Background: an optimization exercise with open tools, aiming at small area. Do not read the settings as production practice. Only simulation tests tie the RTL to the original design; equivalence was not proved. Not every run is shown, and edits may drop behaviour that the tests do not exercise. Power is estimated from default activity; no workload was simulated.

==> run_1/pdn.png <==
Drawn at 2 px/um. Pins as bars on the die edge. Tap cells in gray.
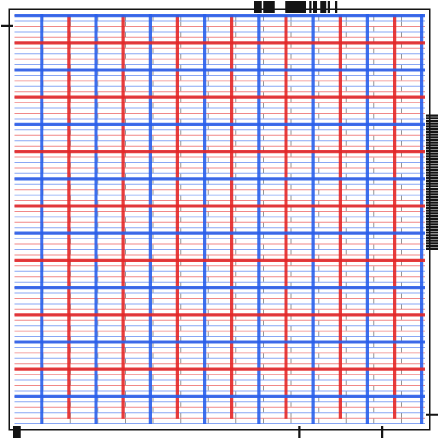
==> run_1/clock_map.png <==
Drawn at 3 px/um.
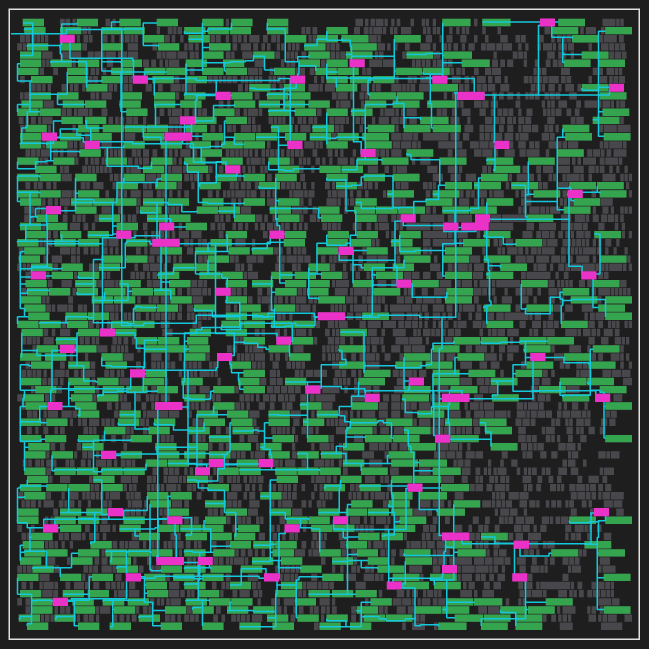
==> run_1/final_congestion.png <==
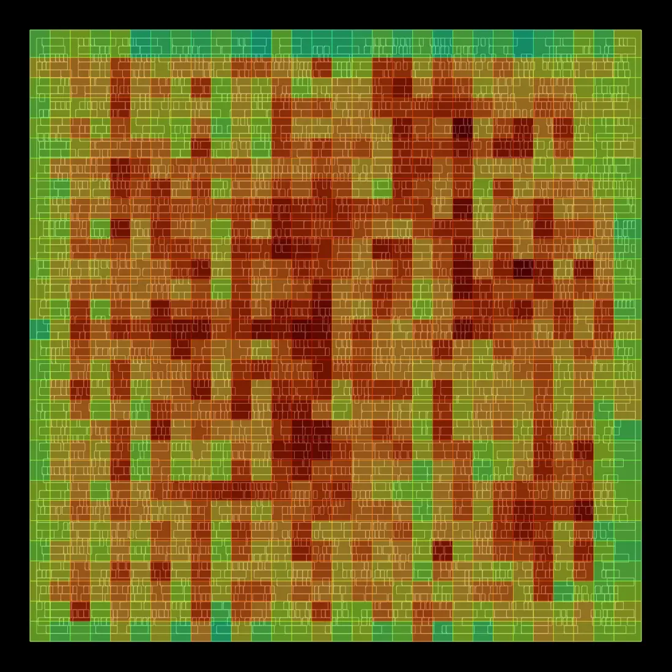
<file path="flow/constraint.sdc">
create_clock -name core_clock -period 10.0 [get_ports {clk}]
set_input_delay 2.0000 -clock core_clock [delete_from_list [all_inputs] [get_ports {clk}]]
set_output_delay 2.0000 -clock core_clock [all_outputs]
set_load 0.01 [all_outputs]
</file>
<file path="flow/standard.sh">
#!/bin/bash
# synth_recipe.tcl (not shown) runs the flow's synth.tcl, then flattens the netlist and writes it again
# the make line also repeats each setting of config.mk as NAME=value (left out here)
make -C /OpenROAD-flow-scripts/flow DESIGN_CONFIG=/design/flow/config.mk WORK_HOME=/design/flow/orfs CLKGATE_MAP_FILE= SYNTH_SCRIPT=/design/flow/synth_recipe.tcl "${@:-finish}"
</file>
<file path="flow/config.mk">
export PLATFORM = sky130hd
export DESIGN_NAME = ahb_usb
export DESIGN_NICKNAME = ahb_usb
export VERILOG_FILES = /design/flow/design.v
export SDC_FILE = /design/flow/constraint.sdc
export NUM_CORES = 4
export LEC_CHECK = 0
export CAP_MARGIN = 20
export CORE_MARGIN = 2
export CORE_UTILIZATION = 70
export SLEW_MARGIN = 20
export SYNTH_HIERARCHICAL = 1
</file>
<file path="flow/design.v">
`timescale 1ns / 10ps
module ahb_usb #(
) (
    input clk, n_rst,
    input logic hsel,
    input logic [3:0] haddr,
    input logic [2:0] hsize,
    input logic [1:0] htrans,
    input logic hwrite,
    input logic [2:0] hburst,
    input logic [31:0] hwdata,
    output logic hready,
    output logic [31:0] hrdata,
    output logic hresp,
    input logic dp_in,
    input logic dm_in,
    output logic dp_out,
    output logic dm_out,
    output logic d_mode
);
    logic [2:0] RX_packet, TX_packet;
    logic RX_data_ready, RX_transfer_active, RX_error;
    logic [6:0] buffer_occupancy;
    logic [7:0] RX_data, TX_data;
    logic clear_done, get_RX_data, store_TX_data, clear, TX_error, TX_transfer_active, packet_done;
    logic flush, store_RX_packet_data, get_TX_packet_data;
    logic [7:0] RX_packet_data, TX_packet_data;
    logic last_store_TX_data, last_store_RX_data;
    logic tx_in_wait;
    logic [6:0] waddr, raddr, hw;
    logic [63:0][7:0] mem, mem_d;
    logic clear_flag, any_store, wr, rd;
    logic [7:0] wval, nwval, rdata;
    assign clear_flag = clear | flush;
    assign clear_done = clear_flag;
    assign last_store_TX_data = tx_in_wait;
    assign any_store = last_store_TX_data | last_store_RX_data;
    assign wr = (clear_flag | any_store) & ~waddr[6];
    assign wval = clear_flag ? 8'h00 : (last_store_RX_data ? RX_packet_data : TX_data);
    assign nwval = ~wval;
    logic eq_rw, at_hw;
    assign eq_rw = (raddr == waddr);
    assign at_hw = (waddr == hw);
    assign rd = ~eq_rw & (get_TX_packet_data | get_RX_data);
    always_ff @(posedge clk, negedge n_rst) begin
        if (~n_rst) begin
            last_store_RX_data <= 0;
            waddr <= 0;
            raddr <= 0;
            hw <= 0;
        end else begin
            last_store_RX_data <= store_RX_packet_data;
            if (clear_flag) waddr <= 0;
            else if (any_store & ~waddr[6]) waddr <= waddr + 1;
            if (clear_flag) raddr <= 0;
            else if (rd) raddr <= raddr + 1;
            if (wr && at_hw) hw <= hw + 1;
        end
    end
    logic [63:0] we;
    always_comb
        for (int i = 0; i < 64; i++) we[i] = wr & (waddr[5:0] == i[5:0]);
    logic [63:0] nwe;
    assign nwe = ~we;
    genvar gi, gb;
    generate
        for (gi = 0; gi < 64; gi++) begin : g_byte
            for (gb = 0; gb < 8; gb++) begin : g_bit
                logic hold_n;
                db_nand2 u_h (.a(mem[gi][gb]), .b(nwe[gi]), .y(hold_n));
                db_o21ai u_d (.a1(nwval[gb]), .a2(nwe[gi]), .b1(hold_n), .y(mem_d[gi][gb]));
            end
        end
    endgenerate
    always_ff @(posedge clk)
        mem <= mem_d;
    logic rvalid;
    logic [7:0] rs_lo, rs_hi;
    logic [63:0] rsel;
    assign rvalid = ~(eq_rw & at_hw);
    always_comb begin
        for (int i = 0; i < 8; i++) begin
            rs_lo[i] = (raddr[2:0] == i[2:0]);
            rs_hi[i] = (raddr[5:3] == i[2:0]) & rvalid;
        end
        for (int i = 0; i < 64; i++) rsel[i] = rs_lo[i % 8] & rs_hi[i / 8];
    end
    generate
        for (gb = 0; gb < 8; gb++) begin : g_rd
            logic [21:0] t_n;
            logic [5:0] u;
            logic [2:0] v_n;
            for (gi = 0; gi < 21; gi++) begin : g_t
                db_a222oi u_t (.a1(rsel[3*gi]), .a2(mem[3*gi][gb]),
                               .b1(rsel[3*gi+1]), .b2(mem[3*gi+1][gb]),
                               .c1(rsel[3*gi+2]), .c2(mem[3*gi+2][gb]), .y(t_n[gi]));
            end
            db_nand2 u_t21 (.a(rsel[63]), .b(mem[63][gb]), .y(t_n[21]));
            for (gi = 0; gi < 5; gi++) begin : g_u
                db_nand4 u_u (.a(t_n[4*gi]), .b(t_n[4*gi+1]), .c(t_n[4*gi+2]), .d(t_n[4*gi+3]), .y(u[gi]));
            end
            db_nand2 u_u5 (.a(t_n[20]), .b(t_n[21]), .y(u[5]));
            db_nor2 u_v0 (.a(u[0]), .b(u[1]), .y(v_n[0]));
            db_nor2 u_v1 (.a(u[2]), .b(u[3]), .y(v_n[1]));
            db_nor2 u_v2 (.a(u[4]), .b(u[5]), .y(v_n[2]));
            db_nand3 u_w (.a(v_n[0]), .b(v_n[1]), .c(v_n[2]), .y(rdata[gb]));
        end
    endgenerate
    assign RX_data = get_RX_data ? rdata : 8'h00;
    assign TX_packet_data = (~get_RX_data & get_TX_packet_data) ? rdata : 8'h00;
    assign buffer_occupancy = waddr - raddr;
    if (1) begin : g_ahb
    logic act;
    assign act = hsel & htrans[1];
    logic l_wr, l_t1;
    logic [3:0] l_addr;
    logic [1:0] l_sz;
    logic r_wr, r_t1;
    logic [3:0] r_addr;
    logic [1:0] hr_state, next_hr_state;
    logic [31:0] dbr;
    logic [7:0] tx_ctl, flush_ctl;
    logic tx_busy, tx_wait;
    logic [1:0] tx_n, tx_hs;
    localparam logic [1:0] RX_IDLE = 2'd0, RX_WRDY = 2'd1, RX_ADDR = 2'd2, RX_WADDR = 2'd3;
    logic [1:0] rx_st, rx_n, rx_hs;
    logic error, stall, raw, tx_ready, rx_ready, tx_cont, rx_cont, tx_stall;
    logic r_error, w_error;
    assign hresp = hr_state[1];
    assign raw = act & ~hwrite & r_wr & (r_addr == haddr);
    assign hready = ~hr_state[0] & ~raw;
    assign d_mode = TX_transfer_active;
    assign TX_packet = tx_ctl[2:0];
    assign clear = flush_ctl[0];
    assign tx_ready = act & hwrite & (haddr[3:2] == 2'b00);
    assign rx_ready = act & ~hwrite & (haddr[3:2] == 2'b00);
    assign tx_cont = ~tx_n[0] ? ((tx_hs == 2'd1) || (tx_hs == 2'd2)) : (~tx_n[1] & (tx_hs == 2'd2));
    assign rx_cont = ~rx_n[0] ? ((rx_hs == 2'd1) || (rx_hs == 2'd2)) : (~rx_n[1] & (rx_hs == 2'd2));
    assign tx_stall = tx_busy ? (~tx_wait | tx_cont) : tx_ready;
    always_comb begin
        case (rx_st)
            RX_IDLE: stall = rx_ready | tx_stall;
            RX_WADDR: stall = rx_cont;
            default: stall = 1'b1;
        endcase
    end
    always_comb begin
        case (hsize)
            3'd0: r_error = ~((haddr <= 4'h8) || (haddr == 4'hC) || (haddr == 4'hD));
            3'd1: r_error = ~((haddr == 4'h0) || (haddr == 4'h2) || (haddr == 4'h4) || (haddr == 4'h6) || (haddr == 4'h8) || (haddr == 4'hC) || (haddr == 4'hD));
            3'd2: r_error = ~((haddr == 4'h0) || (haddr == 4'h4) || (haddr == 4'h6) || (haddr == 4'h8) || (haddr == 4'hC) || (haddr == 4'hD));
            default: r_error = 1'b0;
        endcase
        case (hsize)
            3'd0: w_error = ~((haddr[3:2] == 2'b00) || (haddr == 4'hC) || (haddr == 4'hD));
            3'd1: w_error = ~((haddr == 4'h0) || (haddr == 4'h2) || (haddr == 4'hC) || (haddr == 4'hD));
            3'd2: w_error = ~((haddr == 4'h0) || (haddr == 4'hC) || (haddr == 4'hD));
            default: w_error = 1'b0;
        endcase
    end
    assign error = act & ~hresp & (hwrite ? w_error : r_error);
    always_comb begin
        if (hr_state == 2'b11) next_hr_state = 2'b10;
        else if (error) next_hr_state = 2'b11;
        else if (stall) next_hr_state = 2'b01;
        else next_hr_state = 2'b00;
    end
    logic we;
    logic [3:0] lane_we;
    logic tx_we, flush_we;
    assign we = hsel & r_t1 & l_wr;
    always_comb begin
        lane_we = 4'b0000;
        tx_we = 1'b0;
        flush_we = 1'b0;
        case (l_sz)
            2'd0: begin
                if (l_addr[3:2] == 2'b00) lane_we[l_addr[1:0]] = 1'b1;
                tx_we = (l_addr == 4'hC);
                flush_we = (l_addr == 4'hD);
            end
            2'd1: begin
                if (l_addr == 4'h0) lane_we = 4'b0011;
                if (l_addr == 4'h2) lane_we = 4'b1100;
                tx_we = (l_addr == 4'hC);
                flush_we = (l_addr == 4'hC) || (l_addr == 4'hD);
            end
            2'd2: begin
                if (l_addr == 4'h0) lane_we = 4'b1111;
                tx_we = (l_addr == 4'hC);
                flush_we = (l_addr == 4'hC) || (l_addr == 4'hD);
            end
            default: ;
        endcase
    end
    always_ff @(posedge clk, negedge n_rst) begin
        if (~n_rst) begin
            l_wr <= 0;
            l_t1 <= 0;
            l_addr <= 0;
            l_sz <= 0;
            r_wr <= 0;
            r_t1 <= 0;
            r_addr <= 0;
            hr_state <= 2'b00;
            dbr <= 0;
            tx_ctl <= 0;
            flush_ctl <= 0;
            tx_busy <= 0;
            tx_wait <= 0;
            tx_n <= 0;
            tx_hs <= 0;
            rx_st <= RX_IDLE;
            rx_n <= 0;
            rx_hs <= 0;
        end else begin
            if (hready) begin
                l_wr <= hwrite;
                l_t1 <= htrans[1];
                l_addr <= haddr;
                l_sz <= (hsize[2] | (hsize[1] & hsize[0])) ? 2'd3 : hsize[1:0];
            end
            r_wr <= hwrite;
            r_t1 <= htrans[1];
            r_addr <= haddr;
            hr_state <= next_hr_state;
            for (int k = 0; k < 4; k++) begin
                if (rx_st == RX_ADDR && rx_n == k[1:0]) dbr[8*k +: 8] <= RX_data;
                else if (we & lane_we[k]) dbr[8*k +: 8] <= hwdata[8*k +: 8];
            end
            if (packet_done) tx_ctl <= 0;
            else if (we & tx_we) tx_ctl <= hwdata[7:0];
            if (clear_done) flush_ctl <= 0;
            else if (we & flush_we) flush_ctl <= hwdata[15:8];
            if (!tx_busy) begin
                tx_hs <= hsize[1:0];
                tx_n <= haddr[1:0];
                tx_wait <= 1'b0;
                tx_busy <= tx_ready & ~hresp;
            end else if (!tx_wait) begin
                tx_wait <= 1'b1;
            end else begin
                tx_wait <= 1'b0;
                tx_n <= tx_n + 2'd1;
                tx_busy <= tx_cont;
            end
            case (rx_st)
                RX_IDLE: begin
                    rx_hs <= hsize[1:0];
                    if (rx_ready & ~hresp) rx_st <= RX_WRDY;
                end
                RX_WRDY: begin
                    rx_n <= l_addr[1:0];
                    if (RX_data_ready) rx_st <= (l_addr[3:2] == 2'b00) ? RX_ADDR : RX_IDLE;
                end
                RX_ADDR: rx_st <= RX_WADDR;
                default: begin
                    rx_n <= rx_n + 2'd1;
                    rx_st <= rx_cont ? RX_ADDR : RX_IDLE;
                end
            endcase
        end
    end
    assign store_TX_data = tx_busy & ~tx_wait;
    assign tx_in_wait = tx_busy & tx_wait;
    assign get_RX_data = (rx_st == RX_ADDR);
    assign TX_data = dbr[8*tx_n +: 8];
    logic [15:0] status_reg, error_reg;
    assign status_reg = {7'b0, TX_transfer_active, RX_transfer_active, 3'b0, RX_packet, RX_data_ready};
    assign error_reg = {7'b0, TX_error, 7'b0, RX_error};
    always_comb begin
        hrdata = 32'h0;
        if (hsel && l_t1 && ~hresp && ~l_wr) begin
            case (l_sz)
                2'd0: begin
                    case (l_addr)
                        4'h0: hrdata[7:0] = dbr[7:0];
                        4'h1: hrdata[15:8] = dbr[15:8];
                        4'h2: hrdata[23:16] = dbr[23:16];
                        4'h3: hrdata[31:24] = dbr[31:24];
                        4'h4: hrdata[7:0] = status_reg[7:0];
                        4'h5: hrdata[15:8] = status_reg[15:8];
                        4'h6: hrdata[23:16] = error_reg[7:0];
                        4'h7: hrdata[31:24] = error_reg[15:8];
                        4'h8: hrdata[7:0] = {1'b0, buffer_occupancy};
                        4'hC: hrdata[7:0] = tx_ctl;
                        4'hD: hrdata[15:8] = flush_ctl;
                        default: ;
                    endcase
                end
                2'd1: begin
                    case (l_addr)
                        4'h0: hrdata[15:0] = dbr[15:0];
                        4'h2: hrdata[31:16] = dbr[31:16];
                        4'h4: hrdata[15:0] = status_reg;
                        4'h6: hrdata[31:16] = error_reg;
                        4'h8: hrdata[7:0] = {1'b0, buffer_occupancy};
                        4'hC: hrdata[15:0] = {flush_ctl, tx_ctl};
                        4'hD: hrdata[15:8] = flush_ctl;
                        default: ;
                    endcase
                end
                2'd2: begin
                    case (l_addr)
                        4'h0: hrdata = dbr;
                        4'h4: hrdata[15:0] = status_reg;
                        4'h6: hrdata[31:16] = error_reg;
                        4'h8: hrdata[7:0] = {1'b0, buffer_occupancy};
                        4'hC: hrdata[15:0] = {flush_ctl, tx_ctl};
                        4'hD: hrdata[15:8] = flush_ctl;
                        default: ;
                    endcase
                end
                default: ;
            endcase
        end
    end
    end
    logic [7:0] encoded_TX_packet_data, pidbyte;
    logic c8bit_rollover_flag, tx_clk_div, tx_clear, counter_clear, bit_counter_en;
    logic en_clk_div_tx;
    always_comb begin
        case (TX_packet)
            1 : pidbyte = 8'b11010111;
            2 : pidbyte = 8'b00100111;
            3 : pidbyte = 8'b11001001;
            4 : pidbyte = 8'b00111001;
            5 : pidbyte = 8'b01000001;
            default: pidbyte = 8'h01;
        endcase
    end
    assign en_clk_div_tx = (TX_packet < 6) && (TX_packet != 0);
    assign TX_error = (TX_packet > 5);
    logic [3:0] tx_bitc;
    always_ff @(posedge clk, negedge n_rst) begin
        if (~n_rst) tx_bitc <= 0;
        else if (counter_clear) tx_bitc <= 0;
        else if (bit_counter_en) tx_bitc <= (tx_bitc == 4'd8) ? 4'd1 : tx_bitc + 4'd1;
    end
    assign c8bit_rollover_flag = (tx_bitc == 4'd8);
    logic [3:0] tx_c8;
    logic [1:0] tx_c3;
    logic tx_cnt_en, tx_c8f, tx_c3f;
    assign tx_c8f = (tx_c8 == 4'd8);
    assign tx_c3f = (tx_c3 == 2'd3);
    always_ff @(posedge clk, negedge n_rst) begin
        if (~n_rst) begin
            tx_c8 <= 0;
            tx_c3 <= 0;
            tx_cnt_en <= 0;
        end else begin
            if (tx_clear) tx_c8 <= 0;
            else if (tx_cnt_en) tx_c8 <= tx_c8f ? 4'd1 : tx_c8 + 4'd1;
            if (tx_clear) tx_c3 <= 0;
            else if (tx_c8f) tx_c3 <= tx_c3f ? 2'd1 : tx_c3 + 2'd1;
            tx_cnt_en <= en_clk_div_tx & (~tx_cnt_en | ~(tx_c8f & tx_c3f));
        end
    end
    assign tx_clk_div = ((tx_c8f & ~tx_c3f) | ~tx_cnt_en) & en_clk_div_tx & (tx_c8 != 4'd0);
    assign encoded_TX_packet_data[7] = TX_packet_data[7];
    always_comb
        for (int i = 6; i >= 0; i--)
            encoded_TX_packet_data[i] = TX_packet_data[i] ? encoded_TX_packet_data[i+1] : ~encoded_TX_packet_data[i+1];
    if (1) begin : g_txf
        logic  clk_div;
        assign clk_div = tx_clk_div;
        logic [2:0] tx_packet;
        assign tx_packet = TX_packet;
        logic  buff_empty;
        assign buff_empty = eq_rw;
        logic [7:0] encoded_tx_packet_data;
        assign encoded_tx_packet_data = encoded_TX_packet_data;
        logic  get_tx_packet_data;
        assign get_TX_packet_data = get_tx_packet_data;
        logic  tx_transfer_active;
        assign TX_transfer_active = tx_transfer_active;
        logic  clear;
        assign tx_clear = clear;
        logic  DP_OUT;
        assign dp_out = DP_OUT;
        logic  DM_OUT;
        assign dm_out = DM_OUT;
    logic [7:0] syncbyte, crcbyte1, crcbyte2, parallel_in;
    logic shift_enable, load_enable;
    logic serial_out;
    logic serial_out_dp, serial_out_sr;
    assign syncbyte = 8'b01010100;
    assign crcbyte1 = 8'b00010001;
    assign crcbyte2 = 8'b00100010;
        localparam logic [4:0] IDLE = 5'd0;
    localparam logic [4:0] LoadSYNC = 5'd1;
    localparam logic [4:0] ShiftSYNC = 5'd2;
    localparam logic [4:0] SYNCWait = 5'd3;
    localparam logic [4:0] LoadPID = 5'd4;
    localparam logic [4:0] PIDWait = 5'd5;
    localparam logic [4:0] ShiftPID = 5'd6;
    localparam logic [4:0] LoadCRC1 = 5'd7;
    localparam logic [4:0] CRC1Wait = 5'd8;
    localparam logic [4:0] ShiftCRC1 = 5'd9;
    localparam logic [4:0] LoadCRC2 = 5'd10;
    localparam logic [4:0] CRC2Wait = 5'd11;
    localparam logic [4:0] ShiftCRC2 = 5'd12;
    localparam logic [4:0] LoadDATA = 5'd13;
    localparam logic [4:0] DATAWait = 5'd14;
    localparam logic [4:0] ShiftDATA = 5'd15;
    localparam logic [4:0] LoadEOP = 5'd16;
    localparam logic [4:0] ShiftEOP = 5'd17;
    localparam logic [4:0] EOPWait = 5'd18;
    localparam logic [4:0] PacketDone = 5'd19;
    logic [4:0] state, n_state;
    always_ff @( posedge clk, negedge n_rst ) begin
        if (n_rst == 0) begin
            state <= IDLE;
        end
        else begin
            state <= n_state;
        end
    end
    always_comb begin : Transition
        case (state)
            IDLE : begin
                if ((tx_packet > 0) && (tx_packet < 6)) begin
                    n_state = LoadSYNC;
                end
                else begin
                    n_state = IDLE;
                end
            end
            LoadSYNC : begin
                n_state = SYNCWait;
            end
            ShiftSYNC : begin
                n_state = SYNCWait;
            end
            SYNCWait : begin
                if ((clk_div == 1) && (c8bit_rollover_flag != 1)) begin
                    n_state = ShiftSYNC;
                end
                else if (((clk_div == 1) && (c8bit_rollover_flag == 1))) begin
                    n_state = LoadPID;
                end
                else begin
                    n_state = SYNCWait;
                end
            end
            LoadPID : begin
                n_state = PIDWait;
            end
            ShiftPID : begin
                    n_state = PIDWait;
            end
            PIDWait : begin
                if ((clk_div == 1) && (c8bit_rollover_flag != 1)) begin
                    n_state = ShiftPID;
                end
                else if ((clk_div == 1) && (c8bit_rollover_flag == 1) && ((tx_packet == 1) || (tx_packet == 2)) ) begin
                    n_state = LoadDATA;
                end
                else if ((clk_div == 1) && (c8bit_rollover_flag == 1))begin
                    n_state = LoadCRC1;
                end
                else begin
                    n_state = PIDWait;
                end
            end
            LoadDATA : begin
                n_state = DATAWait;
            end
            ShiftDATA : begin
                n_state = DATAWait;
            end
            DATAWait : begin
                if ((clk_div == 1) && (c8bit_rollover_flag != 1)) begin
                    n_state = ShiftDATA;
                end
                else if ((clk_div == 1) && (c8bit_rollover_flag == 1) && (!buff_empty)) begin
                    n_state = LoadDATA;
                end
                else if ((clk_div == 1) && (c8bit_rollover_flag == 1) && (buff_empty))begin
                    n_state = LoadCRC1;
                end
                else begin
                    n_state = DATAWait;
                end
            end
            LoadCRC1 : begin
                n_state = CRC1Wait;
            end
            ShiftCRC1 : begin
                n_state = CRC1Wait;
            end
            CRC1Wait : begin
                if ((clk_div == 1) && (c8bit_rollover_flag != 1)) begin
                    n_state = ShiftCRC1;
                end
                else if ((clk_div == 1) && (c8bit_rollover_flag == 1)) begin
                    n_state = LoadCRC2;
                end
                else begin
                    n_state = CRC1Wait;
                end
            end
            LoadCRC2 : begin
                n_state = CRC2Wait;
            end
            ShiftCRC2 : begin
                n_state = CRC2Wait;
            end
            CRC2Wait : begin
                if ((clk_div == 1) && (c8bit_rollover_flag != 1)) begin
                    n_state = ShiftCRC2;
                end
                else if ((clk_div == 1) && (c8bit_rollover_flag == 1)) begin
                    n_state = LoadEOP;
                end
                else begin
                    n_state = CRC2Wait;
                end
            end
            LoadEOP : begin
                if (clk_div == 1) begin
                    n_state = ShiftEOP;
                end
                else begin
                    n_state = state;
                end
            end
            ShiftEOP : n_state = EOPWait;
            EOPWait : begin
                if (clk_div == 1) begin
                    n_state = PacketDone;
                end
                else begin
                    n_state = state;
                end
            end
            PacketDone : n_state = IDLE;
            default: n_state = IDLE;
        endcase
    end
    always_comb begin : Output
        parallel_in = '0;
        serial_out_dp = 0;
        case (state)
            IDLE : begin
                clear = 0;
                counter_clear = 1;
                tx_transfer_active = 0;
                packet_done = 0;
                shift_enable = 0;
                load_enable = 1;
                bit_counter_en = 0;
                parallel_in = 8'h80;
                get_tx_packet_data = 0;
            end
            LoadSYNC : begin
                clear = 0;
                counter_clear = 0;
                tx_transfer_active = 1;
                packet_done = 0;
                shift_enable = 1;
                load_enable = 1;
                bit_counter_en = 0;
                parallel_in = syncbyte;  
                get_tx_packet_data = 0;
            end
            ShiftSYNC : begin
                clear = 0;
                counter_clear = 0;
                tx_transfer_active = 1;
                packet_done = 0;
                shift_enable = 1;
                load_enable = 0;
                bit_counter_en = 1;
                get_tx_packet_data = 0;
            end
            SYNCWait : begin
                clear = 0;
                counter_clear = 0;
                tx_transfer_active = 1;
                packet_done = 0;
                shift_enable = 0;
                load_enable = 0;
                bit_counter_en = 0;
                get_tx_packet_data = 0;
            end
            LoadPID : begin
                clear = 0;
                counter_clear = 1;
                tx_transfer_active = 1;
                packet_done = 0;
                shift_enable = 1;
                load_enable = 1;
                bit_counter_en = 0;
                parallel_in = pidbyte;
                get_tx_packet_data = 0;
            end
            PIDWait : begin
                clear = 0;
                counter_clear = 0;
                tx_transfer_active = 1;
                packet_done = 0;
                shift_enable = 0;
                load_enable = 0;
                bit_counter_en = 0;
                get_tx_packet_data = 0;
            end
            ShiftPID : begin
                clear = 0;
                counter_clear = 0;
                tx_transfer_active = 1;
                packet_done = 0;
                shift_enable = 1;
                load_enable = 0;
                bit_counter_en = 1;
                get_tx_packet_data = 0;
            end
            LoadDATA : begin
                clear = 0;
                counter_clear = 1;
                tx_transfer_active = 1;
                packet_done = 0;
                shift_enable = 1;
                load_enable = 1;
                bit_counter_en = 0;
                parallel_in = encoded_tx_packet_data;
                get_tx_packet_data = 1;
            end
            DATAWait : begin
                clear = 0;
                counter_clear = 0;
                tx_transfer_active = 1;
                packet_done = 0;
                shift_enable = 0;
                load_enable = 0;
                bit_counter_en = 0;
                get_tx_packet_data = 0;
            end
            ShiftDATA : begin
                clear = 0;
                counter_clear = 0;
                tx_transfer_active = 1;
                packet_done = 0;
                shift_enable = 1;
                load_enable = 0;
                bit_counter_en = 1;
                get_tx_packet_data = 0;
            end
            LoadCRC1 : begin
                clear = 0;
                counter_clear = 1;
                tx_transfer_active = 1;
                packet_done = 0;
                shift_enable = 1;
                load_enable = 1;
                bit_counter_en = 0;
                parallel_in = crcbyte1;
                get_tx_packet_data = 0;
            end
            CRC1Wait : begin
                clear = 0;
                counter_clear = 0;
                tx_transfer_active = 1;
                packet_done = 0;
                shift_enable = 0;
                load_enable = 0;
                bit_counter_en = 0;
                get_tx_packet_data = 0;
            end
            ShiftCRC1 : begin
                clear = 0;
                counter_clear = 0;
                tx_transfer_active = 1;
                packet_done = 0;
                shift_enable = 1;
                load_enable = 0;
                bit_counter_en = 1;
                get_tx_packet_data = 0;
            end
            LoadCRC2 : begin
                clear = 0;
                counter_clear = 1;
                tx_transfer_active = 1;
                packet_done = 0;
                shift_enable = 1;
                load_enable = 1;
                bit_counter_en = 1;
                parallel_in = crcbyte2;
                get_tx_packet_data = 0;
            end
            CRC2Wait : begin
                clear = 0;
                counter_clear = 0;
                tx_transfer_active = 1;
                packet_done = 0;
                shift_enable = 0;
                load_enable = 0;
                bit_counter_en = 0;
                get_tx_packet_data = 0;
            end
            ShiftCRC2 : begin
                clear = 0;
                counter_clear = 0;
                tx_transfer_active = 1;
                packet_done = 0;
                shift_enable = 1;
                load_enable = 0;
                bit_counter_en = 1;
                get_tx_packet_data = 0;
            end
            LoadEOP : begin
                clear = 0;
                counter_clear = 1;
                tx_transfer_active = 1;
                packet_done = 0;
                shift_enable = 1;
                load_enable = 1;
                bit_counter_en = 0;
                get_tx_packet_data = 0;
            end
            ShiftEOP : begin
                clear = 0;
                counter_clear = 0;
                tx_transfer_active = 1;
                packet_done = 0;
                shift_enable = 1;
                load_enable = 0;
                bit_counter_en = 1;
                get_tx_packet_data = 0;
            end
            EOPWait : begin
                clear = 0;
                counter_clear = 0;
                tx_transfer_active = 1;
                packet_done = 0;
                shift_enable = 0;
                load_enable = 0;
                bit_counter_en = 0;
                get_tx_packet_data = 0;
            end
            PacketDone : begin
                clear = 1;
                counter_clear = 1;
                tx_transfer_active = 0;
                packet_done = 1;
                shift_enable = 0;
                load_enable = 1;
                bit_counter_en = 0;
                get_tx_packet_data = 0;
                parallel_in = 8'h80;
                serial_out_dp = 1;
            end
            default: begin
                clear = 1;
                counter_clear = 1;
                tx_transfer_active = 0;
                packet_done = 0;
                shift_enable = 0;
                load_enable = 1;
                bit_counter_en = 0;
                get_tx_packet_data = 0;
            end
        endcase
    end
    logic [7:0] sr;
    always_ff @( posedge clk, negedge n_rst ) begin
        if (!n_rst)
            sr <= 8'hFF;
        else if (load_enable)
            sr <= parallel_in;
        else if (shift_enable)
            sr <= {sr[6:0], 1'b0};
    end
    assign serial_out_sr = sr[7];
    assign serial_out = serial_out_sr || serial_out_dp;
    assign DP_OUT = serial_out;
    always_comb begin
        if ((state == LoadEOP) || (state == ShiftEOP) || (state == EOPWait)) begin
            DM_OUT = 0;
        end
        else begin
            DM_OUT = ~serial_out;
        end
    end
    end
    logic dp_s1, dp_s, dm_s1, dm_s;
    always_ff @(posedge clk, negedge n_rst) begin
        if (~n_rst) begin
            dp_s1 <= 1'b1;
            dp_s <= 1'b1;
            dm_s1 <= 1'b0;
            dm_s <= 1'b0;
        end else begin
            dp_s1 <= dp_in;
            dp_s <= dp_s1;
            dm_s1 <= dm_in;
            dm_s <= dm_s1;
        end
    end
    logic rx_clk_div, d_edge, d_orig, eop, eop_error;
    logic rx_clear, en_clk_div_rx, shift_in, clear_clk, store_packet, shift_enable, count_en;
    logic NRZI_en, clear_4clk, clk_4_en, addr_check, addr_right, addr_wrong;
    logic rollover_flag_3, byte_strobe, readjust, clear_diff_count;
    logic [7:0] packet_data;
    logic [1:0] eop_count;
    logic prev_dp, prev_dm, se0p;
    assign se0p = ~prev_dp & ~prev_dm;
    always_ff @(posedge clk, negedge n_rst) begin
        if (~n_rst) begin
            eop_count <= 0;
            prev_dm <= 0;
            prev_dp <= 1;
        end else if (rx_clear) begin
            eop_count <= 0;
        end else if (rx_clk_div) begin
            eop_count <= se0p ? eop_count + 2'd1 : 2'd0;
            prev_dm <= dm_s;
            prev_dp <= dp_s;
        end
    end
    assign eop = (eop_count == 2'd2) & ~se0p;
    assign eop_error = ((eop_count == 2'd1) & ~se0p) | ((eop_count == 2'd2) & se0p);
    logic [3:0] rx_c8;
    logic [1:0] rx_c3;
    logic rx_cnt_en, rx_c8f, rx_c3f, en_cd_rx;
    assign rx_c8f = (rx_c8 == 4'd8);
    assign rx_c3f = (rx_c3 == 2'd3);
    assign en_cd_rx = en_clk_div_rx & ~readjust;
    always_ff @(posedge clk, negedge n_rst) begin
        if (~n_rst) begin
            rx_c8 <= 0;
            rx_c3 <= 0;
            rx_cnt_en <= 0;
        end else begin
            if (clear_clk) rx_c8 <= 0;
            else if (rx_cnt_en) rx_c8 <= rx_c8f ? 4'd1 : rx_c8 + 4'd1;
            if (clear_clk) rx_c3 <= 0;
            else if (rx_c8f) rx_c3 <= rx_c3f ? 2'd1 : rx_c3 + 2'd1;
            rx_cnt_en <= en_cd_rx & (~rx_cnt_en | ~(rx_c8f & rx_c3f));
        end
    end
    assign rx_clk_div = ((rx_c8f & ~rx_c3f) | ~rx_cnt_en) & en_cd_rx & (rx_c8 != 4'd0) & ~clear_diff_count;
    logic dp_prev;
    always_ff @(posedge clk, negedge n_rst) begin
        if (~n_rst) dp_prev <= 1'b1;
        else if (NRZI_en) dp_prev <= dp_s;
    end
    assign d_orig = ~(dp_s ^ dp_prev);
    assign d_edge = dp_s ^ dp_prev;
    always_ff @(posedge clk, negedge n_rst) begin
        if (~n_rst) packet_data <= 8'hFF;
        else if (shift_enable) packet_data <= {d_orig, packet_data[7:1]};
    end
    logic [15:0] data_register;
    logic [3:0] next_pid;
    logic [2:0] rx_packet_r;
    assign next_pid = shift_in ? packet_data[3:0] : data_register[11:8];
    always_ff @(posedge clk, negedge n_rst) begin
        if (~n_rst) begin
            data_register <= 16'b0;
            rx_packet_r <= 3'b0;
        end else begin
            if (shift_in) data_register <= {packet_data, data_register[15:8]};
            if (store_packet) begin
                case (next_pid)
                    4'b0001: rx_packet_r <= 3'b001;  
                    4'b1001: rx_packet_r <= 3'b010;  
                    4'b0010: rx_packet_r <= 3'b011;  
                    4'b0011: rx_packet_r <= 3'b100;  
                    4'b1011: rx_packet_r <= 3'b101;  
                    default: rx_packet_r <= 3'b000;
                endcase
            end
        end
    end
    assign RX_packet = rx_packet_r;
    assign RX_packet_data = data_register[7:0];
    assign addr_right = addr_check & (data_register[10:0] == 11'b10111010101);
    assign addr_wrong = addr_check & (data_register[10:0] != 11'b10111010101);
    logic [3:0] byte_cnt;
    logic [1:0] four_cnt;
    logic [5:0] div_cnt;
    always_ff @(posedge clk, negedge n_rst) begin
        if (~n_rst) begin
            byte_cnt <= 0;
            four_cnt <= 0;
            div_cnt <= 0;
            clear_diff_count <= 0;
        end else begin
            if (rx_clear) byte_cnt <= 0;
            else if (count_en) byte_cnt <= byte_strobe ? 4'd1 : byte_cnt + 4'd1;
            if (clear_4clk) four_cnt <= 0;
            else if (clk_4_en) four_cnt <= rollover_flag_3 ? 2'd1 : four_cnt + 2'd1;
            if (clear_diff_count) div_cnt <= 0;
            else if (rx_clk_div) div_cnt <= readjust ? 6'd1 : div_cnt + 6'd1;
            clear_diff_count <= readjust;
        end
    end
    assign byte_strobe = (byte_cnt == 4'd8);
    assign rollover_flag_3 = (four_cnt == 2'd2);
    assign readjust = (div_cnt == 6'd45);
    if (1) begin : g_rxc
        logic  clk_div;
        assign clk_div = rx_clk_div;
        logic  buffer_full;
        assign buffer_full = waddr[6] & (raddr == 7'd0);
        logic  rx_error;
        assign RX_error = rx_error;
        logic  rx_dr;
        assign RX_data_ready = rx_dr;
        logic  rx_busy;
        assign RX_transfer_active = rx_busy;
        logic  store_rx_data;
        assign store_RX_packet_data = store_rx_data;
        logic  en_clk_div;
        assign en_clk_div_rx = en_clk_div;
        logic  clear;
        assign rx_clear = clear;
        logic  shift_en;
        assign shift_enable = shift_en;
localparam logic crc_right = 1'b1, crc_wrong = 1'b0, bitstuff_error = 1'b0;
logic store_data, crc_check, send_packet, EOP_en;
    localparam logic [5:0] IDLE = 6'd0;
    localparam logic [5:0] START = 6'd1;
    localparam logic [5:0] SAMPLE = 6'd2;
    localparam logic [5:0] SYNC_WAIT = 6'd3;
    localparam logic [5:0] SYNC = 6'd4;
    localparam logic [5:0] PID_WAIT = 6'd5;
    localparam logic [5:0] PID = 6'd6;
    localparam logic [5:0] FLUSH = 6'd7;
    localparam logic [5:0] FLUSH_WAIT = 6'd8;
    localparam logic [5:0] START_SHIFT = 6'd9;
    localparam logic [5:0] DATA_WAIT = 6'd10;
    localparam logic [5:0] DATA_WAIT2 = 6'd11;
    localparam logic [5:0] DATA_SHIFT = 6'd12;
    localparam logic [5:0] STORE_DATA = 6'd13;
    localparam logic [5:0] DATA_CRC = 6'd14;
    localparam logic [5:0] CRC_WAIT = 6'd15;
    localparam logic [5:0] DATA_EOP = 6'd16;
    localparam logic [5:0] DATA_IDLE = 6'd17;
    localparam logic [5:0] DATA_ERROR = 6'd18;
    localparam logic [5:0] TOKEN_SHIFT = 6'd19;
    localparam logic [5:0] TOKEN_WAIT1 = 6'd20;
    localparam logic [5:0] TOKEN_WAIT2 = 6'd21;
    localparam logic [5:0] TOKEN_WAIT3 = 6'd22;
    localparam logic [5:0] TOKEN_DATA1 = 6'd23;
    localparam logic [5:0] TOKEN_DATA2 = 6'd24;
    localparam logic [5:0] TOKEN_ADDR_WAIT = 6'd25;
    localparam logic [5:0] TOKEN_ADDR = 6'd26;
    localparam logic [5:0] TOKEN_CRC = 6'd27;
    localparam logic [5:0] TOKEN_CRC_WAIT = 6'd28;
    localparam logic [5:0] TOKEN_EOP = 6'd29;
    localparam logic [5:0] ACK_SHIFT = 6'd30;
    localparam logic [5:0] ACK_WAIT = 6'd31;
    localparam logic [5:0] ACK_SEND = 6'd32;
    localparam logic [5:0] EIDLE = 6'd33;
    localparam logic [5:0] EOP_CHECK = 6'd34;
    logic [5:0] state, next_state;
always_ff @(posedge clk, negedge n_rst) begin
    if(~n_rst) begin
        state <= IDLE;
    end
    else begin
        state <= next_state;
    end
end
always_comb begin
    next_state = state;
    case(state)
    IDLE: next_state = eop ? EIDLE : d_edge ? START : IDLE ; 
    START: next_state = eop ? EIDLE : rollover_flag_3 ? SAMPLE : START;
    SAMPLE: next_state = eop? EIDLE : SYNC_WAIT;
    SYNC_WAIT: next_state = eop ? EIDLE : byte_strobe ? SYNC : SYNC_WAIT ; 
    SYNC: next_state = eop ? EIDLE: (packet_data == 8'h80) ? PID_WAIT : EIDLE ;
    PID_WAIT: next_state = eop  ? EIDLE : byte_strobe? PID : PID_WAIT;
    PID: begin
        if(eop)
            next_state = EIDLE;
        case(packet_data)
        8'b11100001, 8'b01101001: next_state = TOKEN_SHIFT;  
        8'b11000011, 8'b01001011: next_state = FLUSH;  
        8'b11010010: next_state = ACK_SHIFT;  
        default: next_state = EIDLE;
        endcase
    end
    FLUSH: next_state = (eop ||bitstuff_error) ? EIDLE : FLUSH_WAIT; 
    FLUSH_WAIT: next_state = (eop ||bitstuff_error) ? EIDLE : byte_strobe ? START_SHIFT : FLUSH_WAIT;
    START_SHIFT: next_state = (eop || bitstuff_error) ? EIDLE : byte_strobe ? DATA_WAIT : START_SHIFT;
    DATA_WAIT: next_state = (eop_error ||bitstuff_error) ? EIDLE : eop ? DATA_CRC : byte_strobe ? DATA_SHIFT : DATA_WAIT;
    DATA_SHIFT: next_state = (eop_error || bitstuff_error || buffer_full) ? DATA_ERROR : eop ? DATA_CRC : DATA_WAIT2;
    DATA_WAIT2: next_state = (eop_error || bitstuff_error) ? DATA_ERROR : eop ? DATA_CRC : byte_strobe ? STORE_DATA : DATA_WAIT2;
    STORE_DATA: next_state = (eop_error || bitstuff_error || buffer_full) ? DATA_ERROR : eop ? DATA_CRC : DATA_SHIFT;
    DATA_ERROR: next_state = EIDLE;
    DATA_CRC: next_state = eop_error ? DATA_ERROR : CRC_WAIT;
    CRC_WAIT: next_state = crc_wrong ? EIDLE : crc_right ? DATA_EOP : CRC_WAIT; 
    DATA_EOP: next_state = DATA_IDLE; 
    DATA_IDLE : next_state = d_edge ? START : DATA_IDLE;
    TOKEN_SHIFT: next_state =  (eop || bitstuff_error) ? EIDLE : TOKEN_WAIT1;
    TOKEN_WAIT1:next_state = (eop || bitstuff_error) ? EIDLE : byte_strobe ? TOKEN_DATA1 : TOKEN_WAIT1;
    TOKEN_DATA1: next_state = (eop|| bitstuff_error) ? EIDLE : TOKEN_WAIT2;
    TOKEN_WAIT2: next_state = (eop || bitstuff_error) ? EIDLE : byte_strobe ? TOKEN_DATA2 : TOKEN_WAIT2;
    TOKEN_DATA2: next_state = (eop || bitstuff_error) ? EIDLE : TOKEN_WAIT3;
    TOKEN_WAIT3: next_state = (eop_error || bitstuff_error || addr_wrong) ? EIDLE : eop ? TOKEN_ADDR_WAIT : TOKEN_WAIT3;
    TOKEN_ADDR_WAIT: next_state = (eop_error) ? EIDLE : TOKEN_ADDR;
    TOKEN_ADDR: next_state = (eop_error || addr_wrong) ? EIDLE : addr_right ?  TOKEN_CRC : TOKEN_ADDR;
    TOKEN_CRC: next_state = TOKEN_CRC_WAIT;
    TOKEN_CRC_WAIT: next_state = (crc_wrong || eop_error || bitstuff_error) ? EIDLE : crc_right ? TOKEN_EOP : TOKEN_CRC_WAIT;
    TOKEN_EOP: next_state = IDLE;
    ACK_SHIFT: next_state = (eop_error ||bitstuff_error) ? EIDLE: ACK_WAIT;
    ACK_WAIT: next_state = (eop_error ||bitstuff_error) ? EIDLE: eop? ACK_SEND : ACK_WAIT;
    ACK_SEND: next_state = EOP_CHECK;
    EOP_CHECK: next_state = eop_error ? EIDLE : eop? EOP_CHECK : IDLE;
    EIDLE: next_state = d_edge ? START : EIDLE;
    default: next_state = IDLE;
    endcase
end
always_comb begin
    flush = 0;
    rx_error = 0; 
    rx_dr = 0;
    rx_busy = 1;
    store_rx_data = 0;
    store_data = 0;
    crc_check = 0;
    send_packet = 0;
    shift_in = 0;
    clear = 0;
    en_clk_div = 1;
    store_packet = 0;
    addr_check = 0;
    shift_en = ((clk_div == 1) || (rollover_flag_3 == 1 ));
    NRZI_en = ((clk_div == 1)) || (rollover_flag_3 == 1);
    count_en = ((clk_div == 1)) || (rollover_flag_3 == 1);
    EOP_en = clk_div;
    clear_clk = 0;
    clk_4_en = 0;
    clear_4clk = 0;
    case(state)
    IDLE: begin
        en_clk_div = 0;
        rx_busy = 0;
        clear = 1;
        clear_4clk = 1;
        send_packet = 1;
        shift_en = 0;
        count_en = 0;
        clear_clk = 1;
    end
    START: begin
        en_clk_div = 0;
        clk_4_en = 1;
    end
    SAMPLE: begin
        en_clk_div = 1;
        clear_4clk = 1;
    end
    SYNC_WAIT: begin
        en_clk_div = 1;
    end
    SYNC: begin
        en_clk_div = 1;
        clear = 1;    
    end
    PID_WAIT: begin
        en_clk_div = 1; 
    end
    PID: begin  
        en_clk_div = 1;
        clear = 1;
    end
    FLUSH: begin
        flush = 1;
        shift_in  = 1;
        en_clk_div = 1;        
    end
    FLUSH_WAIT: begin
        flush = 0;
        shift_in = 0;
        store_packet = 1;
    end
    START_SHIFT: begin
        en_clk_div = 1;
        shift_in = 1;
        store_data = 0;
        clear = 1;
    end
    DATA_WAIT: begin 
        en_clk_div = 1;
        shift_in = 0;
    end
    DATA_SHIFT: begin
        en_clk_div = 1;
        store_data = 0;
        shift_in = 1;
        clear = 1;
    end
    DATA_WAIT2: begin 
        en_clk_div = 1;
        shift_in = 0;
    end
    STORE_DATA: begin
        en_clk_div = 1;
        store_data = 1;
        shift_in  = 0;
        store_rx_data = 1;
        clear = 1;
    end
    DATA_ERROR: begin
        rx_error = 1;
        flush = 1;  
        clear = 1;
    end
    DATA_CRC: begin
        en_clk_div = 1;
        store_data = 0;
        crc_check = 1;
        shift_in = 0;
        store_data = 0; 
    end
    CRC_WAIT: begin
        en_clk_div = 1;
        crc_check = 0;
    end
    DATA_EOP: begin
        en_clk_div = 1;
        rx_dr = 1;  
        clear = 1;
    end
    DATA_IDLE: begin
        rx_dr = 1;
        rx_busy = 0;
        clear = 1;
        send_packet = 1;
        clear_clk = 1;
        clear_4clk = 1;
        en_clk_div = 0;
    end
    TOKEN_SHIFT:begin
        en_clk_div = 1;
        shift_in = 1;
        store_packet  = 1;
        clear = 1;
    end
    TOKEN_WAIT1:begin
        en_clk_div = 1;
        shift_in = 0;
    end
    TOKEN_DATA1: begin
        en_clk_div = 1;
        shift_in= 1;
        clear = 1;
    end
    TOKEN_WAIT2:begin
        en_clk_div = 1;
        shift_in = 0;
    end
    TOKEN_DATA2: begin
        en_clk_div = 1;
        shift_in= 1;
        clear = 1;
    end
    TOKEN_WAIT3:begin
        en_clk_div = 1;
        shift_in = 0;
    end
    TOKEN_ADDR_WAIT: begin
        en_clk_div = 1;
        addr_check = 1;
    end
    TOKEN_ADDR: begin
        en_clk_div = 1;
        addr_check = 1;
    end
    TOKEN_CRC: begin
        en_clk_div = 1;
        crc_check = 1;
    end
    TOKEN_CRC_WAIT: begin 
        en_clk_div = 1;
        crc_check = 0;
    end
    TOKEN_EOP: begin
        send_packet = 1;
        clear = 1;
    end
    ACK_SHIFT: begin
        shift_in = 1; 
    end
    ACK_WAIT: begin
        store_packet = 1;
    end
    ACK_SEND: begin
        send_packet = 1;
    end
    EOP_CHECK: begin
        clear = 1;
    end
    EIDLE: begin
        rx_error = 1;
        rx_busy = 0;  
        clear = 1;
        clear_clk = 1;
        clear_4clk = 1;
        en_clk_div = 0;
    end
    endcase
end
    end
endmodule
module db_nor2 (input logic a, b, output logic y);
    assign y = ~(a | b);
endmodule
module db_nand2 (input logic a, b, output logic y);
    assign y = ~(a & b);
endmodule
module db_nand3 (input logic a, b, c, output logic y);
    assign y = ~(a & b & c);
endmodule
module db_nand4 (input logic a, b, c, d, output logic y);
    assign y = ~(a & b & c & d);
endmodule
module db_o21ai (input logic a1, a2, b1, output logic y);
    assign y = ~((a1 | a2) & b1);
endmodule
module db_a222oi (input logic a1, a2, b1, b2, c1, c2, output logic y);
    assign y = ~((a1 & a2) | (b1 & b2) | (c1 & c2));
endmodule
</file>
<file path="flow/flow/run.sh">
#!/bin/bash
# Standard ORFS layout (standard.sh, standard synthesis unchanged) with
# two layout-only knobs:
#  - buffer the ports with the smallest buffer
#  - clock tree: clkbuf_8 drives the sink clusters, clkbuf_16 above them,
#    no dummy loads
set -euo pipefail
export BUFFER_PORTS_ARGS="-buffer_cell sky130_fd_sc_hd__buf_1"
export CTS_ARGS="-sink_clustering_enable -repair_clock_nets -sink_clustering_size 17 -sink_clustering_max_diameter 45 -buf_list {sky130_fd_sc_hd__clkbuf_8 sky130_fd_sc_hd__clkbuf_16} -sink_clustering_buffer sky130_fd_sc_hd__clkbuf_8 -root_buf sky130_fd_sc_hd__clkbuf_16 -dont_use_dummy_load"
bash standard.sh > standard.log 2>&1
</file>
==> summary.txt, run 1 <==
Setup path
  – CP max FO: 9
  – CP arrival: around 6.6 ns
  – Reg-to-reg setup timing slack: ~3.8 ns
  – Buf+Inv Stages, Crit Path: 1
  – Reg-to-reg startpoint: raddr[2]
  – Crit-path cells: inv_1, ha_1, nand2_1, or3_1, nor2_1, nor2_1, nand2_1, nor2_1, a222oi_1, nand4_1, nor2_1, nand3_1, xor3_1, xnor3_1, xor2_1, xnor2_1, xnor2_1, o21ai_0, o311ai_0
  – CP top delay family: simple AND/OR/NAND/NOR gates

Synthesis
  – Register area share after synthesis: around half
  – Post-Syn Area per Cell: roughly 8.9 sq um
  – Syn nets: 3418
  – Async SR Flop Fraction: a little over a quarter
  – Mapped Cells: around 3300
  – EDFF count, synth: 0
  – Synth Flop Type: dfxtp_1
  – Area contributors post-synth: dfxtp_1 (35%), dfrtp_1 (14%), nand2_1 (9.3%), o21ai_1 (8.7%), a222oi_1 (5.7%)
  – Synth Area in XOR/XNOR: under 10%

Pwr
  – Combinational power: between 2 and 3 mW
  – Largest power group: registers
  – Seq group: roughly 3.5 mW
  – Sw power: between 3 and 4 mW
  – Int Power: around 4.6 mW
  – PD cells: 253 nW/um^2

Place
  – Post-DP HPWL: approximately 57000 um
  – Post-place setup slack: between 4 and 5 ns
  – Cell Area, Placed: ~30000 sq um
  – Gpl congestion: approximately 0.98

Timing
  – Final Setup Violations: 0
  – Setup_tns: 0 ns
  – Count of pins over their slew limit: 0
  – Max Fclk: between 150 and 200 MHz
  – RSZ-0062 raised after global routing: false

Routing
  – Number of remaining DRC errors: 0
  – DR iter-0 viols: about 3700
  – Drt total wl: ~85000 um
  – Wire length on met3: around 8800 um

Layout
  – Non-clk bufs: 105
  – Layout area overhead: 6.49%
  – Diode count: 0
  – Final instance area: roughly 31000 sq um
  – Num sequential: slightly below 700

Global route
  – Antenna violations before repair: 1
  – First-pass GRT wire length: 133000 um
  – Largest net degree at the start of global routing: approximately 190

Min path
  – Hold crit path type: register to register

CTS
  – Post-CTS Setup Bufs: 0
  – CTS resizes: 0
  – CTS Root Cell: clkbuf_16
  – Reg clk slew, reported paths: roughly 0.09 ns
  – CTS H-tree depth: 3

Run status
  – Status: finished clean

Floorplan
  – Full die area: roughly 44000 sq um
Back to the opening pictures, pdn.png:
| color | net |
|---|---|
| red | VDD |
| blue | VSS |
rows: 75
met1 rails: 76
met5 straps: 15
met4 straps: 15
signal pins: 87
die width: 210 um
Core ar.: 41900 sq um

Back to the opening pictures, clock_map.png:
[green] flip-flops | count: 696
[cyan] clock wires | length: 7100 um
[magenta] cells driving clock nets | count: 68
routed clock nets: 69
Clock power frac: 19.9%
Clock group: 1.58 mW
worst-case clock skew: 0.0867 ns
Worst-Skew Late Latency: 0.60 ns

Back to the opening pictures, final_congestion.png:
GRT met1 Usage: 51.0%
GRT Util Overall: 38.1%
M2 GR Usage: 58.5%
met3 global-route usage: 7.63%

run 1: flip-flops by register name, indices dropped and copies added (netlist names), 5 cells and up:
name	cells
div_cnt	6
packet_data	8
mem	512
g_txf.state	5
g_ahb.tx_ctl	8
g_rxc.state	6
data_register	16
hw	7
g_ahb.flush_ctl	8
waddr	7
g_ahb.dbr	32
raddr	7
g_txf.sr	8
run 1: worst register-to-register path, delay by kind of cell, from the launching register on:
| family | cells | cell delay [ns] |
|---|---|---|
| simple gates | 9 | 2.63 |
| xor+xnor | 5 | 1.40 |
| compound gates | 3 | 0.99 |
| fa+ha+maj | 1 | 0.37 |
| flops | 1 | 0.48 |
| buf+inv | 1 | 0.16 |
run 1: cell usage in the layout, fill, tap and decap left out, drive strengths merged, types with 13 or more instances in the layout:
| master | instances |
|---|---|
| dfxtp | 512 |
| o21ai | 614 |
| a222oi | 169 |
| nand3 | 43 |
| ha | 49 |
| mux2i | 63 |
| buf | 104 |
| nor3 | 27 |
| nand4 | 53 |
| nand2b | 32 |
| mux2 | 40 |
| a21oi | 90 |
| xor2 | 21 |
| inv | 52 |
| xnor2 | 25 |
| clkbuf | 69 |
| o22ai | 13 |
| a22oi | 15 |
| nand2 | 729 |
| nor2b | 23 |
| a211oi | 16 |
| and2 | 28 |
| dfrtp | 164 |
| nor2 | 256 |
| dfstp | 20 |
run 1: modules after synthesis (local to each module, per instance):
module / cells / times used / cell area, sq um
db_o21ai: 1 / 512 / 5.00
db_nand3: 1 / 8 / 5.00
ahb_usb: 2038 / 1 / 23000
db_a222oi: 1 / 168 / 10.0
db_nand4: 1 / 40 / 6.26
db_nand2: 1 / 528 / 3.75
db_nor2: 1 / 24 / 3.75
run 1: how the worst max path moves through the flow:
stage	start	endpoint	slack (ns)	cells after the start
floorplan	hsel	hrdata[8]	4.97	4
global placement	raddr[2]	g_txf.sr[0]	4.21	19
global route	raddr[2]	g_txf.sr[0]	3.63	19
CTS	raddr[2]	g_txf.sr[0]	3.99	19
detailed placement	raddr[2]	g_txf.sr[0]	4.10	19
finish	raddr[2]	g_txf.sr[0]	3.82	19
run 1: metrics by stage:
step                      utilization [%]  cells  hold WS [ns]
after floorplan                         -   3318         0.331
after global placement               72.7   3876         0.337
after detailed placement             72.7   3876         0.348
after CTS                            75.2   3944         0.350
after global routing                 75.2   3944         0.351
final                                75.2   3944         0.349
## Run 2: what changed since run 1
==> flow/flow/run.sh (replaced) <==
#!/bin/bash
# Standard ORFS layout (standard.sh, standard synthesis unchanged) with
# two layout-only knobs:
#  - buffer the ports with the smallest buffer
#  - clock tree: clkbuf_8 drives the sink clusters, clkbuf_16 above them,
#    no dummy loads
set -euo pipefail
export BUFFER_PORTS_ARGS="-buffer_cell sky130_fd_sc_hd__buf_1"
export CTS_ARGS="-sink_clustering_enable -repair_clock_nets -sink_clustering_size 18 -sink_clustering_max_diameter 50 -buf_list {sky130_fd_sc_hd__clkbuf_8 sky130_fd_sc_hd__clkbuf_16} -sink_clustering_buffer sky130_fd_sc_hd__clkbuf_8 -root_buf sky130_fd_sc_hd__clkbuf_16 -dont_use_dummy_load"
bash standard.sh > standard.log 2>&1
--- a/flow/config.mk
+++ b/flow/config.mk
@@ -9,3 +9,3 @@
 export CORE_MARGIN = 2
-export CORE_UTILIZATION = 70
+export CORE_UTILIZATION = 80
 export SLEW_MARGIN = 20
==> run_2/cell_classes.png <==
Drawn at 3 px/um. Fill, decap, tap and diode cells in gray.
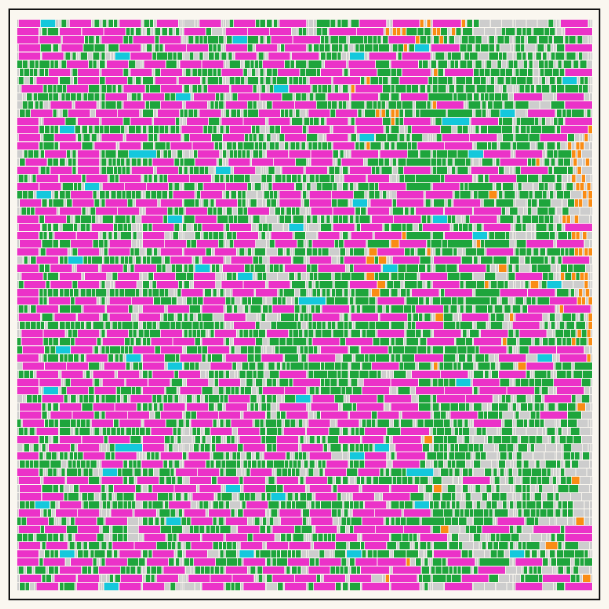
| color | class | cells |
|---|---|---|
| green | all other logic | 2536 |
| magenta | flip-flops | 696 |
| cyan | cells driving clock nets | 50 |
| orange | other buffers and delay cells | 101 |
num rows: 70
Core ar.: 36500 sq um
Seq area share: 47.9%

==> run_2/pdn.png <==
Drawn at 2 px/um. Pins as bars on the die edge. Tap cells in gray.
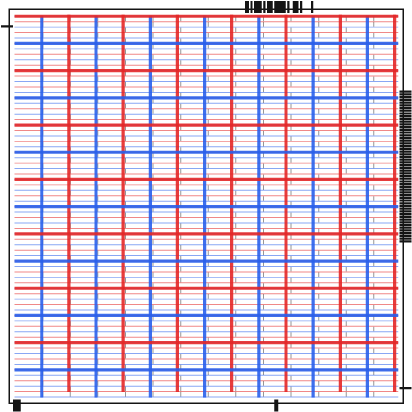
| color | net |
|---|---|
| red | VDD |
| blue | VSS |
rows: 70
met4 straps: 14
signal pins: 87
met5 straps: 14
die extent in y: 196 um
die width: 196 um

==> run_2/clock_map.png <==
Drawn at 3 px/um.
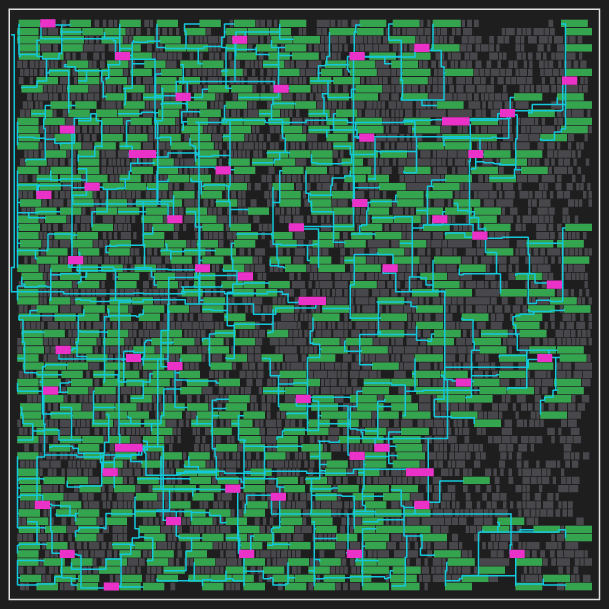
[magenta] cells driving clock nets | count: 50
[cyan] clock wires | length: 6750 um
[green] flip-flops | count: 696
flops lie: all over the die
worst-case clock skew: 0.0726 ns
Clock group: 1.36 mW
Worst-Skew Late Latency: 0.62 ns
Clock power frac: 17.4%

==> run 2 against run 1 <==
Sequential power up 1%. Die area fell by 12%. Synthesized area did not move. Via count grew 3.9%. Routed wire length increased by 4.0%. Critical path depth did not move. Worst hold slack gained 0.0088 ns. Combinational power rose by 2%. Register-to-register slack worse by 0.58 ns. Flip-flop and latch count is the same. Synthesized cell count stayed put. Clock power down 14%. Critical path type unchanged.
==> summary.txt, run 2 <==
Setup path
  – Reg-to-reg startpoint: raddr[5]

Routing
  – Drt total wl: 88500 um

CTS
  – Reg clk slew, reported paths: ~0.1 ns
  – CTS resizes: 0
  – CTS Root Cell: clkbuf_16

Global route
  – GRT Util Overall: between 40% and 50%
  – Antenna violations before repair: 0

Synthesis
  – EDFF count, synth: 0
  – Syn nets: 3418
  – Async SR Flop Fraction: about a quarter
  – Mapped Cells: 3318
  – Synth Flop Type: dfxtp_1
  – Area contributors post-synth: dfxtp_1 (35%), dfrtp_1 (14%), nand2_1 (9.3%), o21ai_1 (8.7%), a222oi_1 (5.7%)
  – Register area share after synthesis: between 50% and 60%

Run status
  – Status: finished clean

Layout
  – Biggest register: mem
  – Largest regs: mem (512), g_ahb.dbr (32), data_register (16)
  – Commonest non-fill, non-tap cell in the layout: nand2_1
  – Most frequent cells in the layout: nand2_1 (721), o21ai_1 (515), dfxtp_1 (512), nor2_1 (256), a222oi_1 (169)
  – Diode count: 0
  – Max reg flops: around 510

Timing
  – RSZ-0062 raised after global routing: false
  – Max Fclk: around 150 MHz
  – Hold Slack: about 0.36 ns
  – Count of pins over their slew limit: 0
  – Setup_tns: 0 ns

Pwr
  – PD cells: 252 nW/um^2

Floorplan
  – Full die area: between 30000 and 40000 sq um

Place
  – Gpl congestion: 0.985
[run 2: critical path, cell delays in order (launching register included)]
cell and delay [ns]:
dfrtp_1 0.49, inv_1 0.17, ha_1 0.40, nand2_1 0.08, or3_1 0.53, nor2_1 0.32
nor2_1 0.11, nand2_1 0.38, nor2_1 0.28, a222oi_1 0.51, nand4_1 0.28, nor2_1 0.53
nand3_1 0.52, xor3_1 0.59, xnor3_1 0.30, xor2_1 0.27, xnor2_1 0.25, xnor2_1 0.15
o21ai_0 0.27, o311ai_0 0.19
[run 2: cell type report]
cell class                 count  area [sq um]
timing repair buffer         101           458
clock buffer                  50           744
tap                          468           586
sequential                   696         14900
multi-input combinational   2483         14200
fill                        2065          5440
inverter                      53           199
[run 2: layer usage]
metal / up-vias / wire, um / global-route usage [%] / part of all wire (%)
met5: - / 0 / 0 / 0
met4: 0 / 6790 / 30.5 / 7.7
met3: 512 / 10900 / 12.3 / 12
met2: 2002 / 39100 / 70.2 / 44
met1: 12800 / 31700 / 56.8 / 36
li1: 12200 / - / - / -
[run 2: worst paths after layout]
kind                                   end  slack, ns  cells after the start
min in group asynchronous         rx_c8[3]       1.35                      1
min reg2reg                           dm_s       0.36                      0
min                                   dm_s       0.36                      0
max reg2reg                    g_txf.sr[0]       3.23                     19
max                            g_txf.sr[0]       3.23                     19
max in group asynchronous  g_ahb.tx_ctl[1]       7.26                      2
[run 2: logic make-up (layout without fill, tap and decap cells)]
family,Yosys count,in the layout,synth area share (%)
AOI/OAI and AO/OA,1013,1013,21.5
DFF,696,696,50.3
and+or+nand+nor,1259,1259,18.3
xor gates and xnor gates,48,48,1.52
buffers and inverters,139,204,1.82
adders and majority gates,50,50,2.14
muxes,113,113,4.42
[run 2: where the power goes]
group | switching (mW) | internal, mW
clock network | 0.861 | 0.498
logic | 2.10 | 0.820
registers | 0.435 | 3.11
[run 2: metrics by stage]
stage / std cells / util [%] / cell area, sq um
finish: 3851 / 85.1 / 31100
global route: 3851 / 85.1 / 31100
CTS: 3851 / 85.0 / 31000
detailed placement: 3801 / 83.0 / 30300
global placement: 3801 / 83.0 / 30300
floorplan: 3318 / - / 29600
[run 2: Yosys stat by module, one instance, submodules excluded]
module,copies in the design,cells inside,flip-flops and latches
db_nor2,24,1,0
ahb_usb,1,2038,696
db_a222oi,168,1,0
db_nand2,528,1,0
db_nand4,40,1,0
db_o21ai,512,1,0
db_nand3,8,1,0
## Run 3: what changed since run 2
--- a/flow/config.mk
+++ b/flow/config.mk
@@ -9,3 +9,3 @@
 export CORE_MARGIN = 2
-export CORE_UTILIZATION = 80
+export CORE_UTILIZATION = 85
 export SLEW_MARGIN = 20
==> run_3/clock_map.png <==
Drawn at 3 px/um.
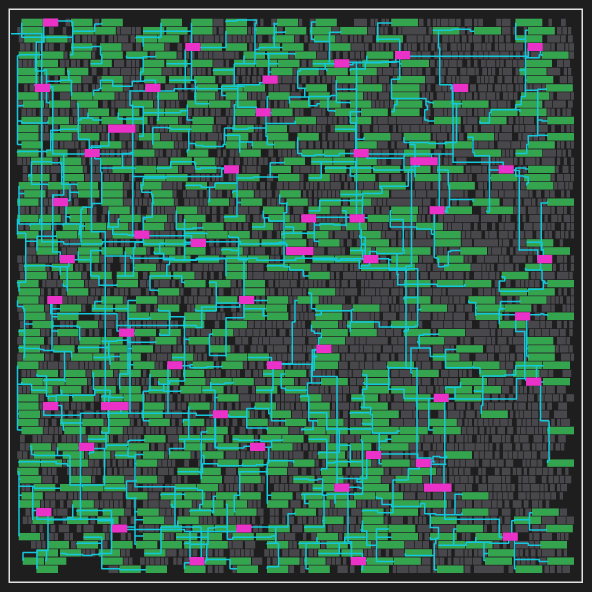
[green] flip-flops | count: 696
[cyan] clock wires | length: 6640 um
[magenta] cells driving clock nets | count: 50
routed clock nets: 51
Worst-Skew Late Latency: 0.61 ns
Clock power frac: 17.2%
worst-case clock skew: 0.0636 ns
Clock group: 1.37 mW

==> run_3/pdn.png <==
Drawn at 2 px/um. Pins as bars on the die edge. Tap cells in gray.
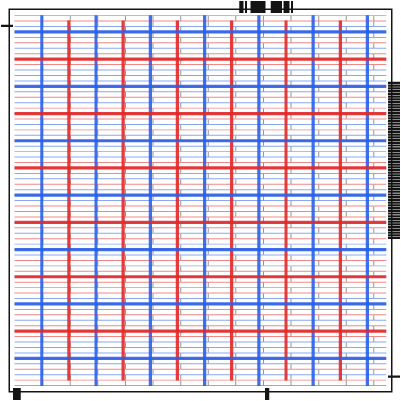
| color | net |
|---|---|
| red | VDD |
| blue | VSS |
tap cells: 455
met4 straps: 13
signal pins: 87
met1 rails: 69
VDD IR max: 0.310 mV
Core ar.: 34400 sq um
die extent in y: 191 um

==> run_3/metal_stack.png <==
Drawn at 4 px/um.
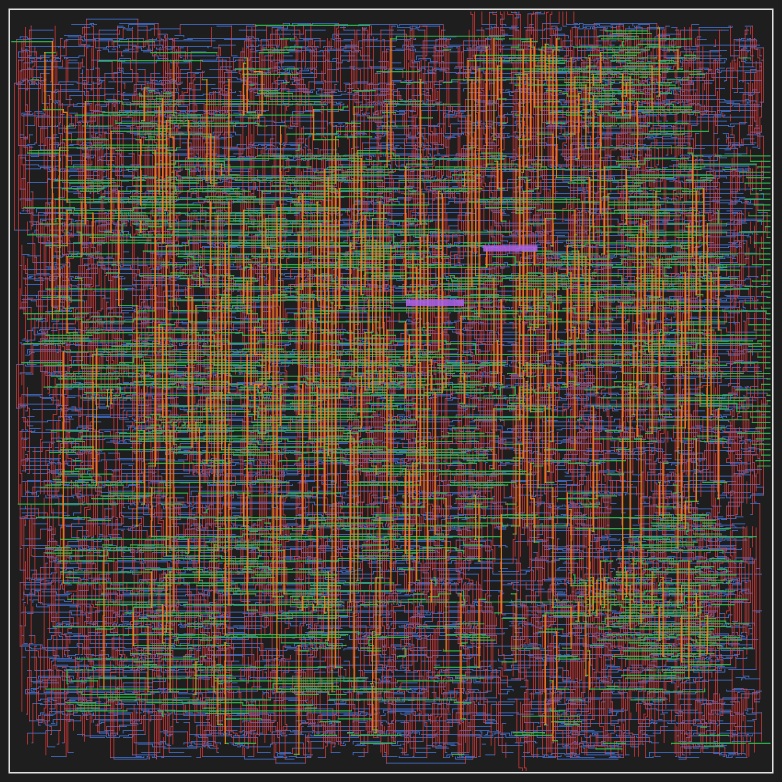
| color | layer | wire length |
|---|---|---|
| blue | met1 | 30.4 mm |
| red | met2 | 40.8 mm |
| green | met3 | 13400 um |
| purple | met5 | 24.8 um |
| orange | met4 | 7840 um |
Vias: 28500
drt total wl: 92500 um
GRT Util Overall: 50.7%

==> run 3 against run 2 <==
Clock power is essentially flat. Synthesized area did not move. Critical endpoint unchanged. Largest power group unchanged. Critical path type unchanged. Sequential power hardly changed.
==> summary.txt, run 3 <==
Run status
  – Status: finished clean

CTS
  – Reg clk slew, reported paths: 0.11 ns
  – CTS Root Cell: clkbuf_16
  – CTS H-tree depth: 2
  – Post-CTS Setup Bufs: 0
  – CTS resizes: 0

Synthesis
  – Synth Flop Type: dfxtp_1
  – Post-Syn Area per Cell: slightly below 9 sq um
  – Mapped Cells: approximately 3300
  – Area contributors post-synth: dfxtp_1 (35%), dfrtp_1 (14%), nand2_1 (9.3%), o21ai_1 (8.7%), a222oi_1 (5.7%)
  – Syn nets: ~3400
  – Synth top area share: between 30% and 40%
  – EDFF count, synth: 0
  – Register area share after synthesis: a little over 50%
  – Synth cell count leaders: nand2_1 (729), o21ai_1 (515), dfxtp_1 (512)
  – Async SR Flop Fraction: 26.4%

Layout
  – Layout area overhead: 4.98%
  – Max reg flops: about 500
  – Final instance area: 31000 sq um
  – Biggest register: mem
  – Commonest non-fill, non-tap cell in the layout: nand2_1
  – Largest regs: mem (512), g_ahb.dbr (32), data_register (16)
  – Diode count: 0
  – Most frequent cells in the layout: nand2_1 (721), o21ai_1 (514), dfxtp_1 (512), nor2_1 (256), a222oi_1 (169)
  – Finished Core Util: roughly nine tenths

Setup path
  – CP max FO: 8
  – R2r endpoint: g_txf.sr[0]
  – R2R depth: 19
  – Reg-to-reg setup timing slack: around 3.3 ns
  – Reg-to-reg startpoint: raddr[5]
  – CP arrival: 7.16 ns

Floorplan
  – Num rows: just under 70
  – Die width: ~190 um
  – Full die area: around 36000 sq um

Global route
  – Vias in the first global route: 27200
  – Largest net degree at the start of global routing: 68
  – First-pass GRT wire length: between 100000 and 150000 um
  – Antenna violations before repair: 3

Place
  – Post-DP HPWL: about 60000 um
  – Gpl congestion: 1.08
  – Cell Area, Placed: about 30000 sq um

Timing
  – Count of pins over their slew limit: 0
  – RSZ-0062 raised after global routing: false
  – Final Setup Violations: 0
  – Max Fclk: around 150 MHz
  – Setup_tns: 0 ns

Min path
  – Hold Path Sink: dp_s
  – Hold crit path type: register to register
  – Hold Path Stages: 0

Routing
  – DR iter-0 viols: between 5000 and 6000
  – Final ANT Viol Nets: 0
  – Number of remaining DRC errors: 0

Pwr
  – PD cells: approximately 260 nW/um^2
-- run 3: cell counts after synthesis --
Identical to the previous run, type by type.
-- run 3: logic make-up after synthesis --
kind of cell	count (synthesis)	synth area share, %
buffers and inverters	139	1.82
DFF	696	50.3
AOI/OAI and AO/OA	1013	21.5
xor gates and xnor gates	48	1.52
adders and majority gates	50	2.14
and+or+nand+nor	1259	18.3
muxes	113	4.42
-- run 3: where the power goes --
part	leakage [nW]	total [mW]	internal [mW]	switching, mW
Clock	0.385	1.37	0.498	0.868
Combinational	4.68	2.99	0.815	2.17
Sequential	6.43	3.56	3.11	0.451
-- run 3: per-stage QoR --
stage,instances,setup WS [ns],hold slack [ns]
after global placement,3788,4.28,0.337
after global routing,3839,3.25,0.373
after floorplan,3318,4.97,0.331
after detailed placement,3789,4.03,0.352
final,3839,3.32,0.363
after CTS,3839,3.89,0.366
-- run 3: how the worst max path moves through the flow --
stage	startpoint	end	slack (ns)	depth (start not counted)
2_1_floorplan	hsel	hrdata[8]	4.97	4
3_3_place_gp	hsel	hrdata[5]	4.28	7
3_5_place_dp	raddr[5]	g_txf.sr[0]	4.03	19
4_1_cts	raddr[4]	g_txf.sr[0]	3.89	19
5_1_grt	raddr[5]	g_txf.sr[0]	3.25	19
6_report	raddr[5]	g_txf.sr[0]	3.32	19
-- run 3: per-layer routing --
layer,vias up,global-route usage (%),part of all wire (%)
li1,12200,-,-
met1,13100,61.3,33
met2,2518,77.3,44
met3,699,15.6,14
met4,4,36.6,8.5
met5,-,0,0.026
-- run 3: layout make-up --
cell class,instances,area [sq um]
Clock buffer,50,744
Inverter,53,199
Multi-Input combinational cell,2483,14200
Tap cell,455,569
Fill cell,1556,3330
Sequential cell,696,14900
Timing Repair Buffer,102,459
-- run 3: worst max-delay path: stages (launching register included) --
cell and delay, ns:
dfrtp_1 0.55, inv_1 0.23, ha_1 0.39, nand2_1 0.07, or3_1 0.54, nor2_1 0.31, nor2_1 0.11, nand2_1 0.35
nor2_1 0.25, a222oi_1 0.64, nand4_1 0.24, nor2_1 0.48, nand3_1 0.50, xor3_1 0.60, xnor3_1 0.34, xor2_1 0.23
xnor2_1 0.22, xnor2_1 0.09, o21ai_0 0.22, o311ai_0 0.19
## Run 4: what changed since run 3
--- a/flow/design.v
+++ b/flow/design.v
@@ -197,9 +197,5 @@
         if (~n_rst) begin
-            l_wr <= 0;
             l_t1 <= 0;
-            l_addr <= 0;
-            l_sz <= 0;
             r_wr <= 0;
             r_t1 <= 0;
-            r_addr <= 0;
             hr_state <= 2'b00;
@@ -210,17 +206,7 @@
             tx_wait <= 0;
-            tx_n <= 0;
-            tx_hs <= 0;
             rx_st <= RX_IDLE;
-            rx_n <= 0;
-            rx_hs <= 0;
         end else begin
-            if (hready) begin
-                l_wr <= hwrite;
-                l_t1 <= htrans[1];
-                l_addr <= haddr;
-                l_sz <= (hsize[2] | (hsize[1] & hsize[0])) ? 2'd3 : hsize[1:0];
-            end
+            if (hready) l_t1 <= htrans[1];
             r_wr <= hwrite;
             r_t1 <= htrans[1];
-            r_addr <= haddr;
             hr_state <= next_hr_state;
@@ -235,4 +221,2 @@
             if (!tx_busy) begin
-                tx_hs <= hsize[1:0];
-                tx_n <= haddr[1:0];
                 tx_wait <= 1'b0;
@@ -243,3 +227,2 @@
                 tx_wait <= 1'b0;
-                tx_n <= tx_n + 2'd1;
                 tx_busy <= tx_cont;
@@ -248,3 +231,2 @@
                 RX_IDLE: begin
-                    rx_hs <= hsize[1:0];
                     if (rx_ready & ~hresp) rx_st <= RX_WRDY;
@@ -252,3 +234,2 @@
                 RX_WRDY: begin
-                    rx_n <= l_addr[1:0];
                     if (RX_data_ready) rx_st <= (l_addr[3:2] == 2'b00) ? RX_ADDR : RX_IDLE;
@@ -257,3 +238,2 @@
                 default: begin
-                    rx_n <= rx_n + 2'd1;
                     rx_st <= rx_cont ? RX_ADDR : RX_IDLE;
@@ -263,2 +243,22 @@
     end
+    always_ff @(posedge clk) begin
+        if (hready) begin
+            l_wr <= hwrite;
+            l_addr <= haddr;
+            l_sz <= (hsize[2] | (hsize[1] & hsize[0])) ? 2'd3 : hsize[1:0];
+        end
+        r_addr <= haddr;
+        if (!tx_busy) begin
+            tx_hs <= hsize[1:0];
+            tx_n <= haddr[1:0];
+        end else if (tx_wait) begin
+            tx_n <= tx_n + 2'd1;
+        end
+        case (rx_st)
+            RX_IDLE: rx_hs <= hsize[1:0];
+            RX_WRDY: rx_n <= l_addr[1:0];
+            RX_WADDR: rx_n <= rx_n + 2'd1;
+            default: ;
+        endcase
+    end
     assign store_TX_data = tx_busy & ~tx_wait;
@@ -767,7 +767,13 @@
         if (!n_rst)
-            sr <= 8'hFF;
+            sr[7] <= 1'b1;
         else if (load_enable)
-            sr <= parallel_in;
+            sr[7] <= parallel_in[7];
         else if (shift_enable)
-            sr <= {sr[6:0], 1'b0};
+            sr[7] <= sr[6];
+    end
+    always_ff @( posedge clk ) begin
+        if (load_enable)
+            sr[6:0] <= parallel_in[6:0];
+        else if (shift_enable)
+            sr[6:0] <= {sr[5:0], 1'b0};
     end
@@ -849,5 +855,4 @@
     assign d_edge = dp_s ^ dp_prev;
-    always_ff @(posedge clk, negedge n_rst) begin
-        if (~n_rst) packet_data <= 8'hFF;
-        else if (shift_enable) packet_data <= {d_orig, packet_data[7:1]};
+    always_ff @(posedge clk) begin
+        if (shift_enable) packet_data <= {d_orig, packet_data[7:1]};
     end
@@ -857,8 +862,9 @@
     assign next_pid = shift_in ? packet_data[3:0] : data_register[11:8];
+    always_ff @(posedge clk) begin
+        if (shift_in) data_register <= {packet_data, data_register[15:8]};
+    end
     always_ff @(posedge clk, negedge n_rst) begin
         if (~n_rst) begin
-            data_register <= 16'b0;
             rx_packet_r <= 3'b0;
         end else begin
-            if (shift_in) data_register <= {packet_data, data_register[15:8]};
             if (store_packet) begin
--- a/flow/config.mk
+++ b/flow/config.mk
@@ -9,3 +9,3 @@
 export CORE_MARGIN = 2
-export CORE_UTILIZATION = 85
+export CORE_UTILIZATION = 80
 export SLEW_MARGIN = 20
==> run_4/final_congestion.png <==
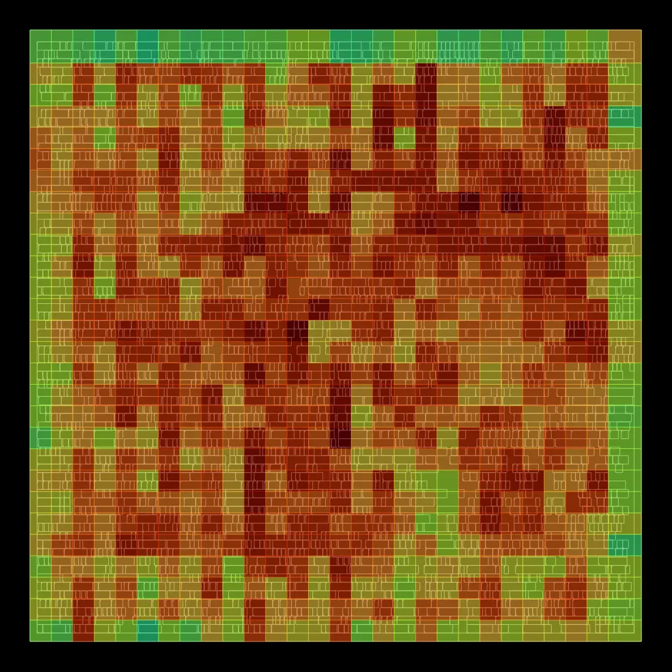
GRT Max-Usage Layer: met2
drt wl/cell: 23.4 um

==> run_4/cell_classes.png <==
Drawn at 3 px/um. Fill, decap, tap and diode cells in gray.
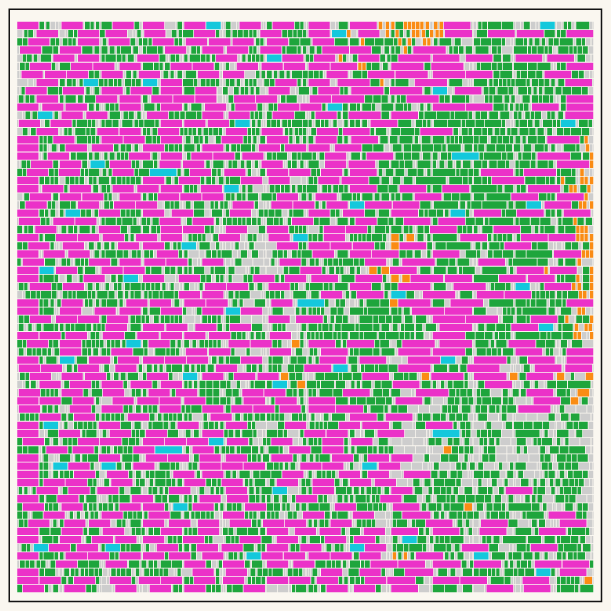
| color | class | cells |
|---|---|---|
| cyan | cells driving clock nets | 50 |
| orange | other buffers and delay cells | 101 |
| magenta | flip-flops | 696 |
| green | all other logic | 2494 |
Core ar.: 36600 sq um
final instance area: 31200 sq um
Seq area share: 48.3%
Finished Core Util: 85.3%

==> run_4/clock_map.png <==
Drawn at 3 px/um.
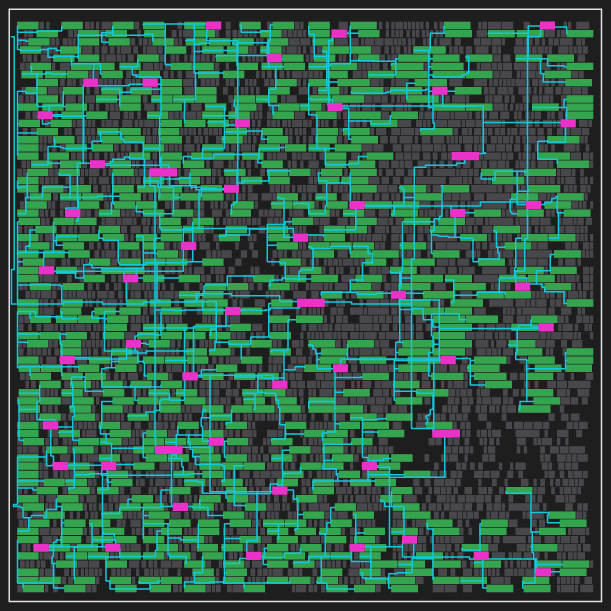
[magenta] cells driving clock nets | count: 50
[cyan] clock wires | length: 6580 um
[green] flip-flops | count: 696
flops lie: all over the die
routed clock nets: 51
worst-case clock skew: 0.0813 ns
Clock group: 1.35 mW
Clock power frac: 18.4%

==> run 4 against run 3 <==
Clock-buffer cell count unchanged. Clock skew increased by 0.018 ns. Sequential share of layout area increased by 0.35 points. Non-clock buffer count shrank 1. Design area increased by 0.56%. Highest routed layer unchanged.
==> summary.txt, run 4 <==
Timing
  – RSZ-0062 raised after global routing: false
  – Final Setup Violations: 0
  – Setup_tns: 0 ns
  – Max Fclk: approximately 150 MHz

Synthesis
  – Synth cell count leaders: nand2_1 (715), o21ai_1 (521), dfxtp_1 (516)
  – Synth Area in Adders: 2.04%
  – Async SR Flop Fraction: around a fifth
  – Synth Flop Type: dfxtp_1
  – Post-Syn Area per Cell: just over 9 sq um
  – Register area share after synthesis: 50.6%
  – Simple-Gate Fraction of Synth Area: 18.6%
  – Synth top area share: about a third
  – Area contributors post-synth: dfxtp_1 (35%), dfrtp_1 (11%), nand2_1 (9.0%), o21ai_1 (8.8%), a222oi_1 (5.6%)
  – Synth Area in XOR/XNOR: under 10%
  – EDFF count, synth: 46
  – Mapped Cells: between 3000 and 4000
  – Compound-Gate Fraction of Synth Area: a little over a fifth
  – Main combinational cell family by area after synthesis: compound AO/OA/AOI/OAI gates
  – Mux cell area share after synthesis: under 10%

Pwr
  – Largest power group: registers
  – Combinational power: between 2 and 2.5 mW
  – Share of total power in combinational logic: 33.6%
  – Seq group: 3.52 mW
  – VDD IR max: about 0.48 mV
  – Int Power: 4.32 mW
  – PD cells: roughly 230 nW/um^2
  – Flop pwr share: between 40% and 50%
  – Switching Share: about two fifths

Floorplan
  – Die width: ~200 um
  – Full die area: 38800 sq um

CTS
  – CTS resizes: 0
  – Post-CTS Setup Bufs: 0
  – Reg clk slew, reported paths: roughly 0.11 ns
  – CTS Root Cell: clkbuf_16
  – Worst-Skew Late Latency: roughly 0.6 ns

Layout
  – Commonest non-fill, non-tap cell in the layout: nand2_1
  – Most frequent cells in the layout: nand2_1 (707), o21ai_1 (520), dfxtp_1 (516), nor2_1 (240), a222oi_1 (168)
  – Layout area overhead: 4.82%
  – Max reg flops: roughly 510

Routing
  – Final ANT Viol Nets: 0
  – DR iter-0 viols: about 4700
  – Drt total wl: around 89000 um
  – Vias: ~27000
  – Number of remaining DRC errors: 0

Global route
  – Antenna violations before repair: 1
  – Vias in the first global route: ~26000
  – GRT Util Overall: between 40 and 50%
  – Largest net degree at the start of global routing: 83
  – First-pass GRT wire length: 139000 um

Run status
  – Status: finished clean

Place
  – Post-DP HPWL: just under 60000 um
  – Gpl congestion: 0.953

Setup path
  – CP max FO: 8
  – CP arrival: 6.92 ns
-- run 4: changes by cell type after synthesis, sizes merged, moves of 15 or more --
cell / delta
nand2b: -17
dfstp: -15
edfxtp: +46
clkbuf: -37
buf: +30
dfrtp: -35
mux2: -19
and3: +25
o21ai: -27
-- run 4: kinds of logic after synthesis --
group	Yosys count
flip-flops	696
multiplexers	95
adder cells (fa/ha/maj)	48
AO/OA/AOI/OAI	981
XOR/XNOR	57
AND/OR/NAND/NOR	1258
buffers and inverters	134
-- run 4: path summary, 6_finish.rpt --
check                         start           to  slack [ns]  cells past startpoint
max                        raddr[2]  g_txf.sr[0]        3.37                     18
min                           dm_s1         dm_s        0.37                      0
max reg2reg                raddr[2]  g_txf.sr[0]        3.37                     18
min reg2reg                   dm_s1         dm_s        0.37                      0
max in group asynchronous     n_rst    tx_cnt_en        7.20                      2
min in group asynchronous     n_rst     raddr[2]        1.51                      1
-- run 4: critical path, cell delays in order (launching register included) --
cell and delay, ns:
dfrtp_1 0.49, inv_1 0.17, ha_1 0.38, nand4_1 0.13
or3_1 0.46, nand4b_1 0.28, and2_1 0.26, nand2_1 0.39
nor2_1 0.26, a222oi_1 0.69, nand4_1 0.29, nor2_1 0.29
nand3_1 0.48, xor3_1 0.69, xnor3_1 0.34, xor2_2 0.24
xor3_1 0.26, o21ai_1 0.12, nand2_1 0.07
-- run 4: final cells by class --
cell class	count	area, sq um
tap	468	586
sequential	696	15100
clock buffer	50	744
multi-input combinational	2439	14100
antenna	1	2.50
inverter	55	206
fill	2074	5400
timing repair buffer	101	458
-- run 4: routing by layer --
metal  track usage [%]  wire, um
met1              57.8     31600
met2              70.0     39200
met3              10.4     11900
met4              29.5      6510
met5                 0        13
-- run 4: metrics by stage --
step                cells  hold WS, ns  utilization, %  worst slack (ns)  area [sq um]
CTS                  3809        0.374            85.2              3.82         31200
global route         3809        0.381            85.2              3.40         31200
detailed placement   3759        0.351            83.2              3.96         30500
floorplan            3269        0.331               -              4.73         29800
finish               3810        0.374            85.3              3.37         31200
global placement     3759        0.332            83.2              4.10         30500
-- run 4: modules after synthesis (local to each module, per instance) --
| module | cells | flip-flops and latches |
|---|---|---|
| ahb_usb | 1989 | 696 |
| db_a222oi | 1 | 0 |
| db_nand4 | 1 | 0 |
| db_nand3 | 1 | 0 |
| db_o21ai | 1 | 0 |
| db_nand2 | 1 | 0 |
| db_nor2 | 1 | 0 |

==> port drivers added, routing unchanged <==
No port has a modelled driver above. Below, the same layouts with a new extraction and two added sets of constraints.
Step 1 assumes that a clkbuf_16 drives the clock port and a buf_2 every other input.
Step 2 moves the port delays by t, midway between the first and last clock arrival at a register: inputs arrive t later, outputs are due t later. That takes back most of the time a late clock gives input paths.
Three values: ideal ports, drivers, drivers and shift; two values: the first two.
run	t, ns	slack for setup (ns)	worst hold slack (ns)	worst setup path at the end	latest minus earliest clock arrival (ns)
run 1	0.616	3.817 / 3.817 / 3.817	0.349 / 0.349 / 0.349	register to register	0.086 / 0.086
run 2	0.637	3.234 / 3.234 / 3.234	0.358 / 0.358 / 0.358	register to register	0.072 / 0.073
run 3	0.633	3.324 / 3.324 / 3.324	0.363 / 0.363 / 0.363	register to register	0.068 / 0.069
run 4	0.616	3.374 / 3.374 / 3.374	0.374 / 0.374 / 0.374	register to register	0.098 / 0.098
After both steps setup and hold are still met in every run listed.
